Background: an optimization exercise with open tools, aiming at small area. Do not read the settings as production practice.
RTL that was checked went through simulation tests only; none was proved equivalent to the original.
Some runs may be left out. An edit can pass the tests and still lose a function that they never use.
No functional check of the RTL was part of runs 2 to 7.

**design/flow/design.v**
```verilog
module Ascending_Sorter_3inputs_8bits(min, mid, max, 
                                      in0, in1, in2,
                                      clk);
    input   wire        clk;
    input   wire [7:0]  in0, in1, in2;
    output  reg  [7:0]  min, mid, max;
    reg [7:0] rin0, rin1, rin2;
    reg       cmp0, cmp1, cmp2;   
    always @(posedge clk) begin
        rin0 <= in0;
        rin1 <= in1;
        rin2 <= in2;
        cmp0 <= (in0 < in1);
        cmp1 <= (in1 < in2);
        cmp2 <= (in2 < in0);
        case ({cmp0, cmp1, cmp2})
            3'b110: begin min <= rin0; mid <= rin1; max <= rin2; end 
            3'b100: begin min <= rin0; mid <= rin2; max <= rin1; end 
            3'b010: begin min <= rin1; mid <= rin0; max <= rin2; end 
            3'b011: begin min <= rin1; mid <= rin2; max <= rin0; end 
            3'b101: begin min <= rin2; mid <= rin0; max <= rin1; end 
            3'b001: begin min <= rin2; mid <= rin1; max <= rin0; end 
            default: begin min <= rin0; mid <= rin1; max <= rin2; end
        endcase
    end 
endmodule
module Median_Finder_9inputs_8bits(
    output wire [7:0] median_pixel,
    output wire       out_valid,
    input  wire [7:0] pixel0, pixel1, pixel2,
    input  wire [7:0] pixel3, pixel4, pixel5,
    input  wire [7:0] pixel6, pixel7, pixel8,
    input  wire       in_valid,
    input  wire       rst,
    input  wire       clk
);
    wire    [7:0] wmin0, wmid0, wmax0;
    wire    [7:0] wmin1, wmid1, wmax1;
    wire    [7:0] wmin2, wmid2, wmax2;
    wire    [7:0] wmax_col0, wmid_col1, wmin_col2;
    reg     [5:0] valid_pipe;
    always @(posedge clk) begin
        if (rst)
            valid_pipe <= 6'b0;
        else
            valid_pipe <= {valid_pipe[4:0], in_valid};
    end
    assign out_valid = valid_pipe[5];
    Ascending_Sorter_3inputs_8bits Row0(
        .min(wmin0), .mid(wmid0), .max(wmax0),
        .in0(pixel0), .in1(pixel1), .in2(pixel2),
        .clk(clk)
    );
    Ascending_Sorter_3inputs_8bits Row1(
        .min(wmin1), .mid(wmid1), .max(wmax1),
        .in0(pixel3), .in1(pixel4), .in2(pixel5),
        .clk(clk)
    );
    Ascending_Sorter_3inputs_8bits Row2(
        .min(wmin2), .mid(wmid2), .max(wmax2),
        .in0(pixel6), .in1(pixel7), .in2(pixel8),
        .clk(clk)
    );
    Ascending_Sorter_3inputs_8bits FindMax(
        .min(), .mid(), .max(wmax_col0),
        .in0(wmin0), .in1(wmin1), .in2(wmin2),        
        .clk(clk)
    );
    Ascending_Sorter_3inputs_8bits FindMid(
        .min(), .mid(wmid_col1), .max(),
        .in0(wmid0), .in1(wmid1), .in2(wmid2),        
        .clk(clk)
    );
    Ascending_Sorter_3inputs_8bits FindMin(
        .min(wmin_col2), .mid(), .max(),
        .in0(wmax0), .in1(wmax1), .in2(wmax2),        
        .clk(clk)
    );
    Ascending_Sorter_3inputs_8bits FindMedian(
        .min(), .mid(median_pixel), .max(),
        .in0(wmax_col0), .in1(wmid_col1), .in2(wmin_col2),
        .clk(clk)
    );
endmodule
```
**design/flow/run.sh**
```bash
#!/bin/bash
# synth_recipe.tcl (not shown) runs the flow's synth.tcl, then flattens the netlist and writes it again
# the make line also repeats each setting of config.mk as NAME=value (left out here)
make -C /OpenROAD-flow-scripts/flow DESIGN_CONFIG=/design/flow/config.mk WORK_HOME=/design/flow/orfs CLKGATE_MAP_FILE= SYNTH_SCRIPT=/design/flow/synth_recipe.tcl finish
```
**design/flow/config.mk**
```make
export PLATFORM = sky130hd
export DESIGN_NAME = Median_Finder_9inputs_8bits
export DESIGN_NICKNAME = Median_Finder_9inputs_8bits
export VERILOG_FILES = /design/flow/design.v
export SDC_FILE = /design/flow/constraint.sdc
export NUM_CORES = 4
export LEC_CHECK = 0
export CAP_MARGIN = 20
export CORE_MARGIN = 2
export CORE_UTILIZATION = 40
export SLEW_MARGIN = 20
```
**design/flow/constraint.sdc**
```tcl
create_clock -name core_clock -period 2.5 [get_ports {clk}]
set_input_delay 0.5000 -clock core_clock [delete_from_list [all_inputs] [get_ports {clk}]]
set_output_delay 0.5000 -clock core_clock [all_outputs]
set_load 0.01 [all_outputs]
```
### The clock network, run 1

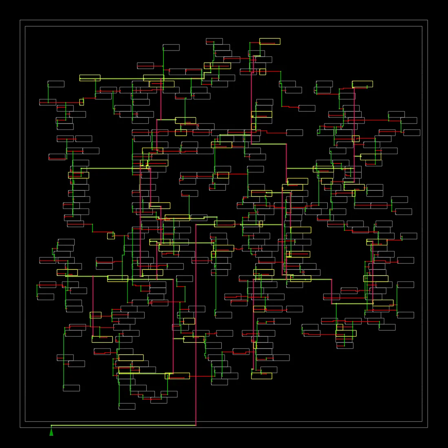
Clock Latency Late Sink: 0.51 ns
cts bufs inserted: 34

### The metal 1 layer, run 1

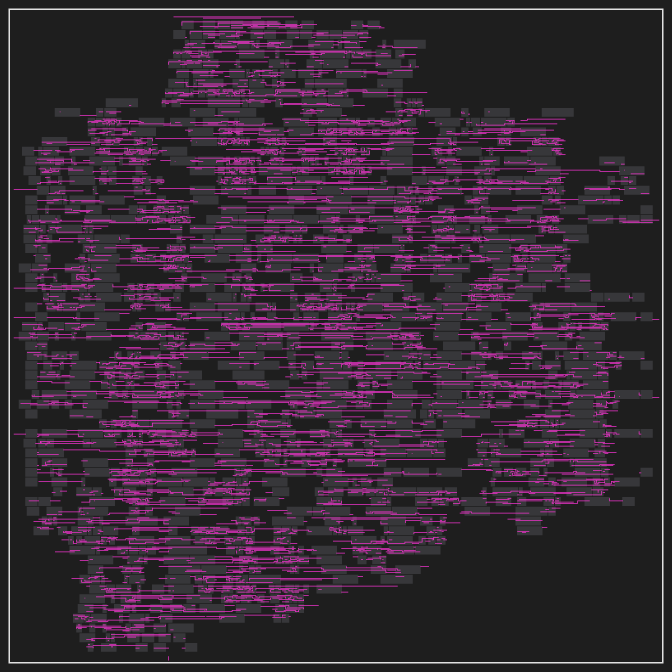
main direction: horizontal
share of all routed wire: 48%
nets with wire on the layer: 1505
wire length on this layer: 13400 um
routed vias: 9299
final wirelength: 28300 um
M1 GR Usage: 23.1%

### Floorplan with the power grid, run 1

Scale bar: 50 um. Pins as bars on the die edge.
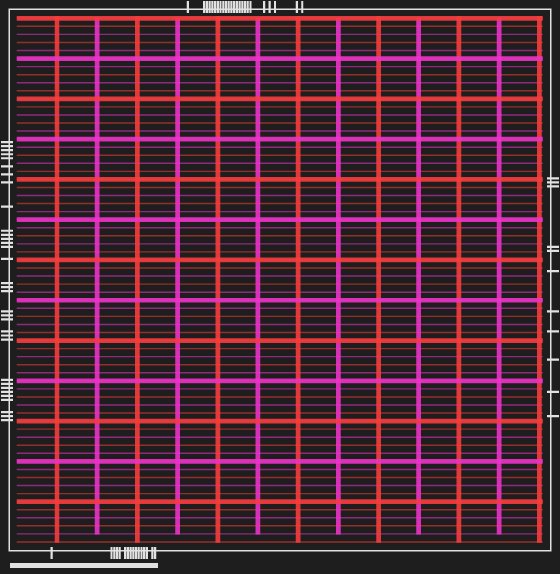
legend:
  VSS:
    color: red
  VDD:
    color: magenta
rows: 65
met1 rails: 66
met5 straps: 13
die extent in x: 182 um
Core ar.: 0.0314 mm^2

==> impl_metrics.env, run 1 <==
export IMPL_hp_class="reg -> reg"
export IMPL_wire_per_inst_um=15.6
export IMPL_cts_root_buf="clkbuf_16"
export IMPL_holdPathStages=0
export IMPL_drive_gt1_share_pct=5.39
export IMPL_num_rows=65
export IMPL_design_area_mm2=0.0151
export IMPL_reg2reg_from="Row0.cmp1"
export IMPL_async_flop_share_pct=0
export IMPL_dr_wl_met2_um=12800
export IMPL_hold_path_end="FindMedian.rin1[0]"
export IMPL_comb_multi_input_count=804
export IMPL_dp_hpwl_um=21900
export IMPL_synth_area_mm2=0.0127
export IMPL_synth_cells=1309
export IMPL_fin_tns_setup_ns=0
export IMPL_grt_pass1_wl_um=45800
export IMPL_grt_ovfl_total=0
export IMPL_dp_cells=1752
export IMPL_antenna_found_initial=0
export IMPL_yosys_area_top_type_share_pct=47.1
export IMPL_cp_end_kind="primary output"
export IMPL_rsz0062_at_grt="no"
export IMPL_final_common_cell="dfxtp_1"
export IMPL_synth_main_ff_cell="dfxtp_1"
export IMPL_met3_length_um=1090
export IMPL_synth_cell_type_count=28
export IMPL_rrSetupSlack_ns=0.74
export IMPL_clockBufferDepth=3
export IMPL_finalNonFillerCells=1813
export IMPL_area_delta_synth_final_pct=18.8
export IMPL_nonClkBufAreaFrac_pct=6.34
export IMPL_biggestCellCategory="registers"
export IMPL_gr_max_usage_layer="met2"
export IMPL_worstPathCellList="clkdlybuf4s50_1"
export IMPL_r2r_cells=4
export IMPL_slowest_delay_ns=0.53
export IMPL_diodes=0
export IMPL_fin_crit_ns=1.83
export IMPL_ant_nets=0
export IMPL_relSlewSlack_pct=57.5
export IMPL_tap_cells=402
export IMPL_yosys_warnings=2
export IMPL_ctsHoldBuffers=0
export IMPL_grt_max_degree=49
export IMPL_yosysMostFrequentCell="dfxtp_1"
export IMPL_cts_tree="done"
export IMPL_nClkBuffers=47
export IMPL_max_freq_mhz=545
export IMPL_status="timing/DRC/antenna clean"
export IMPL_fin_util_pct=48.1
export IMPL_drc_errors=0
export IMPL_timing_final_ws_setup_ns=0.667
export IMPL_finalHoldViolCount=0
export IMPL_initial_utilization_pct=40.5
export IMPL_path_delay_family="buffers and inverters"
export IMPL_worstMarginPinSlew_ns=0.637
export IMPL_final_max_slew_violation_count=0
export IMPL_holdWs_ns=0.370
export IMPL_worstPathRequired_ns=2.00
export IMPL_drt_initial_drc_count=528
export IMPL_multi_input_area_mm2=0.00590
export IMPL_buffers=100
export IMPL_place_gp_congestion=0.859
export IMPL_n_all_inverters=147
export IMPL_grt_usage_pct=17.2
export IMPL_crit_path_start_kind="flop"
export IMPL_place_ws_ns=0.458
export IMPL_cts_resized=0
export IMPL_mostFrequentLayoutCells="299 x dfxtp_1, 147 x inv_1, 147 x ha_1, 103 x a21oi_1, 83 x clkdlybuf4s50_1"
export IMPL_synthAdderAreaFrac_pct=14.5
export IMPL_setup_viol=0
export IMPL_nets=1608
export IMPL_synthSimpleGateAreaFrac_pct=8.62
export IMPL_cp_num_cells=1
export IMPL_clk_share_pct=8.02
export IMPL_clk_pin_slew_worst_paths_ns=0.06
export IMPL_synthMuxAreaShare_pct=2.80
export IMPL_h_tree_depth=2
export IMPL_min_from="FindMid.mid[0]"
export IMPL_synth_compound_area_share_pct=20.5
export IMPL_multi_input_area_share_pct=39.1
export IMPL_highest_layer="met4"
export IMPL_fin_crit_sh_pct=73.3
export IMPL_crit_type="reg -> out"
export IMPL_die_area_mm2=0.0332
export IMPL_fillers=2879
export IMPL_synth_top_cells_by_count="299 x dfxtp_1, 147 x ha_1, 147 x inv_1"
export IMPL_synth_seq_cells=299
export IMPL_seq_area_frac_synth_pct=47.1
export IMPL_synth_top_family_by_area="compound AO/OA/AOI/OAI gates"
export IMPL_synth_edff_count=0
export IMPL_seq_share_pct=39.6
export IMPL_drv_cap=0
export IMPL_synth_avg_cell_area_um2=9.72
export IMPL_regArea_mm2=0.00599
export IMPL_r2r_end="Row0.mid[7]"
export IMPL_use_met3_pct=2.51
export IMPL_synth_largest_area_cell="dfxtp_1"
export IMPL_drtPass1Iterations=5
export IMPL_synthesis_nets=1531
export IMPL_startpoint="FindMedian.mid[0]"
export IMPL_crit_buf_inv=1
export IMPL_met1Wirelength_um=13400
### Cell placement, run 1

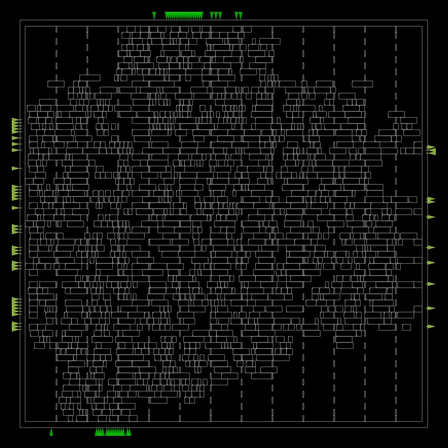

--- run 2 (diff from run 1) ---
==> design/flow/design.v (replaced) <==
module Median9_Bit(
    input  wire [8:0] b,
    output wire       m
);
    wire lo0 = b[0] & b[1] & b[2];
    wire lo1 = b[3] & b[4] & b[5];
    wire lo2 = b[6] & b[7] & b[8];
    wire hi0 = b[0] | b[1] | b[2];
    wire hi1 = b[3] | b[4] | b[5];
    wire hi2 = b[6] | b[7] | b[8];
    wire md0 = (b[0] & b[1]) | (b[1] & b[2]) | (b[0] & b[2]);
    wire md1 = (b[3] & b[4]) | (b[4] & b[5]) | (b[3] & b[5]);
    wire md2 = (b[6] & b[7]) | (b[7] & b[8]) | (b[6] & b[8]);
    wire a   = lo0 | lo1 | lo2;
    wire c   = hi0 & hi1 & hi2;
    wire d   = (md0 & md1) | (md1 & md2) | (md0 & md2);
    assign m = (a & c) | (c & d) | (a & d);
endmodule
module Median9_Level #(parameter integer B = 7) (
    input  wire [71:0] vin,
    output wire        med,
    output wire [71:0] vout
);
    wire [8:0] top;
    genvar i;
    generate
        for (i = 0; i < 9; i = i + 1) begin : g_top
            assign top[i] = vin[i*8 + B];
        end
    endgenerate
    Median9_Bit u_maj(.b(top), .m(med));
    generate
        for (i = 0; i < 9; i = i + 1) begin : g_force
            wire up = top[i] & ~med;    
            wire dn = ~top[i] & med;    
            if (B > 0) begin : g_lo
                assign vout[i*8 +: B] = ({B{up}} | vin[i*8 +: B]) & ~{B{dn}};
            end
            assign vout[i*8 + B +: 8 - B] = vin[i*8 + B +: 8 - B];
        end
    endgenerate
endmodule
module Median_Finder_9inputs_8bits(
    output wire [7:0] median_pixel,
    output wire       out_valid,
    input  wire [7:0] pixel0, pixel1, pixel2,
    input  wire [7:0] pixel3, pixel4, pixel5,
    input  wire [7:0] pixel6, pixel7, pixel8,
    input  wire       in_valid,
    input  wire       rst,
    input  wire       clk
);
    localparam integer K = 3;    
    reg valid_q;
    always @(posedge clk) begin
        if (rst) valid_q <= 1'b0;
        else     valid_q <= in_valid;
    end
    assign out_valid = valid_q;
    wire [71:0] st [0:8];
    wire [7:0]  med;
    assign st[8] = {pixel8, pixel7, pixel6, pixel5, pixel4,
                    pixel3, pixel2, pixel1, pixel0};
    wire [71:0] lvl_out [0:7];
    genvar b, i;
    generate
        for (b = 7; b >= 0; b = b - 1) begin : g_lvl
            Median9_Level #(.B(b)) u_lvl(.vin(st[b+1]), .med(med[b]), .vout(lvl_out[b]));
            if (b == K) begin : g_cut
                reg [9*K-1:0] q;
                for (i = 0; i < 9; i = i + 1) begin : g_q
                    always @(posedge clk) q[i*K +: K] <= lvl_out[b][i*8 +: K];
                    assign st[b][i*8 +: 8] = {{(8-K){1'b0}}, q[i*K +: K]};
                end
            end else begin : g_wire
                assign st[b] = lvl_out[b];
            end
        end
    endgenerate
    reg [7-K:0] med_hi_q;
    always @(posedge clk) med_hi_q <= med[7:K];
    assign median_pixel = {med_hi_q, med[K-1:0]};
endmodule
### Cell placement, run 2

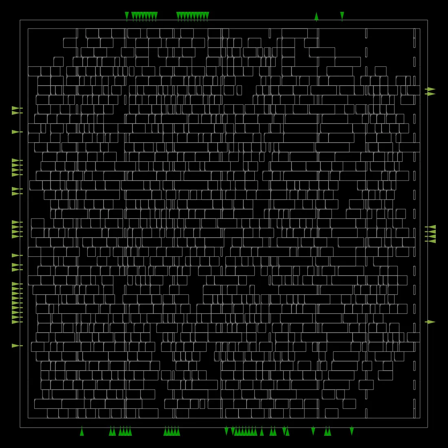
Core ar.: 0.0125 mm^2
Fillers: 997

==> impl_metrics.env, run 2 <==
export IMPL_biggestCellCategory="multi-input gates"
export IMPL_so_faults="setup timing"
export IMPL_drive_gt1_share_pct=41.6
export IMPL_grt_ovfl_total=0
export IMPL_comb_multi_input_count=624
export IMPL_holdPathStages=2
export IMPL_multi_input_area_share_pct=54.7
export IMPL_min_from="rst"
export IMPL_synth_compound_area_share_pct=33.3
export IMPL_crit_buf_inv=12
export IMPL_synth_edff_count=0
export IMPL_nonClkBufAreaFrac_pct=32.6
export IMPL_cts_tree="done"
export IMPL_synth_top_cells_by_count="120 x maj3_1, 97 x nand2_1, 71 x a21oi_1"
export IMPL_place_gp_congestion=1.01
export IMPL_place_ws_ns=-6.15
export IMPL_design_area_mm2=0.00883
export IMPL_synthSimpleGateAreaFrac_pct=19.9
export IMPL_rsz0062_at_grt="yes"
export IMPL_synthesis_nets=794
export IMPL_cts_root_buf="clkbuf_16"
export IMPL_highest_layer="met4"
export IMPL_synth_largest_area_cell="maj3_1"
export IMPL_cts_made_buffers=5
export IMPL_finalNonFillerCells=1198
export IMPL_fin_util_pct=70.6
export IMPL_cts_resized=135
export IMPL_synth_top_family_by_area="compound AO/OA/AOI/OAI gates"
export IMPL_gr_max_usage_layer="met2"
export IMPL_status="complete, but fails checks"
export IMPL_num_rows=41
export IMPL_seq_area_frac_synth_pct=13.0
export IMPL_holdWs_ns=0.748
export IMPL_hold_path_end="valid_q"
export IMPL_n_all_inverters=18
export IMPL_dr_wl_met2_um=10200
export IMPL_dp_hpwl_um=15400
export IMPL_synth_area_mm2=0.00508
export IMPL_multi_input_area_mm2=0.00483
export IMPL_worstPathRequired_ns=2.66
export IMPL_final_common_cell="buf_4"
export IMPL_setup_viol=34
export IMPL_dp_cells=1149
export IMPL_cp_num_cells=38
export IMPL_initial_utilization_pct=40.6
export IMPL_nClkBuffers=5
export IMPL_seq_share_pct=7.48
export IMPL_drv_cap=0
export IMPL_final_max_slew_violation_count=0
export IMPL_drc_errors=0
export IMPL_yosysMostFrequentCell="maj3_1"
export IMPL_synth_avg_cell_area_um2=7.07
export IMPL_async_flop_share_pct=0
export IMPL_synth_main_ff_cell="dfxtp_1"
export IMPL_pin_count=84
export IMPL_die_w_um=117
export IMPL_drtPass1Iterations=5
export IMPL_worstMarginPinSlew_ns=0.612
export IMPL_clockBufferDepth=2
export IMPL_grtUsageMet1_pct=32.2
export IMPL_synthAdderAreaFrac_pct=27.6
export IMPL_grt_pass1_wl_um=30300
export IMPL_slowest_delay_ns=0.40
export IMPL_finalHoldViolCount=0
export IMPL_ant_nets=0
export IMPL_crit_path_start_kind="input pin"
export IMPL_drt_initial_drc_count=382
export IMPL_clk_share_pct=1.94
export IMPL_drt_total_wl_um=19800
export IMPL_timing_final_ws_setup_ns=-5.31
export IMPL_mostFrequentLayoutCells="243 x buf_4, 92 x nand2_1, 92 x maj3_1, 74 x clkdlybuf4s50_1, 65 x a21oi_1"
export IMPL_yosys_warnings=1
export IMPL_grt_max_degree=31
export IMPL_clk_pin_slew_worst_paths_ns=0.05
export IMPL_buffers=343
export IMPL_fin_crit_ns=7.81
export IMPL_startpoint="pixel8[7]"
export IMPL_met1Wirelength_um=7940
export IMPL_crit_type="in -> reg"
export IMPL_area_delta_synth_final_pct=73.8
export IMPL_wire_per_inst_um=16.5
export IMPL_ctsHoldBuffers=0
export IMPL_synth_seq_cells=33
export IMPL_tap_cells=172
export IMPL_path_delay_family="compound AO/OA/AOI/OAI gates"
export IMPL_synth_cells=719
export IMPL_fin_crit_sh_pct=312
export IMPL_yosys_area_top_type_share_pct=23.6
export IMPL_h_tree_depth=2
export IMPL_max_freq_mhz=128
export IMPL_die_area_mm2=0.0136
export IMPL_synth_cell_type_count=68
export IMPL_met3_length_um=755
export IMPL_vias=6748
export IMPL_fin_tns_setup_ns=-157.90
### Layout detail, run 2

Scale bar: 20 um. Window x 33 to 83, y 33 to 83 um. Cells in gray, sequential cells in the stronger gray; small squares are vias.
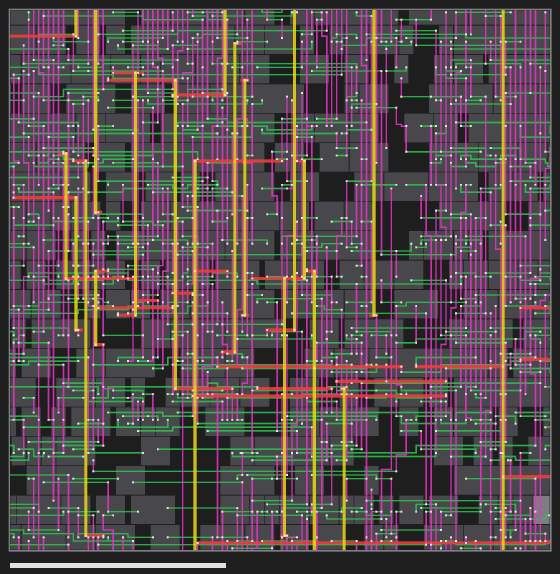
legend:
  met4:
    color: yellow
  met2:
    color: magenta
  met3:
    color: red
  met1:
    color: green
most frequent: buf_4 (76), nand2_1 (19), nor2_1 (18)
cells with their middle in the window: 246
sequential cells in the window: 0

### The clock network, run 2

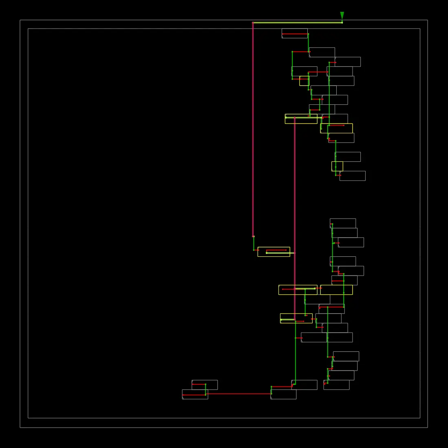

--- run 3 (diff from run 2) ---
==> design/flow/design.v (replaced) <==
module Median9_Bit(
    input  wire [8:0] b,
    output wire       m
);
    wire lo0 = b[0] & b[1] & b[2];
    wire lo1 = b[3] & b[4] & b[5];
    wire lo2 = b[6] & b[7] & b[8];
    wire hi0 = b[0] | b[1] | b[2];
    wire hi1 = b[3] | b[4] | b[5];
    wire hi2 = b[6] | b[7] | b[8];
    wire md0 = (b[0] & b[1]) | (b[1] & b[2]) | (b[0] & b[2]);
    wire md1 = (b[3] & b[4]) | (b[4] & b[5]) | (b[3] & b[5]);
    wire md2 = (b[6] & b[7]) | (b[7] & b[8]) | (b[6] & b[8]);
    wire a   = lo0 | lo1 | lo2;
    wire c   = hi0 & hi1 & hi2;
    wire d   = (md0 & md1) | (md1 & md2) | (md0 & md2);
    assign m = (a & c) | (c & d) | (a & d);
endmodule
module Median9_Stage #(parameter integer HI = 7, parameter integer LO = 0) (
    input  wire [9*(HI+1)-1:0] vin,
    output reg  [HI:LO]        med,
    output reg  [9*(LO+1)-1:0] vout    
);
    reg [8:0] gt, lt, e;
    integer b, i;
    always @* begin
        gt = 9'b0;
        lt = 9'b0;
        e  = 9'b0;
        for (b = HI; b >= LO; b = b - 1) begin
            for (i = 0; i < 9; i = i + 1)
                e[i] = gt[i] | (vin[i*(HI+1) + b] & ~lt[i]);
            med[b] = maj9(e);
            gt = gt | (e & ~{9{med[b]}});
            lt = lt | (~e & {9{med[b]}});
        end
        vout = {9*(LO+1){1'b0}};
        for (i = 0; i < 9; i = i + 1)
            for (b = 0; b < LO; b = b + 1)
                vout[i*(LO+1) + b] = gt[i] | (vin[i*(HI+1) + b] & ~lt[i]);
    end
    function maj9(input [8:0] x);
        reg a, c, d;
        begin
            a = (&x[2:0]) | (&x[5:3]) | (&x[8:6]);
            c = (|x[2:0]) & (|x[5:3]) & (|x[8:6]);
            d = maj3(maj3(x[0], x[1], x[2]), maj3(x[3], x[4], x[5]), maj3(x[6], x[7], x[8]));
            maj9 = maj3(a, c, d);
        end
    endfunction
    function maj3(input p, input q, input r);
        maj3 = (p & q) | (q & r) | (p & r);
    endfunction
endmodule
module Median_Finder_9inputs_8bits(
    output wire [7:0] median_pixel,
    output wire       out_valid,
    input  wire [7:0] pixel0, pixel1, pixel2,
    input  wire [7:0] pixel3, pixel4, pixel5,
    input  wire [7:0] pixel6, pixel7, pixel8,
    input  wire       in_valid,
    input  wire       rst,
    input  wire       clk
);
    localparam integer C1 = 5;    
    localparam integer C2 = 2;    
    reg [1:0] valid_q;
    always @(posedge clk) begin
        if (rst) valid_q <= 2'b0;
        else     valid_q <= {valid_q[0], in_valid};
    end
    assign out_valid = valid_q[1];
    wire [71:0] v0 = {pixel8, pixel7, pixel6, pixel5, pixel4,
                      pixel3, pixel2, pixel1, pixel0};
    wire [7:C1]      m1;
    wire [9*C1+8:0]  o1;
    Median9_Stage #(.HI(7), .LO(C1)) s1(.vin(v0), .med(m1), .vout(o1));
    reg  [9*C1-1:0]  v1_q;
    reg  [7:C1]      m1_q;
    integer i;
    always @(posedge clk) begin
        for (i = 0; i < 9; i = i + 1) v1_q[i*C1 +: C1] <= o1[i*(C1+1) +: C1];
        m1_q <= m1;
    end
    wire [C1-1:C2]   m2;
    wire [9*C2+8:0]  o2;
    Median9_Stage #(.HI(C1-1), .LO(C2)) s2(.vin(v1_q), .med(m2), .vout(o2));
    reg  [9*C2-1:0]  v2_q;
    reg  [7:C2]      m2_q;
    always @(posedge clk) begin
        for (i = 0; i < 9; i = i + 1) v2_q[i*C2 +: C2] <= o2[i*(C2+1) +: C2];
        m2_q <= {m1_q, m2};
    end
    wire [C2-1:0]    m3;
    wire [8:0]       o3;
    Median9_Stage #(.HI(C2-1), .LO(0)) s3(.vin(v2_q), .med(m3), .vout(o3));
    assign median_pixel = {m2_q, m3};
endmodule
--- a/design/flow/config.mk
+++ b/design/flow/config.mk
@@ -5,6 +5,7 @@
 export SDC_FILE = /design/flow/constraint.sdc
 export NUM_CORES = 4
 export LEC_CHECK = 0
+export ABC_AREA = 1
 export CAP_MARGIN = 20
 export CORE_MARGIN = 2
 export CORE_UTILIZATION = 40
### The clock network, run 3

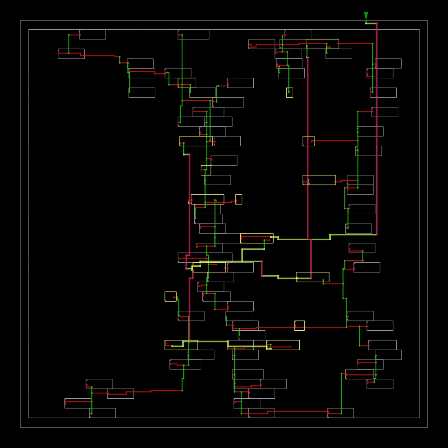
cts bufs inserted: 9
Clock Latency Late Sink: 0.35 ns
count of clock buffers in the final design: 10

### The metal 1 layer, run 3

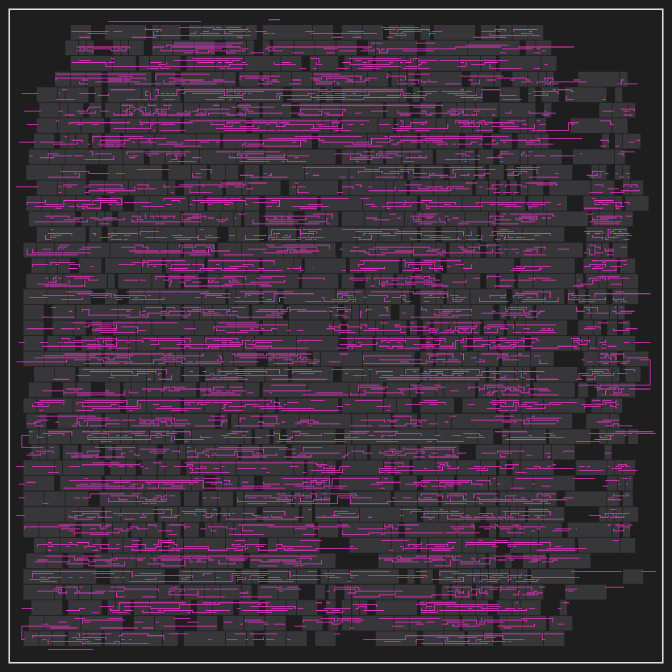
main direction: horizontal
wire length on this layer: 7890 um
nets with wire on the layer: 1136
final wirelength: 23800 um
M1 GR Usage: 27.9%

==> impl_metrics.env, run 3 <==
export IMPL_status="complete, but fails checks"
export IMPL_so_faults="setup timing"
export IMPL_finalHoldViolCount=0
export IMPL_setup_viol=68
export IMPL_synth_edff_count=0
export IMPL_met3_length_um=1040
export IMPL_synth_compound_area_share_pct=9.63
export IMPL_grt_max_degree=14
export IMPL_design_area_mm2=0.0102
export IMPL_synth_avg_cell_area_um2=6.06
export IMPL_drv_cap=0
export IMPL_final_max_slew_violation_count=0
export IMPL_holdPathStages=0
export IMPL_grt_pass1_wl_um=31500
export IMPL_slowest_delay_ns=0.39
export IMPL_tap_cells=147
export IMPL_dp_hpwl_um=12800
export IMPL_synthAdderAreaFrac_pct=0.413
export IMPL_cts_resized=347
export IMPL_async_flop_share_pct=0
export IMPL_rsz0062_at_grt="yes"
export IMPL_die_area_mm2=0.0130
export IMPL_mostFrequentLayoutCells="212 x buf_4, 169 x nand2_1, 78 x nand3_2, 73 x nand2_2, 72 x clkdlybuf4s50_1"
export IMPL_initial_utilization_pct=40.7
export IMPL_multi_input_area_share_pct=47.2
export IMPL_synth_largest_area_cell="dfxtp_1"
export IMPL_drc_errors=0
export IMPL_dp_cells=1183
export IMPL_final_common_cell="buf_4"
export IMPL_pin_count=84
export IMPL_synth_main_ff_cell="dfxtp_1"
export IMPL_holdWs_ns=0.330
export IMPL_yosysMostFrequentCell="nand2_1"
export IMPL_cp_num_cells=26
export IMPL_multi_input_area_mm2=0.00481
export IMPL_startpoint="v1_q[4]"
export IMPL_drive_gt1_share_pct=59.1
export IMPL_synth_top_cells_by_count="275 x nand2_1, 170 x nand3_1, 100 x inv_1"
export IMPL_seq_area_frac_synth_pct=30.6
export IMPL_area_delta_synth_final_pct=110
export IMPL_comb_multi_input_count=613
export IMPL_h_tree_depth=3
export IMPL_yosys_area_top_type_share_pct=30.6
export IMPL_drt_initial_drc_count=419
export IMPL_clk_share_pct=2.76
export IMPL_n_all_inverters=115
export IMPL_clockBufferDepth=2
export IMPL_yosys_warnings=4
export IMPL_wire_per_inst_um=18.4
export IMPL_clk_pin_slew_worst_paths_ns=0.06
export IMPL_vias=7093
export IMPL_gr_max_usage_layer="met2"
export IMPL_worstPathRequired_ns=2.73
export IMPL_crit_type="reg -> reg"
export IMPL_biggestCellCategory="multi-input gates"
export IMPL_fillers=580
export IMPL_crit_buf_inv=2
export IMPL_ctsHoldBuffers=0
export IMPL_fin_crit_ns=3.49
export IMPL_highest_layer="met4"
export IMPL_ant_nets=0
export IMPL_path_delay_family="simple AND/OR/NAND/NOR gates"
export IMPL_synth_seq_cells=74
export IMPL_synthesis_nets=875
export IMPL_max_freq_mhz=287
export IMPL_buffers=328
export IMPL_fin_tns_setup_ns=-61.32
export IMPL_synth_area_mm2=0.00485
export IMPL_hold_path_end="m2_q[6]"
export IMPL_timing_final_ws_setup_ns=-0.985
export IMPL_place_gp_congestion=0.908
export IMPL_seq_share_pct=14.8
export IMPL_fin_util_pct=85.5
export IMPL_met1Wirelength_um=7890
export IMPL_dr_wl_met2_um=12900
export IMPL_synth_cells=800
export IMPL_fp_coreArea_mm2=0.0119
export IMPL_fin_crit_sh_pct=139
### Layout detail, run 3

Scale bar: 20 um. Window x 32 to 82, y 32 to 82 um. Cells in gray, sequential cells in the stronger gray; small squares are vias.
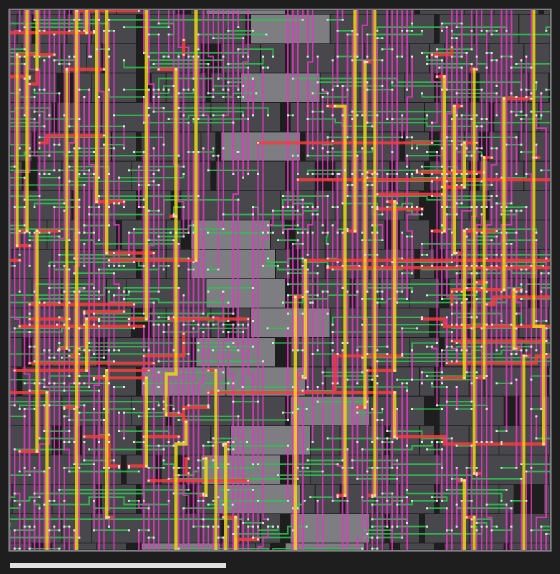

==> run 4: a larger rewrite; changed files in full <==
==> design/flow/design.v <==
module Median_Finder_9inputs_8bits(
    output wire [7:0] median_pixel,
    output wire       out_valid,
    input  wire [7:0] pixel0, pixel1, pixel2,
    input  wire [7:0] pixel3, pixel4, pixel5,
    input  wire [7:0] pixel6, pixel7, pixel8,
    input  wire       in_valid,
    input  wire       rst,
    input  wire       clk
);
    reg [1:0] valid_q;
    always @(posedge clk) begin
        if (rst) valid_q <= 2'b0;
        else     valid_q <= {valid_q[0:0], in_valid};
    end
    assign out_valid = valid_q[1];
    wire [7:0] x0_0 = pixel0, x0_1 = pixel1, x0_2 = pixel2;
    wire [7:0] x0_3 = pixel3, x0_4 = pixel4, x0_5 = pixel5;
    wire [7:0] x0_6 = pixel6, x0_7 = pixel7, x0_8 = pixel8;
    wire [7:0] m;    
    wire e7_0 = x0_0[7];
    wire e7_1 = x0_1[7];
    wire e7_2 = x0_2[7];
    wire e7_3 = x0_3[7];
    wire e7_4 = x0_4[7];
    wire e7_5 = x0_5[7];
    wire e7_6 = x0_6[7];
    wire e7_7 = x0_7[7];
    wire e7_8 = x0_8[7];
    assign m[7] = maj9({e7_8, e7_7, e7_6, e7_5, e7_4, e7_3, e7_2, e7_1, e7_0});
    wire g7_0 = 1'b0, l7_0 = 1'b0;
    wire g7_1 = 1'b0, l7_1 = 1'b0;
    wire g7_2 = 1'b0, l7_2 = 1'b0;
    wire g7_3 = 1'b0, l7_3 = 1'b0;
    wire g7_4 = 1'b0, l7_4 = 1'b0;
    wire g7_5 = 1'b0, l7_5 = 1'b0;
    wire g7_6 = 1'b0, l7_6 = 1'b0;
    wire g7_7 = 1'b0, l7_7 = 1'b0;
    wire g7_8 = 1'b0, l7_8 = 1'b0;
    wire P6_0 = g7_0 | (x0_0[6] & e7_0);
    wire Q6_0 = e7_0 | (x0_0[6] & ~l7_0);
    wire e6_0 = m[7] ? P6_0 : Q6_0;
    wire P6_1 = g7_1 | (x0_1[6] & e7_1);
    wire Q6_1 = e7_1 | (x0_1[6] & ~l7_1);
    wire e6_1 = m[7] ? P6_1 : Q6_1;
    wire P6_2 = g7_2 | (x0_2[6] & e7_2);
    wire Q6_2 = e7_2 | (x0_2[6] & ~l7_2);
    wire e6_2 = m[7] ? P6_2 : Q6_2;
    wire P6_3 = g7_3 | (x0_3[6] & e7_3);
    wire Q6_3 = e7_3 | (x0_3[6] & ~l7_3);
    wire e6_3 = m[7] ? P6_3 : Q6_3;
    wire P6_4 = g7_4 | (x0_4[6] & e7_4);
    wire Q6_4 = e7_4 | (x0_4[6] & ~l7_4);
    wire e6_4 = m[7] ? P6_4 : Q6_4;
    wire P6_5 = g7_5 | (x0_5[6] & e7_5);
    wire Q6_5 = e7_5 | (x0_5[6] & ~l7_5);
    wire e6_5 = m[7] ? P6_5 : Q6_5;
    wire P6_6 = g7_6 | (x0_6[6] & e7_6);
    wire Q6_6 = e7_6 | (x0_6[6] & ~l7_6);
    wire e6_6 = m[7] ? P6_6 : Q6_6;
    wire P6_7 = g7_7 | (x0_7[6] & e7_7);
    wire Q6_7 = e7_7 | (x0_7[6] & ~l7_7);
    wire e6_7 = m[7] ? P6_7 : Q6_7;
    wire P6_8 = g7_8 | (x0_8[6] & e7_8);
    wire Q6_8 = e7_8 | (x0_8[6] & ~l7_8);
    wire e6_8 = m[7] ? P6_8 : Q6_8;
    wire majP6 = maj9({P6_8, P6_7, P6_6, P6_5, P6_4, P6_3, P6_2, P6_1, P6_0});
    wire majQ6 = maj9({Q6_8, Q6_7, Q6_6, Q6_5, Q6_4, Q6_3, Q6_2, Q6_1, Q6_0});
    assign m[6] = m[7] ? majP6 : majQ6;
    wire g6_0 = m[7] ? g7_0 : e7_0;
    wire l6_0 = m[7] ? (l7_0 | ~e7_0) : l7_0;
    wire g6_1 = m[7] ? g7_1 : e7_1;
    wire l6_1 = m[7] ? (l7_1 | ~e7_1) : l7_1;
    wire g6_2 = m[7] ? g7_2 : e7_2;
    wire l6_2 = m[7] ? (l7_2 | ~e7_2) : l7_2;
    wire g6_3 = m[7] ? g7_3 : e7_3;
    wire l6_3 = m[7] ? (l7_3 | ~e7_3) : l7_3;
    wire g6_4 = m[7] ? g7_4 : e7_4;
    wire l6_4 = m[7] ? (l7_4 | ~e7_4) : l7_4;
    wire g6_5 = m[7] ? g7_5 : e7_5;
    wire l6_5 = m[7] ? (l7_5 | ~e7_5) : l7_5;
    wire g6_6 = m[7] ? g7_6 : e7_6;
    wire l6_6 = m[7] ? (l7_6 | ~e7_6) : l7_6;
    wire g6_7 = m[7] ? g7_7 : e7_7;
    wire l6_7 = m[7] ? (l7_7 | ~e7_7) : l7_7;
    wire g6_8 = m[7] ? g7_8 : e7_8;
    wire l6_8 = m[7] ? (l7_8 | ~e7_8) : l7_8;
    wire P5_0 = g6_0 | (x0_0[5] & e6_0);
    wire Q5_0 = e6_0 | (x0_0[5] & ~l6_0);
    wire e5_0 = m[6] ? P5_0 : Q5_0;
    wire P5_1 = g6_1 | (x0_1[5] & e6_1);
    wire Q5_1 = e6_1 | (x0_1[5] & ~l6_1);
    wire e5_1 = m[6] ? P5_1 : Q5_1;
    wire P5_2 = g6_2 | (x0_2[5] & e6_2);
    wire Q5_2 = e6_2 | (x0_2[5] & ~l6_2);
    wire e5_2 = m[6] ? P5_2 : Q5_2;
    wire P5_3 = g6_3 | (x0_3[5] & e6_3);
    wire Q5_3 = e6_3 | (x0_3[5] & ~l6_3);
    wire e5_3 = m[6] ? P5_3 : Q5_3;
    wire P5_4 = g6_4 | (x0_4[5] & e6_4);
    wire Q5_4 = e6_4 | (x0_4[5] & ~l6_4);
    wire e5_4 = m[6] ? P5_4 : Q5_4;
    wire P5_5 = g6_5 | (x0_5[5] & e6_5);
    wire Q5_5 = e6_5 | (x0_5[5] & ~l6_5);
    wire e5_5 = m[6] ? P5_5 : Q5_5;
    wire P5_6 = g6_6 | (x0_6[5] & e6_6);
    wire Q5_6 = e6_6 | (x0_6[5] & ~l6_6);
    wire e5_6 = m[6] ? P5_6 : Q5_6;
    wire P5_7 = g6_7 | (x0_7[5] & e6_7);
    wire Q5_7 = e6_7 | (x0_7[5] & ~l6_7);
    wire e5_7 = m[6] ? P5_7 : Q5_7;
    wire P5_8 = g6_8 | (x0_8[5] & e6_8);
    wire Q5_8 = e6_8 | (x0_8[5] & ~l6_8);
    wire e5_8 = m[6] ? P5_8 : Q5_8;
    wire majP5 = maj9({P5_8, P5_7, P5_6, P5_5, P5_4, P5_3, P5_2, P5_1, P5_0});
    wire majQ5 = maj9({Q5_8, Q5_7, Q5_6, Q5_5, Q5_4, Q5_3, Q5_2, Q5_1, Q5_0});
    assign m[5] = m[6] ? majP5 : majQ5;
    wire g5_0 = m[6] ? g6_0 : e6_0;
    wire l5_0 = m[6] ? (l6_0 | ~e6_0) : l6_0;
    wire g5_1 = m[6] ? g6_1 : e6_1;
    wire l5_1 = m[6] ? (l6_1 | ~e6_1) : l6_1;
    wire g5_2 = m[6] ? g6_2 : e6_2;
    wire l5_2 = m[6] ? (l6_2 | ~e6_2) : l6_2;
    wire g5_3 = m[6] ? g6_3 : e6_3;
    wire l5_3 = m[6] ? (l6_3 | ~e6_3) : l6_3;
    wire g5_4 = m[6] ? g6_4 : e6_4;
    wire l5_4 = m[6] ? (l6_4 | ~e6_4) : l6_4;
    wire g5_5 = m[6] ? g6_5 : e6_5;
    wire l5_5 = m[6] ? (l6_5 | ~e6_5) : l6_5;
    wire g5_6 = m[6] ? g6_6 : e6_6;
    wire l5_6 = m[6] ? (l6_6 | ~e6_6) : l6_6;
    wire g5_7 = m[6] ? g6_7 : e6_7;
    wire l5_7 = m[6] ? (l6_7 | ~e6_7) : l6_7;
    wire g5_8 = m[6] ? g6_8 : e6_8;
    wire l5_8 = m[6] ? (l6_8 | ~e6_8) : l6_8;
    wire P4_0 = g5_0 | (x0_0[4] & e5_0);
    wire Q4_0 = e5_0 | (x0_0[4] & ~l5_0);
    wire e4_0 = m[5] ? P4_0 : Q4_0;
    wire P4_1 = g5_1 | (x0_1[4] & e5_1);
    wire Q4_1 = e5_1 | (x0_1[4] & ~l5_1);
    wire e4_1 = m[5] ? P4_1 : Q4_1;
    wire P4_2 = g5_2 | (x0_2[4] & e5_2);
    wire Q4_2 = e5_2 | (x0_2[4] & ~l5_2);
    wire e4_2 = m[5] ? P4_2 : Q4_2;
    wire P4_3 = g5_3 | (x0_3[4] & e5_3);
    wire Q4_3 = e5_3 | (x0_3[4] & ~l5_3);
    wire e4_3 = m[5] ? P4_3 : Q4_3;
    wire P4_4 = g5_4 | (x0_4[4] & e5_4);
    wire Q4_4 = e5_4 | (x0_4[4] & ~l5_4);
    wire e4_4 = m[5] ? P4_4 : Q4_4;
    wire P4_5 = g5_5 | (x0_5[4] & e5_5);
    wire Q4_5 = e5_5 | (x0_5[4] & ~l5_5);
    wire e4_5 = m[5] ? P4_5 : Q4_5;
    wire P4_6 = g5_6 | (x0_6[4] & e5_6);
    wire Q4_6 = e5_6 | (x0_6[4] & ~l5_6);
    wire e4_6 = m[5] ? P4_6 : Q4_6;
    wire P4_7 = g5_7 | (x0_7[4] & e5_7);
    wire Q4_7 = e5_7 | (x0_7[4] & ~l5_7);
    wire e4_7 = m[5] ? P4_7 : Q4_7;
    wire P4_8 = g5_8 | (x0_8[4] & e5_8);
    wire Q4_8 = e5_8 | (x0_8[4] & ~l5_8);
    wire e4_8 = m[5] ? P4_8 : Q4_8;
    wire majP4 = maj9({P4_8, P4_7, P4_6, P4_5, P4_4, P4_3, P4_2, P4_1, P4_0});
    wire majQ4 = maj9({Q4_8, Q4_7, Q4_6, Q4_5, Q4_4, Q4_3, Q4_2, Q4_1, Q4_0});
    assign m[4] = m[5] ? majP4 : majQ4;
    wire g4_0 = m[5] ? g5_0 : e5_0;
    wire l4_0 = m[5] ? (l5_0 | ~e5_0) : l5_0;
    wire g4_1 = m[5] ? g5_1 : e5_1;
    wire l4_1 = m[5] ? (l5_1 | ~e5_1) : l5_1;
    wire g4_2 = m[5] ? g5_2 : e5_2;
    wire l4_2 = m[5] ? (l5_2 | ~e5_2) : l5_2;
    wire g4_3 = m[5] ? g5_3 : e5_3;
    wire l4_3 = m[5] ? (l5_3 | ~e5_3) : l5_3;
    wire g4_4 = m[5] ? g5_4 : e5_4;
    wire l4_4 = m[5] ? (l5_4 | ~e5_4) : l5_4;
    wire g4_5 = m[5] ? g5_5 : e5_5;
    wire l4_5 = m[5] ? (l5_5 | ~e5_5) : l5_5;
    wire g4_6 = m[5] ? g5_6 : e5_6;
    wire l4_6 = m[5] ? (l5_6 | ~e5_6) : l5_6;
    wire g4_7 = m[5] ? g5_7 : e5_7;
    wire l4_7 = m[5] ? (l5_7 | ~e5_7) : l5_7;
    wire g4_8 = m[5] ? g5_8 : e5_8;
    wire l4_8 = m[5] ? (l5_8 | ~e5_8) : l5_8;
    wire gf0_0 = g4_0 | (e4_0 & ~m[4]);
    wire lf0_0 = l4_0 | (~e4_0 & m[4]);
    wire gf0_1 = g4_1 | (e4_1 & ~m[4]);
    wire lf0_1 = l4_1 | (~e4_1 & m[4]);
    wire gf0_2 = g4_2 | (e4_2 & ~m[4]);
    wire lf0_2 = l4_2 | (~e4_2 & m[4]);
    wire gf0_3 = g4_3 | (e4_3 & ~m[4]);
    wire lf0_3 = l4_3 | (~e4_3 & m[4]);
    wire gf0_4 = g4_4 | (e4_4 & ~m[4]);
    wire lf0_4 = l4_4 | (~e4_4 & m[4]);
    wire gf0_5 = g4_5 | (e4_5 & ~m[4]);
    wire lf0_5 = l4_5 | (~e4_5 & m[4]);
    wire gf0_6 = g4_6 | (e4_6 & ~m[4]);
    wire lf0_6 = l4_6 | (~e4_6 & m[4]);
    wire gf0_7 = g4_7 | (e4_7 & ~m[4]);
    wire lf0_7 = l4_7 | (~e4_7 & m[4]);
    wire gf0_8 = g4_8 | (e4_8 & ~m[4]);
    wire lf0_8 = l4_8 | (~e4_8 & m[4]);
    reg [3:0] x1_0, x1_1, x1_2, x1_3, x1_4, x1_5, x1_6, x1_7, x1_8;
    reg [7:4] mr0;
    always @(posedge clk) begin
        x1_0 <= ({4{gf0_0}} | x0_0[3:0]) & ~{4{lf0_0}};
        x1_1 <= ({4{gf0_1}} | x0_1[3:0]) & ~{4{lf0_1}};
        x1_2 <= ({4{gf0_2}} | x0_2[3:0]) & ~{4{lf0_2}};
        x1_3 <= ({4{gf0_3}} | x0_3[3:0]) & ~{4{lf0_3}};
        x1_4 <= ({4{gf0_4}} | x0_4[3:0]) & ~{4{lf0_4}};
        x1_5 <= ({4{gf0_5}} | x0_5[3:0]) & ~{4{lf0_5}};
        x1_6 <= ({4{gf0_6}} | x0_6[3:0]) & ~{4{lf0_6}};
        x1_7 <= ({4{gf0_7}} | x0_7[3:0]) & ~{4{lf0_7}};
        x1_8 <= ({4{gf0_8}} | x0_8[3:0]) & ~{4{lf0_8}};
        mr0 <= m[7:4];
    end
    wire e3_0 = x1_0[3];
    wire e3_1 = x1_1[3];
    wire e3_2 = x1_2[3];
    wire e3_3 = x1_3[3];
    wire e3_4 = x1_4[3];
    wire e3_5 = x1_5[3];
    wire e3_6 = x1_6[3];
    wire e3_7 = x1_7[3];
    wire e3_8 = x1_8[3];
    assign m[3] = maj9({e3_8, e3_7, e3_6, e3_5, e3_4, e3_3, e3_2, e3_1, e3_0});
    wire g3_0 = 1'b0, l3_0 = 1'b0;
    wire g3_1 = 1'b0, l3_1 = 1'b0;
    wire g3_2 = 1'b0, l3_2 = 1'b0;
    wire g3_3 = 1'b0, l3_3 = 1'b0;
    wire g3_4 = 1'b0, l3_4 = 1'b0;
    wire g3_5 = 1'b0, l3_5 = 1'b0;
    wire g3_6 = 1'b0, l3_6 = 1'b0;
    wire g3_7 = 1'b0, l3_7 = 1'b0;
    wire g3_8 = 1'b0, l3_8 = 1'b0;
    wire P2_0 = g3_0 | (x1_0[2] & e3_0);
    wire Q2_0 = e3_0 | (x1_0[2] & ~l3_0);
    wire e2_0 = m[3] ? P2_0 : Q2_0;
    wire P2_1 = g3_1 | (x1_1[2] & e3_1);
    wire Q2_1 = e3_1 | (x1_1[2] & ~l3_1);
    wire e2_1 = m[3] ? P2_1 : Q2_1;
    wire P2_2 = g3_2 | (x1_2[2] & e3_2);
    wire Q2_2 = e3_2 | (x1_2[2] & ~l3_2);
    wire e2_2 = m[3] ? P2_2 : Q2_2;
    wire P2_3 = g3_3 | (x1_3[2] & e3_3);
    wire Q2_3 = e3_3 | (x1_3[2] & ~l3_3);
    wire e2_3 = m[3] ? P2_3 : Q2_3;
    wire P2_4 = g3_4 | (x1_4[2] & e3_4);
    wire Q2_4 = e3_4 | (x1_4[2] & ~l3_4);
    wire e2_4 = m[3] ? P2_4 : Q2_4;
    wire P2_5 = g3_5 | (x1_5[2] & e3_5);
    wire Q2_5 = e3_5 | (x1_5[2] & ~l3_5);
    wire e2_5 = m[3] ? P2_5 : Q2_5;
    wire P2_6 = g3_6 | (x1_6[2] & e3_6);
    wire Q2_6 = e3_6 | (x1_6[2] & ~l3_6);
    wire e2_6 = m[3] ? P2_6 : Q2_6;
    wire P2_7 = g3_7 | (x1_7[2] & e3_7);
    wire Q2_7 = e3_7 | (x1_7[2] & ~l3_7);
    wire e2_7 = m[3] ? P2_7 : Q2_7;
    wire P2_8 = g3_8 | (x1_8[2] & e3_8);
    wire Q2_8 = e3_8 | (x1_8[2] & ~l3_8);
    wire e2_8 = m[3] ? P2_8 : Q2_8;
    wire majP2 = maj9({P2_8, P2_7, P2_6, P2_5, P2_4, P2_3, P2_2, P2_1, P2_0});
    wire majQ2 = maj9({Q2_8, Q2_7, Q2_6, Q2_5, Q2_4, Q2_3, Q2_2, Q2_1, Q2_0});
    assign m[2] = m[3] ? majP2 : majQ2;
    wire g2_0 = m[3] ? g3_0 : e3_0;
    wire l2_0 = m[3] ? (l3_0 | ~e3_0) : l3_0;
    wire g2_1 = m[3] ? g3_1 : e3_1;
    wire l2_1 = m[3] ? (l3_1 | ~e3_1) : l3_1;
    wire g2_2 = m[3] ? g3_2 : e3_2;
    wire l2_2 = m[3] ? (l3_2 | ~e3_2) : l3_2;
    wire g2_3 = m[3] ? g3_3 : e3_3;
    wire l2_3 = m[3] ? (l3_3 | ~e3_3) : l3_3;
    wire g2_4 = m[3] ? g3_4 : e3_4;
    wire l2_4 = m[3] ? (l3_4 | ~e3_4) : l3_4;
    wire g2_5 = m[3] ? g3_5 : e3_5;
    wire l2_5 = m[3] ? (l3_5 | ~e3_5) : l3_5;
    wire g2_6 = m[3] ? g3_6 : e3_6;
    wire l2_6 = m[3] ? (l3_6 | ~e3_6) : l3_6;
    wire g2_7 = m[3] ? g3_7 : e3_7;
    wire l2_7 = m[3] ? (l3_7 | ~e3_7) : l3_7;
    wire g2_8 = m[3] ? g3_8 : e3_8;
    wire l2_8 = m[3] ? (l3_8 | ~e3_8) : l3_8;
    wire P1_0 = g2_0 | (x1_0[1] & e2_0);
    wire Q1_0 = e2_0 | (x1_0[1] & ~l2_0);
    wire e1_0 = m[2] ? P1_0 : Q1_0;
    wire P1_1 = g2_1 | (x1_1[1] & e2_1);
    wire Q1_1 = e2_1 | (x1_1[1] & ~l2_1);
    wire e1_1 = m[2] ? P1_1 : Q1_1;
    wire P1_2 = g2_2 | (x1_2[1] & e2_2);
    wire Q1_2 = e2_2 | (x1_2[1] & ~l2_2);
    wire e1_2 = m[2] ? P1_2 : Q1_2;
    wire P1_3 = g2_3 | (x1_3[1] & e2_3);
    wire Q1_3 = e2_3 | (x1_3[1] & ~l2_3);
    wire e1_3 = m[2] ? P1_3 : Q1_3;
    wire P1_4 = g2_4 | (x1_4[1] & e2_4);
    wire Q1_4 = e2_4 | (x1_4[1] & ~l2_4);
    wire e1_4 = m[2] ? P1_4 : Q1_4;
    wire P1_5 = g2_5 | (x1_5[1] & e2_5);
    wire Q1_5 = e2_5 | (x1_5[1] & ~l2_5);
    wire e1_5 = m[2] ? P1_5 : Q1_5;
    wire P1_6 = g2_6 | (x1_6[1] & e2_6);
    wire Q1_6 = e2_6 | (x1_6[1] & ~l2_6);
    wire e1_6 = m[2] ? P1_6 : Q1_6;
    wire P1_7 = g2_7 | (x1_7[1] & e2_7);
    wire Q1_7 = e2_7 | (x1_7[1] & ~l2_7);
    wire e1_7 = m[2] ? P1_7 : Q1_7;
    wire P1_8 = g2_8 | (x1_8[1] & e2_8);
    wire Q1_8 = e2_8 | (x1_8[1] & ~l2_8);
    wire e1_8 = m[2] ? P1_8 : Q1_8;
    wire majP1 = maj9({P1_8, P1_7, P1_6, P1_5, P1_4, P1_3, P1_2, P1_1, P1_0});
    wire majQ1 = maj9({Q1_8, Q1_7, Q1_6, Q1_5, Q1_4, Q1_3, Q1_2, Q1_1, Q1_0});
    assign m[1] = m[2] ? majP1 : majQ1;
    wire g1_0 = m[2] ? g2_0 : e2_0;
    wire l1_0 = m[2] ? (l2_0 | ~e2_0) : l2_0;
    wire g1_1 = m[2] ? g2_1 : e2_1;
    wire l1_1 = m[2] ? (l2_1 | ~e2_1) : l2_1;
    wire g1_2 = m[2] ? g2_2 : e2_2;
    wire l1_2 = m[2] ? (l2_2 | ~e2_2) : l2_2;
    wire g1_3 = m[2] ? g2_3 : e2_3;
    wire l1_3 = m[2] ? (l2_3 | ~e2_3) : l2_3;
    wire g1_4 = m[2] ? g2_4 : e2_4;
    wire l1_4 = m[2] ? (l2_4 | ~e2_4) : l2_4;
    wire g1_5 = m[2] ? g2_5 : e2_5;
    wire l1_5 = m[2] ? (l2_5 | ~e2_5) : l2_5;
    wire g1_6 = m[2] ? g2_6 : e2_6;
    wire l1_6 = m[2] ? (l2_6 | ~e2_6) : l2_6;
    wire g1_7 = m[2] ? g2_7 : e2_7;
    wire l1_7 = m[2] ? (l2_7 | ~e2_7) : l2_7;
    wire g1_8 = m[2] ? g2_8 : e2_8;
    wire l1_8 = m[2] ? (l2_8 | ~e2_8) : l2_8;
    wire gf1_0 = g1_0 | (e1_0 & ~m[1]);
    wire lf1_0 = l1_0 | (~e1_0 & m[1]);
    wire gf1_1 = g1_1 | (e1_1 & ~m[1]);
    wire lf1_1 = l1_1 | (~e1_1 & m[1]);
    wire gf1_2 = g1_2 | (e1_2 & ~m[1]);
    wire lf1_2 = l1_2 | (~e1_2 & m[1]);
    wire gf1_3 = g1_3 | (e1_3 & ~m[1]);
    wire lf1_3 = l1_3 | (~e1_3 & m[1]);
    wire gf1_4 = g1_4 | (e1_4 & ~m[1]);
    wire lf1_4 = l1_4 | (~e1_4 & m[1]);
    wire gf1_5 = g1_5 | (e1_5 & ~m[1]);
    wire lf1_5 = l1_5 | (~e1_5 & m[1]);
    wire gf1_6 = g1_6 | (e1_6 & ~m[1]);
    wire lf1_6 = l1_6 | (~e1_6 & m[1]);
    wire gf1_7 = g1_7 | (e1_7 & ~m[1]);
    wire lf1_7 = l1_7 | (~e1_7 & m[1]);
    wire gf1_8 = g1_8 | (e1_8 & ~m[1]);
    wire lf1_8 = l1_8 | (~e1_8 & m[1]);
    reg [0:0] x2_0, x2_1, x2_2, x2_3, x2_4, x2_5, x2_6, x2_7, x2_8;
    reg [7:1] mr1;
    always @(posedge clk) begin
        x2_0 <= ({1{gf1_0}} | x1_0[0:0]) & ~{1{lf1_0}};
        x2_1 <= ({1{gf1_1}} | x1_1[0:0]) & ~{1{lf1_1}};
        x2_2 <= ({1{gf1_2}} | x1_2[0:0]) & ~{1{lf1_2}};
        x2_3 <= ({1{gf1_3}} | x1_3[0:0]) & ~{1{lf1_3}};
        x2_4 <= ({1{gf1_4}} | x1_4[0:0]) & ~{1{lf1_4}};
        x2_5 <= ({1{gf1_5}} | x1_5[0:0]) & ~{1{lf1_5}};
        x2_6 <= ({1{gf1_6}} | x1_6[0:0]) & ~{1{lf1_6}};
        x2_7 <= ({1{gf1_7}} | x1_7[0:0]) & ~{1{lf1_7}};
        x2_8 <= ({1{gf1_8}} | x1_8[0:0]) & ~{1{lf1_8}};
        mr1 <= {mr0, m[3:1]};
    end
    wire e0_0 = x2_0[0];
    wire e0_1 = x2_1[0];
    wire e0_2 = x2_2[0];
    wire e0_3 = x2_3[0];
    wire e0_4 = x2_4[0];
    wire e0_5 = x2_5[0];
    wire e0_6 = x2_6[0];
    wire e0_7 = x2_7[0];
    wire e0_8 = x2_8[0];
    assign m[0] = maj9({e0_8, e0_7, e0_6, e0_5, e0_4, e0_3, e0_2, e0_1, e0_0});
    wire g0_0 = 1'b0, l0_0 = 1'b0;
    wire g0_1 = 1'b0, l0_1 = 1'b0;
    wire g0_2 = 1'b0, l0_2 = 1'b0;
    wire g0_3 = 1'b0, l0_3 = 1'b0;
    wire g0_4 = 1'b0, l0_4 = 1'b0;
    wire g0_5 = 1'b0, l0_5 = 1'b0;
    wire g0_6 = 1'b0, l0_6 = 1'b0;
    wire g0_7 = 1'b0, l0_7 = 1'b0;
    wire g0_8 = 1'b0, l0_8 = 1'b0;
    wire gf2_0 = g0_0 | (e0_0 & ~m[0]);
    wire lf2_0 = l0_0 | (~e0_0 & m[0]);
    wire gf2_1 = g0_1 | (e0_1 & ~m[0]);
    wire lf2_1 = l0_1 | (~e0_1 & m[0]);
    wire gf2_2 = g0_2 | (e0_2 & ~m[0]);
    wire lf2_2 = l0_2 | (~e0_2 & m[0]);
    wire gf2_3 = g0_3 | (e0_3 & ~m[0]);
    wire lf2_3 = l0_3 | (~e0_3 & m[0]);
    wire gf2_4 = g0_4 | (e0_4 & ~m[0]);
    wire lf2_4 = l0_4 | (~e0_4 & m[0]);
    wire gf2_5 = g0_5 | (e0_5 & ~m[0]);
    wire lf2_5 = l0_5 | (~e0_5 & m[0]);
    wire gf2_6 = g0_6 | (e0_6 & ~m[0]);
    wire lf2_6 = l0_6 | (~e0_6 & m[0]);
    wire gf2_7 = g0_7 | (e0_7 & ~m[0]);
    wire lf2_7 = l0_7 | (~e0_7 & m[0]);
    wire gf2_8 = g0_8 | (e0_8 & ~m[0]);
    wire lf2_8 = l0_8 | (~e0_8 & m[0]);
    assign median_pixel = {mr1, m[0:0]};
    function maj9(input [8:0] v);
        begin
            maj9 = maj3((&v[2:0]) | (&v[5:3]) | (&v[8:6]),
                        (|v[2:0]) & (|v[5:3]) & (|v[8:6]),
                        maj3(maj3(v[0], v[1], v[2]), maj3(v[3], v[4], v[5]),
                             maj3(v[6], v[7], v[8])));
        end
    endfunction
    function maj3(input a, input b, input c);
        maj3 = (a & b) | (b & c) | (a & c);
    endfunction
endmodule
### Layout detail, run 4

Scale bar: 20 um. Window x 39 to 89, y 39 to 89 um. Cells in gray, sequential cells in the stronger gray; small squares are vias.
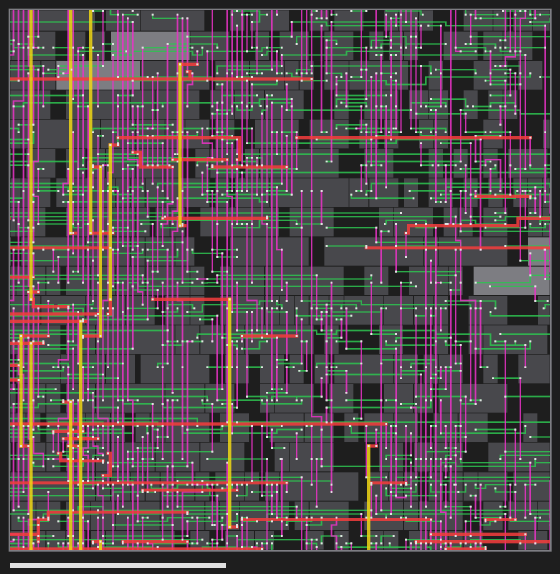
legend:
  met3:
    color: red
  met4:
    color: yellow
  met1:
    color: green
  met2:
    color: magenta
sequential cells in the window: 3
netlist names of flops here include: `x1_0` (2), `x1_8` (1)
cells with their middle in the window: 287
most frequent: nand2_1 (61), buf_4 (35), inv_1 (24)

==> impl_metrics.env, run 4 <==
export IMPL_status="complete, but fails checks"
export IMPL_so_faults="setup timing"
export IMPL_highest_layer="met4"
export IMPL_holdPathStages=0
export IMPL_synth_seq_cells=58
export IMPL_synth_main_ff_cell="dfxtp_1"
export IMPL_drc_errors=0
export IMPL_synth_edff_count=0
export IMPL_startpoint="pixel8[6]"
export IMPL_timing_critical_path_to="x1_0[0]"
export IMPL_finalHoldViolCount=0
export IMPL_multi_input_area_share_pct=50.0
export IMPL_yosysMostFrequentCell="nand2_1"
export IMPL_fin_skew_ns=0.00773
export IMPL_multi_input_area_mm2=0.00553
export IMPL_yosys_area_top_type_share_pct=25.1
export IMPL_synth_top_cells_by_count="416 x nand2_1, 186 x inv_1, 171 x nand3_1"
export IMPL_drive_gt1_share_pct=43.8
export IMPL_n_all_inverters=203
export IMPL_ctsHoldBuffers=0
export IMPL_clock_latency_ns=0.34
export IMPL_vias=8619
export IMPL_antenna_found_initial=0
export IMPL_timing_final_ws_setup_ns=-0.612
export IMPL_holdWs_ns=0.324
export IMPL_grt_pass1_wl_um=38000
export IMPL_drt_initial_drc_count=622
export IMPL_gr_max_usage_layer="met2"
export IMPL_synth_largest_area_cell="nand2_1"
export IMPL_synthesis_nets=1232
export IMPL_dp_hpwl_um=16800
export IMPL_initial_utilization_pct=41.0
export IMPL_drv_cap=0
export IMPL_area_delta_synth_final_pct=77.8
export IMPL_clk_share_pct=2.95
export IMPL_cts_made_buffers=9
export IMPL_die_area_mm2=0.0166
export IMPL_mostFrequentLayoutCells="304 x nand2_1, 210 x buf_4, 157 x inv_1, 95 x nand3_1, 89 x nand2_2"
export IMPL_grt_usage_pct=28.8
export IMPL_worstPathRequired_ns=2.79
export IMPL_comb_multi_input_count=871
export IMPL_grtUsageMet1_pct=38.6
export IMPL_place_gp_congestion=0.892
export IMPL_grt_pass1_vias=8057
export IMPL_tap_cells=188
export IMPL_grt_max_degree=28
export IMPL_max_freq_mhz=321
export IMPL_slowest_delay_ns=0.23
export IMPL_met3_length_um=1460
export IMPL_rsz0062_at_grt="yes"
export IMPL_biggestCellCategory="multi-input gates"
export IMPL_crit_buf_inv=6
export IMPL_hold_path_end="mr1[5]"
export IMPL_fin_tns_setup_ns=-20.84
export IMPL_dp_cells=1586
export IMPL_grt_ovfl_total=0
export IMPL_wire_per_inst_um=15.2
export IMPL_cts_resized=326
export IMPL_seq_area_frac_synth_pct=18.6
export IMPL_clk_pin_slew_worst_paths_ns=0.06
export IMPL_fin_crit_sh_pct=124
export IMPL_met1Wirelength_um=11100
export IMPL_pin_count=84
export IMPL_path_delay_family="simple AND/OR/NAND/NOR gates"
export IMPL_ant_nets=0
export IMPL_drt_total_wl_um=25200
export IMPL_crit_type="in -> reg"
export IMPL_fin_crit_ns=3.11
export IMPL_dr_wl_met2_um=11800
export IMPL_fin_util_pct=72.8
export IMPL_nClkBuffers=9
export IMPL_fillers=1215
export IMPL_final_max_slew_violation_count=0
export IMPL_cp_num_cells=28
export IMPL_cts_num_sinks=58
export IMPL_synth_compound_area_share_pct=14.6
export IMPL_async_flop_share_pct=0
export IMPL_viasPerCell=5.18
export IMPL_setup_viol=47
export IMPL_synth_cells=1157
export IMPL_nets=1546
export IMPL_place_area_mm2=0.00871
export IMPL_yosys_warnings=1
export IMPL_h_tree_depth=3
export IMPL_synth_avg_cell_area_um2=5.38
export IMPL_drtPass1Iterations=5
export IMPL_r2r_end="mr1[1]"
export IMPL_synth_area_mm2=0.00623
export IMPL_synthAdderAreaFrac_pct=0.643
export IMPL_clockBufferDepth=2
export IMPL_buffers=328
export IMPL_final_common_cell="nand2_1"
### Placed cells, one color a class, run 4

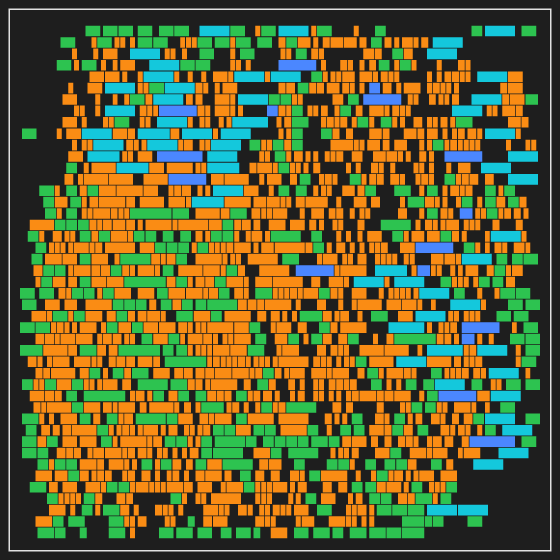
legend:
  all other logic:
    color: orange
    cells: 1074
  clock drivers and dummy loads:
    color: blue
    cells: 16
  other buffers and delay cells:
    color: green
    cells: 328
  flip-flops:
    color: cyan
    cells: 58
Core ar.: 0.0152 mm^2
fin area: 0.0111 mm^2
Seq area share: 10.7%

### The clock network, run 4

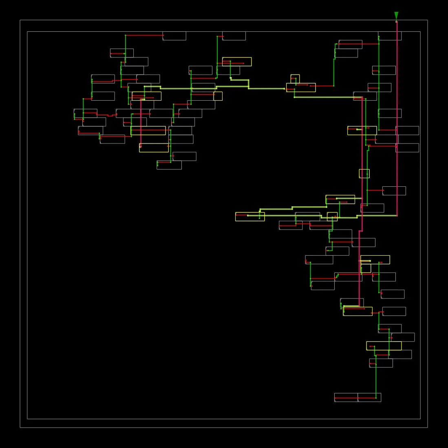

==> run 5: a larger rewrite; changed files in full <==
==> design/flow/design.v <==
module Median_Finder_9inputs_8bits(
    output wire [7:0] median_pixel,
    output wire       out_valid,
    input  wire [7:0] pixel0, pixel1, pixel2,
    input  wire [7:0] pixel3, pixel4, pixel5,
    input  wire [7:0] pixel6, pixel7, pixel8,
    input  wire       in_valid,
    input  wire       rst,
    input  wire       clk
);
    reg [2:0] valid_q;
    always @(posedge clk) begin
        if (rst) valid_q <= 3'b0;
        else     valid_q <= {valid_q[1:0], in_valid};
    end
    assign out_valid = valid_q[2];
    wire [7:0] x0_0 = pixel0, x0_1 = pixel1, x0_2 = pixel2;
    wire [7:0] x0_3 = pixel3, x0_4 = pixel4, x0_5 = pixel5;
    wire [7:0] x0_6 = pixel6, x0_7 = pixel7, x0_8 = pixel8;
    wire [7:0] m;    
    wire e7_0 = x0_0[7];
    wire e7_1 = x0_1[7];
    wire e7_2 = x0_2[7];
    wire e7_3 = x0_3[7];
    wire e7_4 = x0_4[7];
    wire e7_5 = x0_5[7];
    wire e7_6 = x0_6[7];
    wire e7_7 = x0_7[7];
    wire e7_8 = x0_8[7];
    assign m[7] = maj9({e7_8, e7_7, e7_6, e7_5, e7_4, e7_3, e7_2, e7_1, e7_0});
    wire g7_0 = 1'b0, l7_0 = 1'b0;
    wire g7_1 = 1'b0, l7_1 = 1'b0;
    wire g7_2 = 1'b0, l7_2 = 1'b0;
    wire g7_3 = 1'b0, l7_3 = 1'b0;
    wire g7_4 = 1'b0, l7_4 = 1'b0;
    wire g7_5 = 1'b0, l7_5 = 1'b0;
    wire g7_6 = 1'b0, l7_6 = 1'b0;
    wire g7_7 = 1'b0, l7_7 = 1'b0;
    wire g7_8 = 1'b0, l7_8 = 1'b0;
    wire G6_0 = g7_0 | (e7_0 & ~m[7]);
    wire L6_0 = l7_0 | (~e7_0 & m[7]);
    wire e6_0 = G6_0 | (x0_0[6] & ~L6_0);
    wire G6_1 = g7_1 | (e7_1 & ~m[7]);
    wire L6_1 = l7_1 | (~e7_1 & m[7]);
    wire e6_1 = G6_1 | (x0_1[6] & ~L6_1);
    wire G6_2 = g7_2 | (e7_2 & ~m[7]);
    wire L6_2 = l7_2 | (~e7_2 & m[7]);
    wire e6_2 = G6_2 | (x0_2[6] & ~L6_2);
    wire G6_3 = g7_3 | (e7_3 & ~m[7]);
    wire L6_3 = l7_3 | (~e7_3 & m[7]);
    wire e6_3 = G6_3 | (x0_3[6] & ~L6_3);
    wire G6_4 = g7_4 | (e7_4 & ~m[7]);
    wire L6_4 = l7_4 | (~e7_4 & m[7]);
    wire e6_4 = G6_4 | (x0_4[6] & ~L6_4);
    wire G6_5 = g7_5 | (e7_5 & ~m[7]);
    wire L6_5 = l7_5 | (~e7_5 & m[7]);
    wire e6_5 = G6_5 | (x0_5[6] & ~L6_5);
    wire G6_6 = g7_6 | (e7_6 & ~m[7]);
    wire L6_6 = l7_6 | (~e7_6 & m[7]);
    wire e6_6 = G6_6 | (x0_6[6] & ~L6_6);
    wire G6_7 = g7_7 | (e7_7 & ~m[7]);
    wire L6_7 = l7_7 | (~e7_7 & m[7]);
    wire e6_7 = G6_7 | (x0_7[6] & ~L6_7);
    wire G6_8 = g7_8 | (e7_8 & ~m[7]);
    wire L6_8 = l7_8 | (~e7_8 & m[7]);
    wire e6_8 = G6_8 | (x0_8[6] & ~L6_8);
    assign m[6] = maj9({e6_8, e6_7, e6_6, e6_5, e6_4, e6_3, e6_2, e6_1, e6_0});
    wire g6_0 = G6_0, l6_0 = L6_0;
    wire g6_1 = G6_1, l6_1 = L6_1;
    wire g6_2 = G6_2, l6_2 = L6_2;
    wire g6_3 = G6_3, l6_3 = L6_3;
    wire g6_4 = G6_4, l6_4 = L6_4;
    wire g6_5 = G6_5, l6_5 = L6_5;
    wire g6_6 = G6_6, l6_6 = L6_6;
    wire g6_7 = G6_7, l6_7 = L6_7;
    wire g6_8 = G6_8, l6_8 = L6_8;
    wire gf0_0 = g6_0 | (e6_0 & ~m[6]);
    wire lf0_0 = l6_0 | (~e6_0 & m[6]);
    wire gf0_1 = g6_1 | (e6_1 & ~m[6]);
    wire lf0_1 = l6_1 | (~e6_1 & m[6]);
    wire gf0_2 = g6_2 | (e6_2 & ~m[6]);
    wire lf0_2 = l6_2 | (~e6_2 & m[6]);
    wire gf0_3 = g6_3 | (e6_3 & ~m[6]);
    wire lf0_3 = l6_3 | (~e6_3 & m[6]);
    wire gf0_4 = g6_4 | (e6_4 & ~m[6]);
    wire lf0_4 = l6_4 | (~e6_4 & m[6]);
    wire gf0_5 = g6_5 | (e6_5 & ~m[6]);
    wire lf0_5 = l6_5 | (~e6_5 & m[6]);
    wire gf0_6 = g6_6 | (e6_6 & ~m[6]);
    wire lf0_6 = l6_6 | (~e6_6 & m[6]);
    wire gf0_7 = g6_7 | (e6_7 & ~m[6]);
    wire lf0_7 = l6_7 | (~e6_7 & m[6]);
    wire gf0_8 = g6_8 | (e6_8 & ~m[6]);
    wire lf0_8 = l6_8 | (~e6_8 & m[6]);
    reg [5:0] x1_0, x1_1, x1_2, x1_3, x1_4, x1_5, x1_6, x1_7, x1_8;
    reg [7:6] mr0;
    always @(posedge clk) begin
        x1_0 <= ({6{gf0_0}} | x0_0[5:0]) & ~{6{lf0_0}};
        x1_1 <= ({6{gf0_1}} | x0_1[5:0]) & ~{6{lf0_1}};
        x1_2 <= ({6{gf0_2}} | x0_2[5:0]) & ~{6{lf0_2}};
        x1_3 <= ({6{gf0_3}} | x0_3[5:0]) & ~{6{lf0_3}};
        x1_4 <= ({6{gf0_4}} | x0_4[5:0]) & ~{6{lf0_4}};
        x1_5 <= ({6{gf0_5}} | x0_5[5:0]) & ~{6{lf0_5}};
        x1_6 <= ({6{gf0_6}} | x0_6[5:0]) & ~{6{lf0_6}};
        x1_7 <= ({6{gf0_7}} | x0_7[5:0]) & ~{6{lf0_7}};
        x1_8 <= ({6{gf0_8}} | x0_8[5:0]) & ~{6{lf0_8}};
        mr0 <= m[7:6];
    end
    wire e5_0 = x1_0[5];
    wire e5_1 = x1_1[5];
    wire e5_2 = x1_2[5];
    wire e5_3 = x1_3[5];
    wire e5_4 = x1_4[5];
    wire e5_5 = x1_5[5];
    wire e5_6 = x1_6[5];
    wire e5_7 = x1_7[5];
    wire e5_8 = x1_8[5];
    assign m[5] = maj9({e5_8, e5_7, e5_6, e5_5, e5_4, e5_3, e5_2, e5_1, e5_0});
    wire g5_0 = 1'b0, l5_0 = 1'b0;
    wire g5_1 = 1'b0, l5_1 = 1'b0;
    wire g5_2 = 1'b0, l5_2 = 1'b0;
    wire g5_3 = 1'b0, l5_3 = 1'b0;
    wire g5_4 = 1'b0, l5_4 = 1'b0;
    wire g5_5 = 1'b0, l5_5 = 1'b0;
    wire g5_6 = 1'b0, l5_6 = 1'b0;
    wire g5_7 = 1'b0, l5_7 = 1'b0;
    wire g5_8 = 1'b0, l5_8 = 1'b0;
    wire G4_0 = g5_0 | (e5_0 & ~m[5]);
    wire L4_0 = l5_0 | (~e5_0 & m[5]);
    wire e4_0 = G4_0 | (x1_0[4] & ~L4_0);
    wire G4_1 = g5_1 | (e5_1 & ~m[5]);
    wire L4_1 = l5_1 | (~e5_1 & m[5]);
    wire e4_1 = G4_1 | (x1_1[4] & ~L4_1);
    wire G4_2 = g5_2 | (e5_2 & ~m[5]);
    wire L4_2 = l5_2 | (~e5_2 & m[5]);
    wire e4_2 = G4_2 | (x1_2[4] & ~L4_2);
    wire G4_3 = g5_3 | (e5_3 & ~m[5]);
    wire L4_3 = l5_3 | (~e5_3 & m[5]);
    wire e4_3 = G4_3 | (x1_3[4] & ~L4_3);
    wire G4_4 = g5_4 | (e5_4 & ~m[5]);
    wire L4_4 = l5_4 | (~e5_4 & m[5]);
    wire e4_4 = G4_4 | (x1_4[4] & ~L4_4);
    wire G4_5 = g5_5 | (e5_5 & ~m[5]);
    wire L4_5 = l5_5 | (~e5_5 & m[5]);
    wire e4_5 = G4_5 | (x1_5[4] & ~L4_5);
    wire G4_6 = g5_6 | (e5_6 & ~m[5]);
    wire L4_6 = l5_6 | (~e5_6 & m[5]);
    wire e4_6 = G4_6 | (x1_6[4] & ~L4_6);
    wire G4_7 = g5_7 | (e5_7 & ~m[5]);
    wire L4_7 = l5_7 | (~e5_7 & m[5]);
    wire e4_7 = G4_7 | (x1_7[4] & ~L4_7);
    wire G4_8 = g5_8 | (e5_8 & ~m[5]);
    wire L4_8 = l5_8 | (~e5_8 & m[5]);
    wire e4_8 = G4_8 | (x1_8[4] & ~L4_8);
    assign m[4] = maj9({e4_8, e4_7, e4_6, e4_5, e4_4, e4_3, e4_2, e4_1, e4_0});
    wire g4_0 = G4_0, l4_0 = L4_0;
    wire g4_1 = G4_1, l4_1 = L4_1;
    wire g4_2 = G4_2, l4_2 = L4_2;
    wire g4_3 = G4_3, l4_3 = L4_3;
    wire g4_4 = G4_4, l4_4 = L4_4;
    wire g4_5 = G4_5, l4_5 = L4_5;
    wire g4_6 = G4_6, l4_6 = L4_6;
    wire g4_7 = G4_7, l4_7 = L4_7;
    wire g4_8 = G4_8, l4_8 = L4_8;
    wire gf1_0 = g4_0 | (e4_0 & ~m[4]);
    wire lf1_0 = l4_0 | (~e4_0 & m[4]);
    wire gf1_1 = g4_1 | (e4_1 & ~m[4]);
    wire lf1_1 = l4_1 | (~e4_1 & m[4]);
    wire gf1_2 = g4_2 | (e4_2 & ~m[4]);
    wire lf1_2 = l4_2 | (~e4_2 & m[4]);
    wire gf1_3 = g4_3 | (e4_3 & ~m[4]);
    wire lf1_3 = l4_3 | (~e4_3 & m[4]);
    wire gf1_4 = g4_4 | (e4_4 & ~m[4]);
    wire lf1_4 = l4_4 | (~e4_4 & m[4]);
    wire gf1_5 = g4_5 | (e4_5 & ~m[4]);
    wire lf1_5 = l4_5 | (~e4_5 & m[4]);
    wire gf1_6 = g4_6 | (e4_6 & ~m[4]);
    wire lf1_6 = l4_6 | (~e4_6 & m[4]);
    wire gf1_7 = g4_7 | (e4_7 & ~m[4]);
    wire lf1_7 = l4_7 | (~e4_7 & m[4]);
    wire gf1_8 = g4_8 | (e4_8 & ~m[4]);
    wire lf1_8 = l4_8 | (~e4_8 & m[4]);
    reg [3:0] x2_0, x2_1, x2_2, x2_3, x2_4, x2_5, x2_6, x2_7, x2_8;
    reg [7:4] mr1;
    always @(posedge clk) begin
        x2_0 <= ({4{gf1_0}} | x1_0[3:0]) & ~{4{lf1_0}};
        x2_1 <= ({4{gf1_1}} | x1_1[3:0]) & ~{4{lf1_1}};
        x2_2 <= ({4{gf1_2}} | x1_2[3:0]) & ~{4{lf1_2}};
        x2_3 <= ({4{gf1_3}} | x1_3[3:0]) & ~{4{lf1_3}};
        x2_4 <= ({4{gf1_4}} | x1_4[3:0]) & ~{4{lf1_4}};
        x2_5 <= ({4{gf1_5}} | x1_5[3:0]) & ~{4{lf1_5}};
        x2_6 <= ({4{gf1_6}} | x1_6[3:0]) & ~{4{lf1_6}};
        x2_7 <= ({4{gf1_7}} | x1_7[3:0]) & ~{4{lf1_7}};
        x2_8 <= ({4{gf1_8}} | x1_8[3:0]) & ~{4{lf1_8}};
        mr1 <= {mr0, m[5:4]};
    end
    wire e3_0 = x2_0[3];
    wire e3_1 = x2_1[3];
    wire e3_2 = x2_2[3];
    wire e3_3 = x2_3[3];
    wire e3_4 = x2_4[3];
    wire e3_5 = x2_5[3];
    wire e3_6 = x2_6[3];
    wire e3_7 = x2_7[3];
    wire e3_8 = x2_8[3];
    assign m[3] = maj9({e3_8, e3_7, e3_6, e3_5, e3_4, e3_3, e3_2, e3_1, e3_0});
    wire g3_0 = 1'b0, l3_0 = 1'b0;
    wire g3_1 = 1'b0, l3_1 = 1'b0;
    wire g3_2 = 1'b0, l3_2 = 1'b0;
    wire g3_3 = 1'b0, l3_3 = 1'b0;
    wire g3_4 = 1'b0, l3_4 = 1'b0;
    wire g3_5 = 1'b0, l3_5 = 1'b0;
    wire g3_6 = 1'b0, l3_6 = 1'b0;
    wire g3_7 = 1'b0, l3_7 = 1'b0;
    wire g3_8 = 1'b0, l3_8 = 1'b0;
    wire G2_0 = g3_0 | (e3_0 & ~m[3]);
    wire L2_0 = l3_0 | (~e3_0 & m[3]);
    wire e2_0 = G2_0 | (x2_0[2] & ~L2_0);
    wire G2_1 = g3_1 | (e3_1 & ~m[3]);
    wire L2_1 = l3_1 | (~e3_1 & m[3]);
    wire e2_1 = G2_1 | (x2_1[2] & ~L2_1);
    wire G2_2 = g3_2 | (e3_2 & ~m[3]);
    wire L2_2 = l3_2 | (~e3_2 & m[3]);
    wire e2_2 = G2_2 | (x2_2[2] & ~L2_2);
    wire G2_3 = g3_3 | (e3_3 & ~m[3]);
    wire L2_3 = l3_3 | (~e3_3 & m[3]);
    wire e2_3 = G2_3 | (x2_3[2] & ~L2_3);
    wire G2_4 = g3_4 | (e3_4 & ~m[3]);
    wire L2_4 = l3_4 | (~e3_4 & m[3]);
    wire e2_4 = G2_4 | (x2_4[2] & ~L2_4);
    wire G2_5 = g3_5 | (e3_5 & ~m[3]);
    wire L2_5 = l3_5 | (~e3_5 & m[3]);
    wire e2_5 = G2_5 | (x2_5[2] & ~L2_5);
    wire G2_6 = g3_6 | (e3_6 & ~m[3]);
    wire L2_6 = l3_6 | (~e3_6 & m[3]);
    wire e2_6 = G2_6 | (x2_6[2] & ~L2_6);
    wire G2_7 = g3_7 | (e3_7 & ~m[3]);
    wire L2_7 = l3_7 | (~e3_7 & m[3]);
    wire e2_7 = G2_7 | (x2_7[2] & ~L2_7);
    wire G2_8 = g3_8 | (e3_8 & ~m[3]);
    wire L2_8 = l3_8 | (~e3_8 & m[3]);
    wire e2_8 = G2_8 | (x2_8[2] & ~L2_8);
    assign m[2] = maj9({e2_8, e2_7, e2_6, e2_5, e2_4, e2_3, e2_2, e2_1, e2_0});
    wire g2_0 = G2_0, l2_0 = L2_0;
    wire g2_1 = G2_1, l2_1 = L2_1;
    wire g2_2 = G2_2, l2_2 = L2_2;
    wire g2_3 = G2_3, l2_3 = L2_3;
    wire g2_4 = G2_4, l2_4 = L2_4;
    wire g2_5 = G2_5, l2_5 = L2_5;
    wire g2_6 = G2_6, l2_6 = L2_6;
    wire g2_7 = G2_7, l2_7 = L2_7;
    wire g2_8 = G2_8, l2_8 = L2_8;
    wire gf2_0 = g2_0 | (e2_0 & ~m[2]);
    wire lf2_0 = l2_0 | (~e2_0 & m[2]);
    wire gf2_1 = g2_1 | (e2_1 & ~m[2]);
    wire lf2_1 = l2_1 | (~e2_1 & m[2]);
    wire gf2_2 = g2_2 | (e2_2 & ~m[2]);
    wire lf2_2 = l2_2 | (~e2_2 & m[2]);
    wire gf2_3 = g2_3 | (e2_3 & ~m[2]);
    wire lf2_3 = l2_3 | (~e2_3 & m[2]);
    wire gf2_4 = g2_4 | (e2_4 & ~m[2]);
    wire lf2_4 = l2_4 | (~e2_4 & m[2]);
    wire gf2_5 = g2_5 | (e2_5 & ~m[2]);
    wire lf2_5 = l2_5 | (~e2_5 & m[2]);
    wire gf2_6 = g2_6 | (e2_6 & ~m[2]);
    wire lf2_6 = l2_6 | (~e2_6 & m[2]);
    wire gf2_7 = g2_7 | (e2_7 & ~m[2]);
    wire lf2_7 = l2_7 | (~e2_7 & m[2]);
    wire gf2_8 = g2_8 | (e2_8 & ~m[2]);
    wire lf2_8 = l2_8 | (~e2_8 & m[2]);
    reg [1:0] x3_0, x3_1, x3_2, x3_3, x3_4, x3_5, x3_6, x3_7, x3_8;
    reg [7:2] mr2;
    always @(posedge clk) begin
        x3_0 <= ({2{gf2_0}} | x2_0[1:0]) & ~{2{lf2_0}};
        x3_1 <= ({2{gf2_1}} | x2_1[1:0]) & ~{2{lf2_1}};
        x3_2 <= ({2{gf2_2}} | x2_2[1:0]) & ~{2{lf2_2}};
        x3_3 <= ({2{gf2_3}} | x2_3[1:0]) & ~{2{lf2_3}};
        x3_4 <= ({2{gf2_4}} | x2_4[1:0]) & ~{2{lf2_4}};
        x3_5 <= ({2{gf2_5}} | x2_5[1:0]) & ~{2{lf2_5}};
        x3_6 <= ({2{gf2_6}} | x2_6[1:0]) & ~{2{lf2_6}};
        x3_7 <= ({2{gf2_7}} | x2_7[1:0]) & ~{2{lf2_7}};
        x3_8 <= ({2{gf2_8}} | x2_8[1:0]) & ~{2{lf2_8}};
        mr2 <= {mr1, m[3:2]};
    end
    wire e1_0 = x3_0[1];
    wire e1_1 = x3_1[1];
    wire e1_2 = x3_2[1];
    wire e1_3 = x3_3[1];
    wire e1_4 = x3_4[1];
    wire e1_5 = x3_5[1];
    wire e1_6 = x3_6[1];
    wire e1_7 = x3_7[1];
    wire e1_8 = x3_8[1];
    assign m[1] = maj9({e1_8, e1_7, e1_6, e1_5, e1_4, e1_3, e1_2, e1_1, e1_0});
    wire g1_0 = 1'b0, l1_0 = 1'b0;
    wire g1_1 = 1'b0, l1_1 = 1'b0;
    wire g1_2 = 1'b0, l1_2 = 1'b0;
    wire g1_3 = 1'b0, l1_3 = 1'b0;
    wire g1_4 = 1'b0, l1_4 = 1'b0;
    wire g1_5 = 1'b0, l1_5 = 1'b0;
    wire g1_6 = 1'b0, l1_6 = 1'b0;
    wire g1_7 = 1'b0, l1_7 = 1'b0;
    wire g1_8 = 1'b0, l1_8 = 1'b0;
    wire G0_0 = g1_0 | (e1_0 & ~m[1]);
    wire L0_0 = l1_0 | (~e1_0 & m[1]);
    wire e0_0 = G0_0 | (x3_0[0] & ~L0_0);
    wire G0_1 = g1_1 | (e1_1 & ~m[1]);
    wire L0_1 = l1_1 | (~e1_1 & m[1]);
    wire e0_1 = G0_1 | (x3_1[0] & ~L0_1);
    wire G0_2 = g1_2 | (e1_2 & ~m[1]);
    wire L0_2 = l1_2 | (~e1_2 & m[1]);
    wire e0_2 = G0_2 | (x3_2[0] & ~L0_2);
    wire G0_3 = g1_3 | (e1_3 & ~m[1]);
    wire L0_3 = l1_3 | (~e1_3 & m[1]);
    wire e0_3 = G0_3 | (x3_3[0] & ~L0_3);
    wire G0_4 = g1_4 | (e1_4 & ~m[1]);
    wire L0_4 = l1_4 | (~e1_4 & m[1]);
    wire e0_4 = G0_4 | (x3_4[0] & ~L0_4);
    wire G0_5 = g1_5 | (e1_5 & ~m[1]);
    wire L0_5 = l1_5 | (~e1_5 & m[1]);
    wire e0_5 = G0_5 | (x3_5[0] & ~L0_5);
    wire G0_6 = g1_6 | (e1_6 & ~m[1]);
    wire L0_6 = l1_6 | (~e1_6 & m[1]);
    wire e0_6 = G0_6 | (x3_6[0] & ~L0_6);
    wire G0_7 = g1_7 | (e1_7 & ~m[1]);
    wire L0_7 = l1_7 | (~e1_7 & m[1]);
    wire e0_7 = G0_7 | (x3_7[0] & ~L0_7);
    wire G0_8 = g1_8 | (e1_8 & ~m[1]);
    wire L0_8 = l1_8 | (~e1_8 & m[1]);
    wire e0_8 = G0_8 | (x3_8[0] & ~L0_8);
    assign m[0] = maj9({e0_8, e0_7, e0_6, e0_5, e0_4, e0_3, e0_2, e0_1, e0_0});
    wire g0_0 = G0_0, l0_0 = L0_0;
    wire g0_1 = G0_1, l0_1 = L0_1;
    wire g0_2 = G0_2, l0_2 = L0_2;
    wire g0_3 = G0_3, l0_3 = L0_3;
    wire g0_4 = G0_4, l0_4 = L0_4;
    wire g0_5 = G0_5, l0_5 = L0_5;
    wire g0_6 = G0_6, l0_6 = L0_6;
    wire g0_7 = G0_7, l0_7 = L0_7;
    wire g0_8 = G0_8, l0_8 = L0_8;
    wire gf3_0 = g0_0 | (e0_0 & ~m[0]);
    wire lf3_0 = l0_0 | (~e0_0 & m[0]);
    wire gf3_1 = g0_1 | (e0_1 & ~m[0]);
    wire lf3_1 = l0_1 | (~e0_1 & m[0]);
    wire gf3_2 = g0_2 | (e0_2 & ~m[0]);
    wire lf3_2 = l0_2 | (~e0_2 & m[0]);
    wire gf3_3 = g0_3 | (e0_3 & ~m[0]);
    wire lf3_3 = l0_3 | (~e0_3 & m[0]);
    wire gf3_4 = g0_4 | (e0_4 & ~m[0]);
    wire lf3_4 = l0_4 | (~e0_4 & m[0]);
    wire gf3_5 = g0_5 | (e0_5 & ~m[0]);
    wire lf3_5 = l0_5 | (~e0_5 & m[0]);
    wire gf3_6 = g0_6 | (e0_6 & ~m[0]);
    wire lf3_6 = l0_6 | (~e0_6 & m[0]);
    wire gf3_7 = g0_7 | (e0_7 & ~m[0]);
    wire lf3_7 = l0_7 | (~e0_7 & m[0]);
    wire gf3_8 = g0_8 | (e0_8 & ~m[0]);
    wire lf3_8 = l0_8 | (~e0_8 & m[0]);
    assign median_pixel = {mr2, m[1:0]};
    function maj9(input [8:0] v);
        begin
            maj9 = maj3((&v[2:0]) | (&v[5:3]) | (&v[8:6]),
                        (|v[2:0]) & (|v[5:3]) & (|v[8:6]),
                        maj3(maj3(v[0], v[1], v[2]), maj3(v[3], v[4], v[5]),
                             maj3(v[6], v[7], v[8])));
        end
    endfunction
    function maj3(input a, input b, input c);
        maj3 = (a & b) | (b & c) | (a & c);
    endfunction
endmodule
### The clock network, run 5

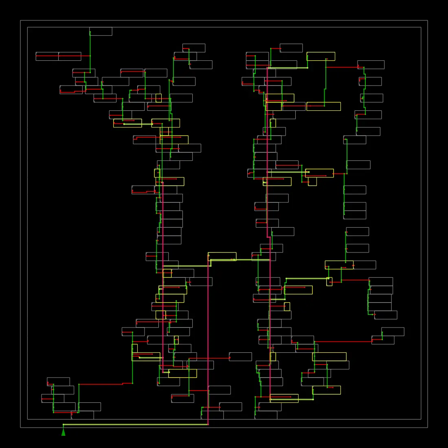
Clock Latency Late Sink: 0.41 ns
count of clock buffers in the final design: 19
Sink Count: 123
Seq cells: 123

### Placed cells, one color a class, run 5

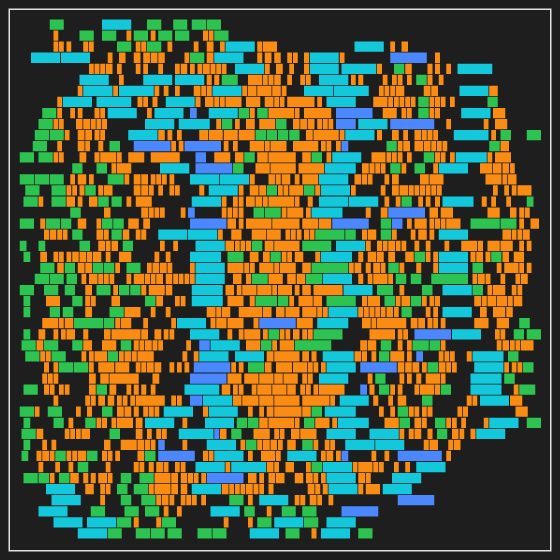
Rows: 47
Seq area share: 24.2%

==> impl_metrics.env, run 5 <==
export IMPL_status="complete, but fails checks"
export IMPL_so_faults="setup timing"
export IMPL_comb_multi_input_count=658
export IMPL_synth_largest_area_cell="dfxtp_1"
export IMPL_final_max_slew_violation_count=0
export IMPL_synth_edff_count=0
export IMPL_fp_coreArea_mm2=0.0164
export IMPL_timing_final_ws_setup_ns=-0.333
export IMPL_die_area_mm2=0.0176
export IMPL_synth_top_cells_by_count="353 x nand2_1, 305 x inv_1, 195 x nand3_1"
export IMPL_hold_path_end="mr1[7]"
export IMPL_timing_critical_path_to="median_pixel[0]"
export IMPL_met1Wirelength_um=7390
export IMPL_grt_pass1_vias=6208
export IMPL_viasPerCell=4.39
export IMPL_place_area_mm2=0.00860
export IMPL_final_common_cell="nand2_1"
export IMPL_cp_num_cells=16
export IMPL_synth_area_mm2=0.00663
export IMPL_startpoint="x3_0[1]"
export IMPL_fin_crit_ns=2.83
export IMPL_worstPathRequired_ns=2.00
export IMPL_tap_cells=220
export IMPL_worstPathCellList="nand2_1 -> a21oi_2 -> nor2_1 -> a31oi_1 -> o21ai_1 -> nand2_2 -> buf_6 -> a21oi_2 -> buf_4 -> o21ai_1 -> nand2_1 -> nand2_1 -> nand3_1 -> nor2_1 -> nor2_1 -> buf_2"
export IMPL_drt_initial_drc_count=294
export IMPL_synthAdderAreaFrac_pct=0
export IMPL_drv_cap=0
export IMPL_yosysMostFrequentCell="nand2_1"
export IMPL_place_gp_congestion=0.831
export IMPL_clockBufferDepth=2
export IMPL_dp_cells=1505
export IMPL_dr_wl_met2_um=8980
export IMPL_h_tree_depth=4
export IMPL_ant_nets=0
export IMPL_multi_input_area_mm2=0.00390
export IMPL_grt_pass1_wl_um=26500
export IMPL_biggestCellCategory="multi-input gates"
export IMPL_grtUsageMet1_pct=21.7
export IMPL_holdPathStages=0
export IMPL_fin_util_pct=63.3
export IMPL_crit_type="reg -> out"
export IMPL_drt_total_wl_um=17300
export IMPL_synthesis_nets=1168
export IMPL_nets=1401
export IMPL_fin_crit_sh_pct=113
export IMPL_synth_compound_area_share_pct=3.39
export IMPL_max_freq_mhz=353
export IMPL_design_area_mm2=0.0104
export IMPL_cts_resized=103
export IMPL_async_flop_share_pct=0
export IMPL_yosys_warnings=1
export IMPL_wire_per_inst_um=11.1
export IMPL_clk_share_pct=5.48
export IMPL_highest_layer="met4"
export IMPL_seq_area_frac_synth_pct=37.1
export IMPL_antenna_found_initial=0
export IMPL_fin_skew_ns=0.00677
export IMPL_synth_main_ff_cell="dfxtp_1"
export IMPL_yosys_area_top_type_share_pct=37.1
export IMPL_grt_ovfl_total=0
export IMPL_path_delay_family="simple AND/OR/NAND/NOR gates"
export IMPL_initial_utilization_pct=40.4
export IMPL_finalHoldViolCount=0
export IMPL_area_delta_synth_final_pct=56.7
export IMPL_drtPass1Iterations=5
export IMPL_synth_seq_cells=123
export IMPL_dp_hpwl_um=12400
export IMPL_clk_pin_slew_worst_paths_ns=0.06
export IMPL_drive_gt1_share_pct=32.3
export IMPL_drc_errors=0
export IMPL_holdWs_ns=0.326
export IMPL_rsz0062_at_grt="yes"
export IMPL_pin_count=84
export IMPL_met2_usage_pct=32.6
export IMPL_met3_length_um=540
export IMPL_postCtsSetupBuffers=4
export IMPL_ctsHoldBuffers=0
export IMPL_n_all_inverters=308
export IMPL_mostFrequentLayoutCells="285 x nand2_1, 276 x inv_1, 135 x nand3_1, 114 x buf_4, 98 x dfxtp_1"
export IMPL_setup_viol=5
export IMPL_grt_usage_pct=18.4
export IMPL_r2r_end="x2_5[2]"
export IMPL_fillers=1449
export IMPL_vias=6843
export IMPL_crit_buf_inv=3
export IMPL_cts_made_buffers=17
export IMPL_synthSimpleGateAreaFrac_pct=41.2
### Cell placement, run 5

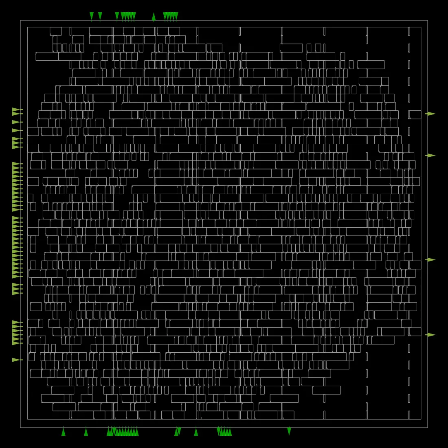

--- run 6 (diff from run 5) ---
--- a/design/flow/design.v
+++ b/design/flow/design.v
@@ -8,12 +8,12 @@
     input  wire       rst,
     input  wire       clk
 );
-    reg [2:0] valid_q;
+    reg [3:0] valid_q;
     always @(posedge clk) begin
-        if (rst) valid_q <= 3'b0;
-        else     valid_q <= {valid_q[1:0], in_valid};
+        if (rst) valid_q <= 4'b0;
+        else     valid_q <= {valid_q[2:0], in_valid};
     end
-    assign out_valid = valid_q[2];
+    assign out_valid = valid_q[3];
     wire [7:0] x0_0 = pixel0, x0_1 = pixel1, x0_2 = pixel2;
     wire [7:0] x0_3 = pixel3, x0_4 = pixel4, x0_5 = pixel5;
     wire [7:0] x0_6 = pixel6, x0_7 = pixel7, x0_8 = pixel8;
@@ -356,7 +356,11 @@
     wire lf3_7 = l0_7 | (~e0_7 & m[0]);
     wire gf3_8 = g0_8 | (e0_8 & ~m[0]);
     wire lf3_8 = l0_8 | (~e0_8 & m[0]);
-    assign median_pixel = {mr2, m[1:0]};
+    reg [7:0] mr3;
+    always @(posedge clk) begin
+        mr3 <= {mr2, m[1:0]};
+    end
+    assign median_pixel = mr3;
     function maj9(input [8:0] v);
         begin
             maj9 = maj3((&v[2:0]) | (&v[5:3]) | (&v[8:6]),
### Cell placement, run 6

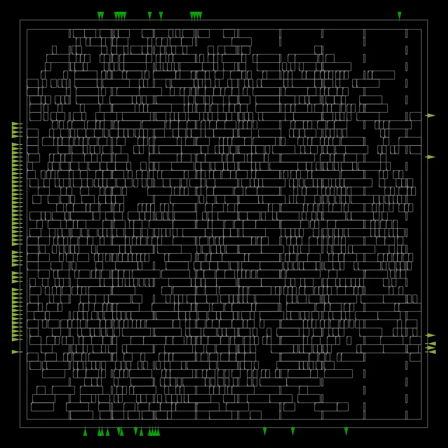
tap cells: 220
Seq cells: 132
Fillers: 1459

==> impl_metrics.env, run 6 <==
export IMPL_final_common_cell="nand2_1"
export IMPL_final_max_slew_violation_count=0
export IMPL_grtUsageMet1_pct=22.7
export IMPL_setup_viol=9
export IMPL_async_flop_share_pct=0
export IMPL_initial_utilization_pct=40.7
export IMPL_ctsHoldBuffers=0
export IMPL_place_gp_congestion=0.899
export IMPL_h_tree_depth=4
export IMPL_worstPathRequired_ns=2.87
export IMPL_clockBufferDepth=2
export IMPL_r2r_end="x2_0[0]"
export IMPL_dp_cells=1541
export IMPL_synth_main_ff_cell="dfxtp_1"
export IMPL_clk_pin_slew_worst_paths_ns=0.06
export IMPL_drt_total_wl_um=17900
export IMPL_fin_skew_ns=0.0108
export IMPL_met1Wirelength_um=7650
export IMPL_viasPerCell=4.31
export IMPL_met2_usage_pct=35.3
export IMPL_crit_type="reg -> reg"
export IMPL_worstPathCellList="inv_2 -> nand3_2 -> nand3_2 -> or2_4 -> nand2_4 -> buf_8 -> nand2_4 -> nand2_2 -> nand2_1 -> buf_4 -> nand2_1 -> nand3_2 -> nand2_2 -> nand3_4 -> nand2_8 -> nand3_2 -> nand2_2 -> nand2_1 -> inv_1"
export IMPL_cts_num_sinks=132
export IMPL_synth_seq_cells=132
export IMPL_grt_usage_pct=19.9
export IMPL_path_delay_family="simple AND/OR/NAND/NOR gates"
export IMPL_synth_area_mm2=0.00672
export IMPL_holdWs_ns=0.325
export IMPL_drtPass1Iterations=5
export IMPL_seq_area_frac_synth_pct=39.3
export IMPL_multi_input_area_mm2=0.00370
export IMPL_fin_crit_ns=2.54
export IMPL_area_delta_synth_final_pct=57.7
export IMPL_synth_compound_area_share_pct=2.53
export IMPL_cts_made_buffers=17
export IMPL_drive_gt1_share_pct=30.3
export IMPL_drt_initial_drc_count=289
export IMPL_grt_ovfl_total=0
export IMPL_yosys_warnings=1
export IMPL_status="complete, but fails checks"
export IMPL_yosys_area_top_type_share_pct=39.3
export IMPL_clock_latency_ns=0.43
export IMPL_drv_cap=0
export IMPL_clk_share_pct=5.90
export IMPL_synthAdderAreaFrac_pct=0
export IMPL_fin_crit_sh_pct=102
export IMPL_cts_resized=132
export IMPL_timing_critical_path_to="x2_0[0]"
export IMPL_synthSimpleGateAreaFrac_pct=40.4
export IMPL_synth_largest_area_cell="dfxtp_1"
export IMPL_max_freq_mhz=394
export IMPL_yosysMostFrequentCell="nand2_1"
export IMPL_fp_coreArea_mm2=0.0165
export IMPL_num_rows=47
export IMPL_pin_count=84
export IMPL_crit_buf_inv=4
export IMPL_mostFrequentLayoutCells="305 x nand2_1, 274 x inv_1, 142 x buf_4, 137 x nand3_1, 115 x dfxtp_1"
export IMPL_met3_length_um=684
export IMPL_so_faults="setup timing"
export IMPL_cp_num_cells=19
export IMPL_seq_share_pct=25.3
export IMPL_highest_layer="met4"
export IMPL_antenna_found_initial=0
export IMPL_vias=6866
export IMPL_synth_top_cells_by_count="372 x nand2_1, 296 x inv_1, 194 x nand3_1"
export IMPL_grt_pass1_vias=6497
export IMPL_finalHoldViolCount=0
export IMPL_dp_hpwl_um=12700
export IMPL_synth_edff_count=0
export IMPL_n_all_inverters=304
export IMPL_biggestCellCategory="multi-input gates"
export IMPL_hold_path_end="mr3[2]"
export IMPL_drc_errors=0
export IMPL_worstPathMaxFanout=9
export IMPL_ant_nets=0
export IMPL_rrSetupSlack_ns=-0.04
export IMPL_wire_per_inst_um=11.2
export IMPL_fin_util_pct=64.2
export IMPL_die_area_mm2=0.0179
export IMPL_nClkBuffers=19
export IMPL_nets=1436
export IMPL_holdPathStages=0
export IMPL_timing_final_ws_setup_ns=-0.0393
export IMPL_synthesis_nets=1180
### Layout detail, run 6

Scale bar: 20 um. Window x 42 to 92, y 42 to 92 um. Cells in gray, sequential cells in the stronger gray; small squares are vias.
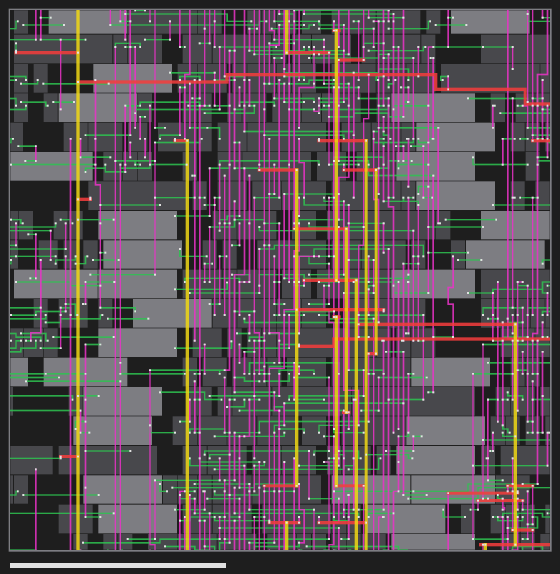
legend:
  met3:
    color: red
  met1:
    color: green
  met4:
    color: yellow
  met2:
    color: magenta
sequential cells in the window: 30
most frequent: inv_1 (48), nand2_1 (47), dfxtp_1 (23)
netlist names of flops here include: `x1_6` (6), `x1_7` (5), `x1_8` (4)
cells with their middle in the window: 233

### The clock network, run 6

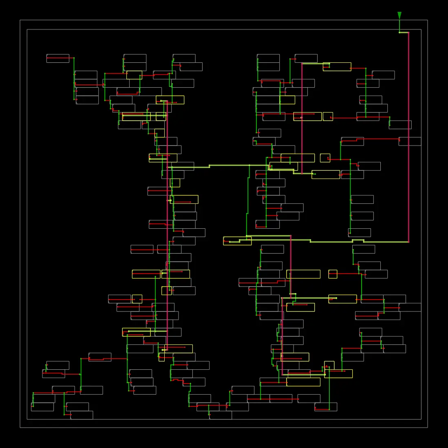

--- run 7 (diff from run 6) ---
==> design/flow/flow/run.sh (new file) <==
#!/bin/bash
# Own layout flow: the standard flow, with two changes:
#  - synthesis maps the logic with the ABC script in flow/abc.script (an
#    area-oriented mapping) instead of ORFS's; the rest of the standard
#    synthesis (synth_recipe.tcl) is unchanged, so registers keep their names;
#  - port buffers are plain buffers (flow/ports.txt names the cell) instead
#    of the default delay cell.
# Each tool's output goes to a log file in the folder this runs in.
set -euo pipefail
W=$PWD
F=$W/flow
sed 's|log_cmd abc {\*}\$abc_args|log_cmd abc {*}[lreplace $abc_args 1 1 '"$F"'/abc.script]|' \
    "$FLOW_HOME/scripts/synth.tcl" > "$W/own_synth_core.tcl"
grep -q "$F/abc.script" "$W/own_synth_core.tcl"
sed "s|source \$::env(SCRIPTS_DIR)/synth.tcl|source $W/own_synth_core.tcl|" \
    "$W/synth_recipe.tcl" > "$W/own_synth.tcl"
grep -q "own_synth_core.tcl" "$W/own_synth.tcl"
bash "$W/standard.sh" "SYNTH_SCRIPT=$W/own_synth.tcl" synth > "$W/own_synth.log" 2>&1
EXTRA=()
while read -r line; do
    [[ -z "$line" || "$line" == \#* ]] || EXTRA+=("$line")
done < "$F/make_vars.txt"
bash "$W/standard.sh" "${EXTRA[@]}" finish > "$W/own_layout.log" 2>&1
==> design/flow/flow/abc.script (new file) <==
strash
dch
map -a
topo
stime -c
buffer -c
upsize -c
dnsize -c
==> design/flow/flow/make_vars.txt (new file) <==
# extra make variables for the layout, one per line
BUFFER_PORTS_ARGS=-buffer_cell sky130_fd_sc_hd__buf_2
==> design/flow/standard.sh (new file) <==
#!/bin/bash
# synth_recipe.tcl (not shown) runs the flow's synth.tcl, then flattens the netlist and writes it again
# the make line also repeats each setting of config.mk as NAME=value (left out here)
make -C /OpenROAD-flow-scripts/flow DESIGN_CONFIG=/design/flow/config.mk WORK_HOME=/design/flow/orfs CLKGATE_MAP_FILE= SYNTH_SCRIPT=/design/flow/synth_recipe.tcl "${@:-finish}"
removed: design/flow/run.sh
### The clock network, run 7

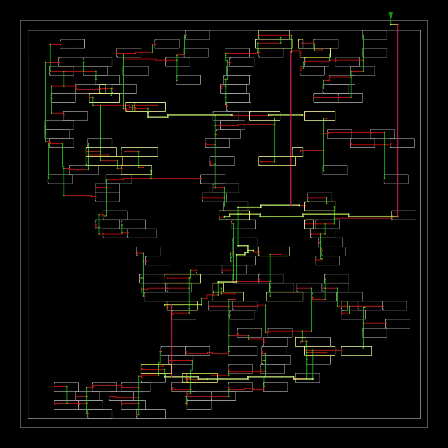
Sink Count: 132
cts bufs inserted: 17
Clock Latency Late Sink: 0.42 ns

==> impl_metrics.env, run 7 <==
export IMPL_status="complete, but fails checks"
export IMPL_so_faults="setup timing"
export IMPL_cts_resized=209
export IMPL_synth_area_mm2=0.00563
export IMPL_grt_pass1_wl_um=25800
export IMPL_synthesis_nets=838
export IMPL_async_flop_share_pct=0
export IMPL_synth_main_ff_cell="dfxtp_1"
export IMPL_synth_cell_type_count=29
export IMPL_worstPathCellList="inv_1 -> nor2_4 -> nand2_1 -> o221ai_1 -> o221ai_2 -> nand2_2 -> clkinvlp_4 -> nor2_2 -> inv_2 -> a21oi_4 -> inv_2 -> nor2_4 -> nor2_2 -> maj3_2 -> o21ai_2 -> nand2_2 -> clkinv_4 -> buf_12 -> buf_8 -> a21oi_4 -> a21oi_1"
export IMPL_synth_edff_count=0
export IMPL_slowest_delay_ns=0.36
export IMPL_clk_pin_slew_worst_paths_ns=0.06
export IMPL_grtUsageMet1_pct=24.0
export IMPL_hold_path_end="valid_q[2]"
export IMPL_use_met3_pct=4.97
export IMPL_synthAdderAreaFrac_pct=1.98
export IMPL_drc_errors=0
export IMPL_antenna_found_initial=0
export IMPL_r2r_end="x2_8[3]"
export IMPL_highest_layer="met4"
export IMPL_drt_total_wl_um=18000
export IMPL_rrSetupSlack_ns=-0.52
export IMPL_clockBufferDepth=2
export IMPL_grt_pass1_vias=5763
export IMPL_synthTopCellsByArea="dfxtp_1 47%, a21oi_1 14%, inv_1 12%"
export IMPL_cp_num_cells=21
export IMPL_final_common_cell="buf_4"
export IMPL_finalHoldViolCount=0
export IMPL_viasPerCell=4.78
export IMPL_vias=5981
export IMPL_fin_skew_ns=0.00972
export IMPL_seq_cells=132
export IMPL_seq_share_pct=26.8
export IMPL_num_rows=43
export IMPL_tap_cells=180
export IMPL_multi_input_area_mm2=0.00347
export IMPL_drtPass1Iterations=4
export IMPL_met1Wirelength_um=6910
export IMPL_timing_final_ws_setup_ns=-0.525
export IMPL_initial_utilization_pct=40.7
export IMPL_fillers=945
export IMPL_met2_usage_pct=42.0
export IMPL_dp_hpwl_um=10800
export IMPL_holdWs_ns=0.277
export IMPL_crit_type="reg -> reg"
export IMPL_yosysMostFrequentCell="inv_1"
export IMPL_seq_area_frac_synth_pct=46.9
export IMPL_nets=1134
export IMPL_die_area_mm2=0.0150
export IMPL_fp_coreArea_mm2=0.0138
export IMPL_clk_share_pct=6.61
export IMPL_max_freq_mhz=331
export IMPL_r2r_cells=21
export IMPL_mostFrequentLayoutCells="174 x buf_4, 158 x inv_1, 112 x a21oi_2, 111 x dfxtp_1, 74 x buf_2"
export IMPL_worstPathRequired_ns=2.84
export IMPL_synth_cells=763
export IMPL_worstPathMaxFanout=7
export IMPL_dp_cells=1169
export IMPL_place_gp_congestion=0.852
export IMPL_ctsHoldBuffers=0
export IMPL_place_ws_ns=-0.696
export IMPL_yosys_area_top_type_share_pct=46.9
export IMPL_synthSimpleGateAreaFrac_pct=12.3
export IMPL_area_delta_synth_final_pct=78.5
export IMPL_crit_buf_inv=7
export IMPL_synth_avg_cell_area_um2=7.38
export IMPL_drive_gt1_share_pct=61.5
export IMPL_crit_path_start_kind="flop"
export IMPL_timing_critical_path_to="x2_8[3]"
export IMPL_fin_util_pct=72.7
export IMPL_grt_max_degree=17
export IMPL_holdPathStages=2
export IMPL_grt_usage_pct=22.2
export IMPL_synth_top_cells_by_count="181 x inv_1, 155 x a21oi_1, 132 x dfxtp_1"
export IMPL_final_max_slew_violation_count=0
export IMPL_grt_ovfl_total=0
export IMPL_dr_wl_met2_um=9880
export IMPL_gr_max_usage_layer="met2"
export IMPL_ant_nets=0
export IMPL_h_tree_depth=4
export IMPL_regArea_mm2=0.00269
export IMPL_nClkBuffers=19
export IMPL_met3_length_um=515
export IMPL_fin_crit_sh_pct=121
export IMPL_fin_crit_ns=3.02
export IMPL_cts_tree="done"
export IMPL_synth_seq_cells=132
export IMPL_setup_viol=109
export IMPL_synth_largest_area_cell="dfxtp_1"
export IMPL_n_all_inverters=212
export IMPL_yosys_warnings=1
export IMPL_path_delay_family="simple AND/OR/NAND/NOR gates"
export IMPL_drt_initial_drc_count=210
export IMPL_wire_per_inst_um=14.3
export IMPL_pin_count=84
export IMPL_drv_cap=0
export IMPL_synth_compound_area_share_pct=23.8
export IMPL_biggestCellCategory="multi-input gates"
### Layout detail, run 7

Scale bar: 20 um. Window x 36 to 86, y 36 to 86 um. Cells in gray, sequential cells in the stronger gray; small squares are vias.
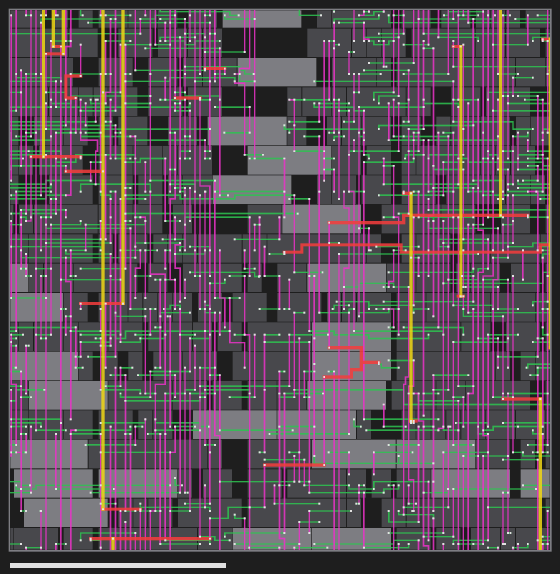
legend:
  met3:
    color: red
  met1:
    color: green
  met4:
    color: yellow
  met2:
    color: magenta
netlist names of flops here include: `x1_4` (6), `x2_3` (4), `x2_4` (4)
sequential cells in the window: 24
most frequent: buf_4 (49), a21oi_2 (28), inv_1 (27)
cells with their middle in the window: 244

### Floorplan with the power grid, run 7

Scale bar: 20 um. Pins as bars on the die edge.
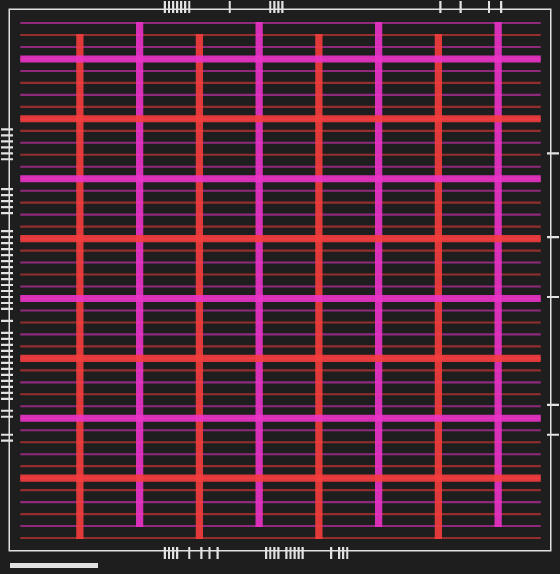

## Run 8: large edit since run 7, in outline
design/flow/design.v: 375 -> 447 lines; modules unchanged: 0
  Median_Finder_9inputs_8bits: edited, 375 -> 447 lines
==> design/flow/flow/abc.script (replaced) <==
strash
dch
amap
topo
stime -c
### Floorplan with the power grid, run 8

Scale bar: 20 um. Pins as bars on the die edge.
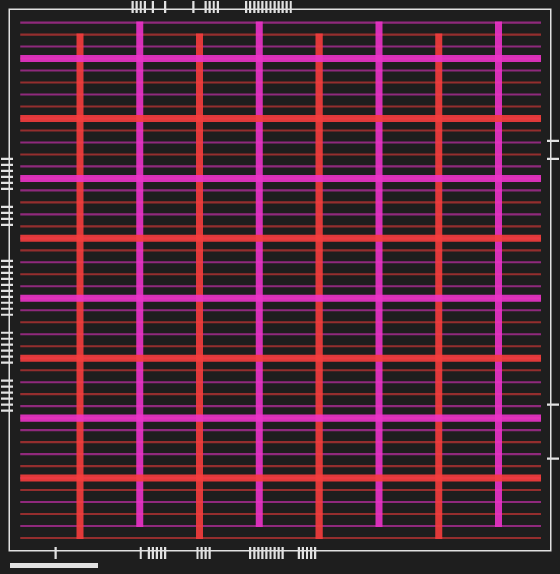
Core ar.: 0.0138 mm^2
Die Y: 123 um

==> impl_metrics.env, run 8 <==
export IMPL_yosys_area_top_type_share_pct=47.0
export IMPL_regArea_mm2=0.00265
export IMPL_min_from="pixel7[3]"
export IMPL_largest_register_ff_count=8
export IMPL_holdPathStages=2
export IMPL_multi_input_area_mm2=0.00345
export IMPL_crit_type="reg -> reg"
export IMPL_nets=934
export IMPL_timing_final_ws_setup_ns=-0.0746
export IMPL_cp_end_kind="flop"
export IMPL_drv_cap=0
export IMPL_cp_num_cells=8
export IMPL_cts_tree="done"
export IMPL_design_area_mm2=0.00830
export IMPL_diodes=0
export IMPL_rsz0062_at_grt="yes"
export IMPL_so_faults="setup timing"
export IMPL_dp_cells=1004
export IMPL_place_area_mm2=0.00697
export IMPL_cts_resized=81
export IMPL_grtUsageMet1_pct=26.0
export IMPL_synth_edff_count=0
export IMPL_dr_wl_met2_um=8780
export IMPL_wire_per_inst_um=16.3
export IMPL_grt_pass1_vias=5663
export IMPL_postCtsSetupBuffers=11
export IMPL_reg2reg_from="x2_8[3]"
export IMPL_num_rows=43
export IMPL_hp_class="in -> reg"
export IMPL_synth_top_cells_by_count="132 x dfxtp_1, 119 x o21a_1, 108 x nor2_1"
export IMPL_async_flop_share_pct=0
export IMPL_fin_crit_ns=2.57
export IMPL_seq_area_frac_synth_pct=47.0
export IMPL_synth_top_family_by_area="compound AO/OA/AOI/OAI gates"
export IMPL_holdWs_ns=0.288
export IMPL_met2_usage_pct=41.2
export IMPL_met3_length_um=600
export IMPL_tap_cells=180
export IMPL_r2r_cells=8
export IMPL_slowest_delay_ns=0.57
export IMPL_place_gp_congestion=0.922
export IMPL_portBuffers=83
export IMPL_cp_slowest_cell="a222oi_1"
export IMPL_synth_area_mm2=0.00562
export IMPL_crit_path_start_kind="flop"
export IMPL_relSlewSlack_pct=59.2
export IMPL_n_all_inverters=39
export IMPL_timing_critical_path_to="x3_8[0]"
export IMPL_final_max_slew_violation_count=0
export IMPL_antenna_found_initial=0
export IMPL_dp_hpwl_um=12500
export IMPL_seq_share_pct=31.9
export IMPL_grt_pass1_wl_um=26900
export IMPL_multi_input_area_share_pct=41.5
export IMPL_nonClkBufAreaFrac_pct=14.9
export IMPL_drc_errors=0
export IMPL_use_met3_pct=5.30
export IMPL_vias=5654
export IMPL_setup_viol=50
export IMPL_comb_multi_input_count=486
export IMPL_crit_buf_inv=2
export IMPL_cts_made_buffers=17
export IMPL_biggestCellCategory="multi-input gates"
export IMPL_synth_cell_type_count=31
export IMPL_viasPerCell=5.38
export IMPL_drt_initial_drc_count=322
export IMPL_cts_num_sinks=132
export IMPL_clockBufferDepth=2
export IMPL_fin_crit_sh_pct=103
export IMPL_clk_pin_slew_worst_paths_ns=0.06
export IMPL_fin_util_pct=60.0
export IMPL_worstPathRequired_ns=2.86
export IMPL_startpoint="x2_8[3]"
export IMPL_clk_share_pct=6.86
export IMPL_synth_compound_area_share_pct=34.9
export IMPL_fin_tns_setup_ns=-0.810
export IMPL_grt_max_degree=20
export IMPL_hold_path_end="x1_7[3]"
export IMPL_synth_seq_cells=132
export IMPL_worstMarginPinSlew_ns=0.608
export IMPL_final_common_cell="dfxtp_1"
export IMPL_worstPathMaxFanout=9
export IMPL_yosysMostFrequentCell="dfxtp_1"
export IMPL_die_w_um=123
export IMPL_drtPass1Iterations=7
export IMPL_initial_utilization_pct=40.6
export IMPL_synthesis_nets=729
export IMPL_cts_root_buf="clkbuf_16"
export IMPL_highest_layer="met4"
export IMPL_max_freq_mhz=388
export IMPL_finalHoldViolCount=0
export IMPL_synth_main_ff_cell="dfxtp_1"
export IMPL_synthTopCellsByArea="dfxtp_1 47%, o21a_1 16%, nor2_1 7.2%"
export IMPL_finalNonFillerCells=1051
export IMPL_synthSimpleGateAreaFrac_pct=15.5
export IMPL_synth_largest_area_cell="dfxtp_1"
export IMPL_ctsHoldBuffers=0
export IMPL_met1Wirelength_um=7090
export IMPL_synthAdderAreaFrac_pct=0
export IMPL_rrSetupSlack_ns=-0.07
export IMPL_regMostFlops="mr3"
export IMPL_gr_max_usage_layer="met2"
export IMPL_pin_count=84
export IMPL_grt_ovfl_total=0
export IMPL_synthMuxAreaShare_pct=0
export IMPL_h_tree_depth=4
export IMPL_clock_latency_ns=0.42
export IMPL_drt_total_wl_um=17100
export IMPL_r2r_end="x3_8[0]"
export IMPL_seq_cells=132
export IMPL_area_delta_synth_final_pct=47.7
export IMPL_ant_nets=0
export IMPL_synthXorXnorAreaFrac_pct=0
export IMPL_fillers=1177
export IMPL_grt_usage_pct=23.4
export IMPL_path_delay_family="compound AO/OA/AOI/OAI gates"
export IMPL_worstPathArrival_ns=2.93
export IMPL_yosys_warnings=1
export IMPL_place_ws_ns=-0.759
export IMPL_synth_avg_cell_area_um2=8.59
export IMPL_status="complete, but fails checks"
export IMPL_drive_gt1_share_pct=36.1
export IMPL_die_area_mm2=0.0150
export IMPL_synth_cells=654
export IMPL_buffers=183
export IMPL_mostFrequentLayoutCells="128 x dfxtp_1, 119 x o21a_1, 92 x nor2_1, 91 x buf_4, 80 x buf_2"
export IMPL_worstPathCellList="clkinv_1 -> a222oi_1 -> o22ai_2 -> o21ai_4 -> clkinv_2 -> o31a_4 -> a22oi_1 -> o21a_1"
### The clock network, run 8

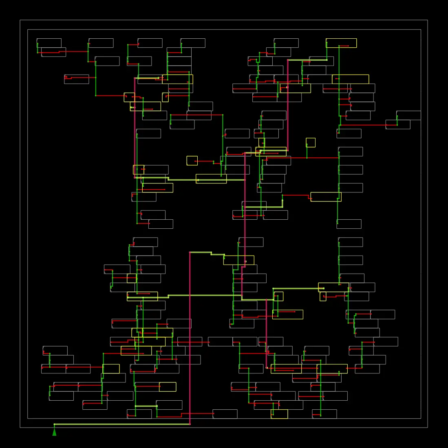
count of clock buffers in the final design: 20
Worst Skew: 0.00829 ns


==> gallery <==
Floorplan with the power grid.
(a)
Scale bar: 20 um. Pins as bars on the die edge.
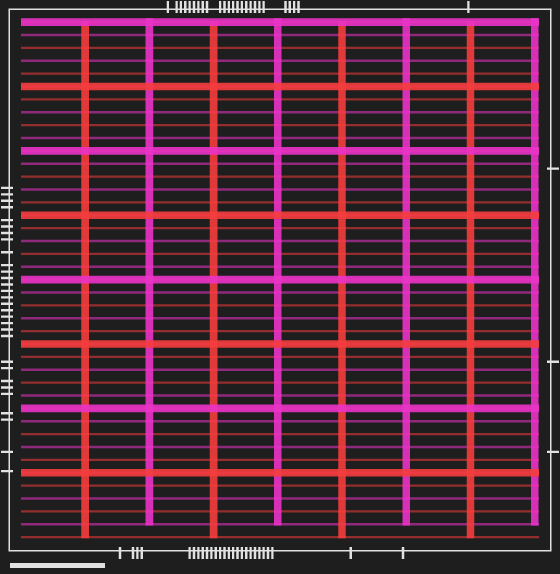
(b)
Scale bar: 50 um. Pins as bars on the die edge.
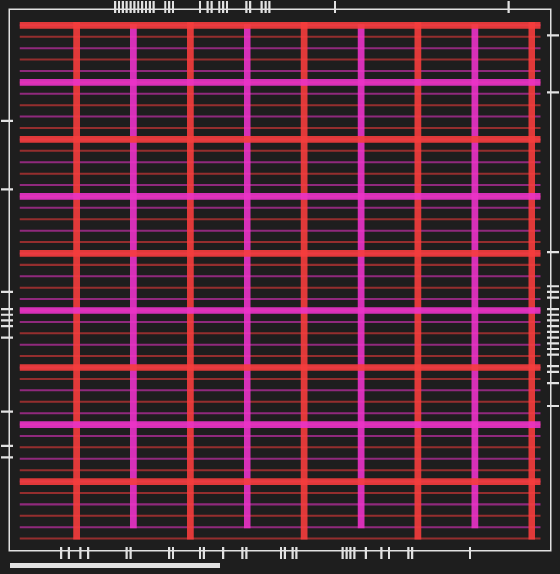
(c)
Scale bar: 50 um. Pins as bars on the die edge.
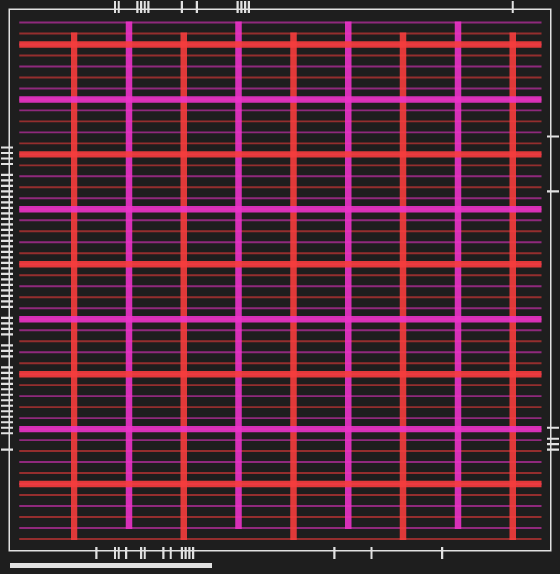
| from | picture |
|---|---|
| run 3 | (a) |
| run 4 | (b) |
| run 6 | (c) |
- smallest die: (a)

Key to (a):
legend:
  VDD:
    color: magenta
  VSS:
    color: red
signal pins: 84
met5 straps: 8
rows: 40
met4 straps: 8
met1 rails: 41


==> notes/layouts.md <==
Pictures saved along the way, in no particular order.

Placed cells, one color a class.
shot_01.png
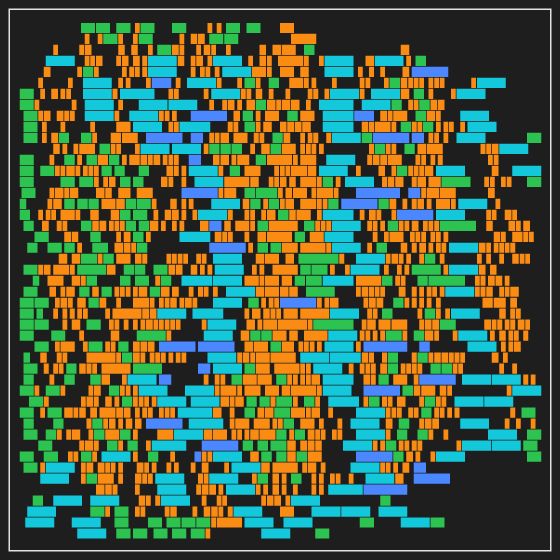
shot_02.png
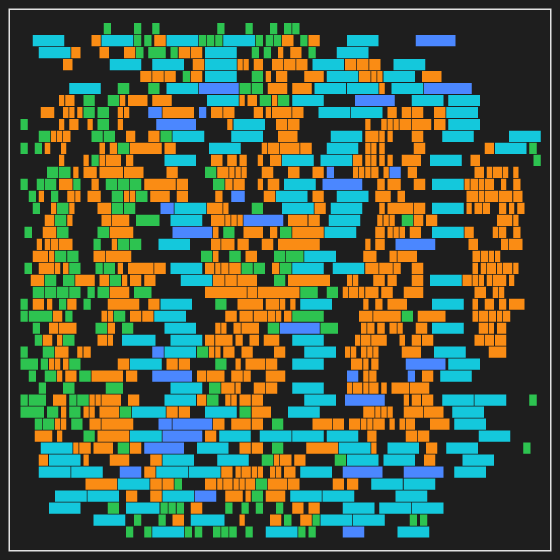
shot_03.png
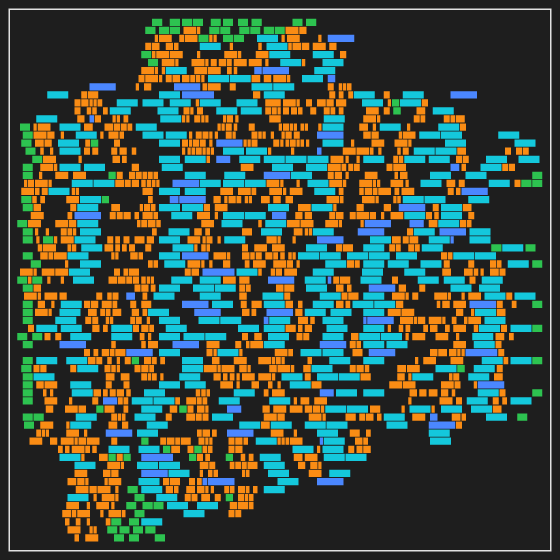
shot_04.png
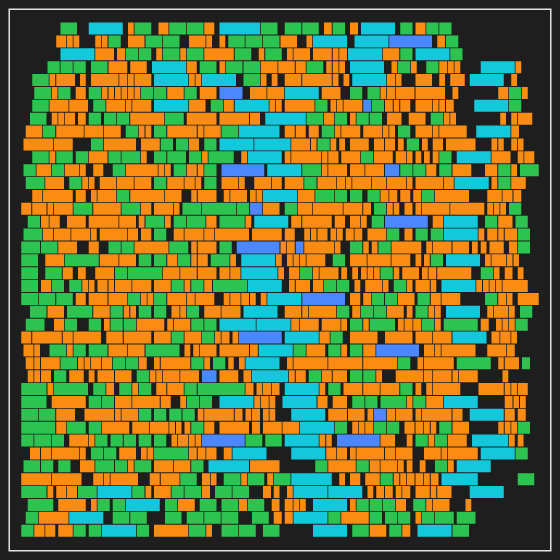
shot_05.png
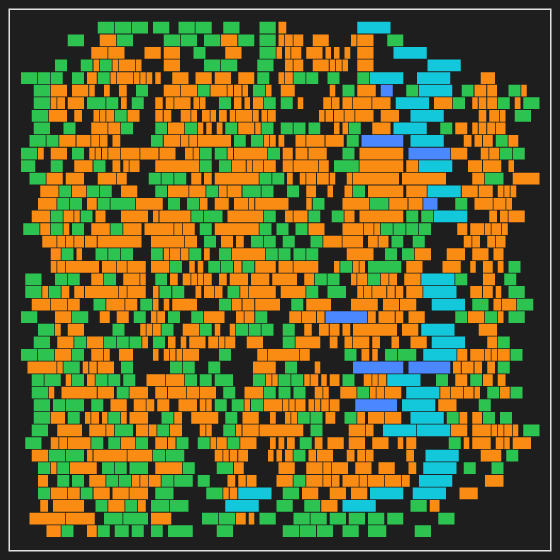
shot_05.png comes from run 2.
shot_02.png comes from run 8.
shot_04.png comes from run 3.
shot_01.png comes from run 6.
shot_03.png comes from run 1.

-- what the ideal ports hide --
The flow's constraints put no driver on any port. The routed layouts listed below were extracted and timed again, unchanged, in two steps. Step 1 sets driving cells, clkbuf_16 on the clock port and buf_2 on the other inputs (assumed; they add their load-dependent delay and slew). Step 2 adds t to the input delays and takes it off the output delays; t is the mean of the earliest and latest rising clock arrival at the registers after step 1. Input paths then give back, and output paths get back, about the clock's delay inside the block. Three values: ideal, step 1, step 2; two values: the first two.
run | t, ns | setup slack, ns | clock arrival spread, ns | worst data-port slew with drivers (ns) | cell pins on the clock port's net
run 1 | 0.548 | 0.667 / 0.620 / 0.449 | 0.011 / 0.011 | 0.05 | 1
run 2 | 0.317 | -5.310 / -5.315 / -5.632 | 0.005 / 0.005 | 0.05 | 1
run 3 | 0.386 | -0.985 / -0.985 / -1.346 | 0.011 / 0.011 | 0.06 | 1
run 4 | 0.382 | -0.612 / -0.595 / -0.977 | 0.010 / 0.010 | 0.05 | 1
run 5 | 0.448 | -0.333 / -0.373 / -0.210 | 0.009 / 0.009 | 0.05 | 1
run 6 | 0.467 | -0.039 / -0.039 / -0.268 | 0.012 / 0.011 | 0.06 | 1
run 7 | 0.457 | -0.525 / -0.525 / -0.681 | 0.011 / 0.012 | 0.06 | 1
run 8 | 0.454 | -0.075 / -0.075 / -0.459 | 0.010 / 0.010 | 0.05 | 1
The setup slack of run 8, which loses most, moves by 0.000 ns with the drivers and by -0.384 ns with both steps.
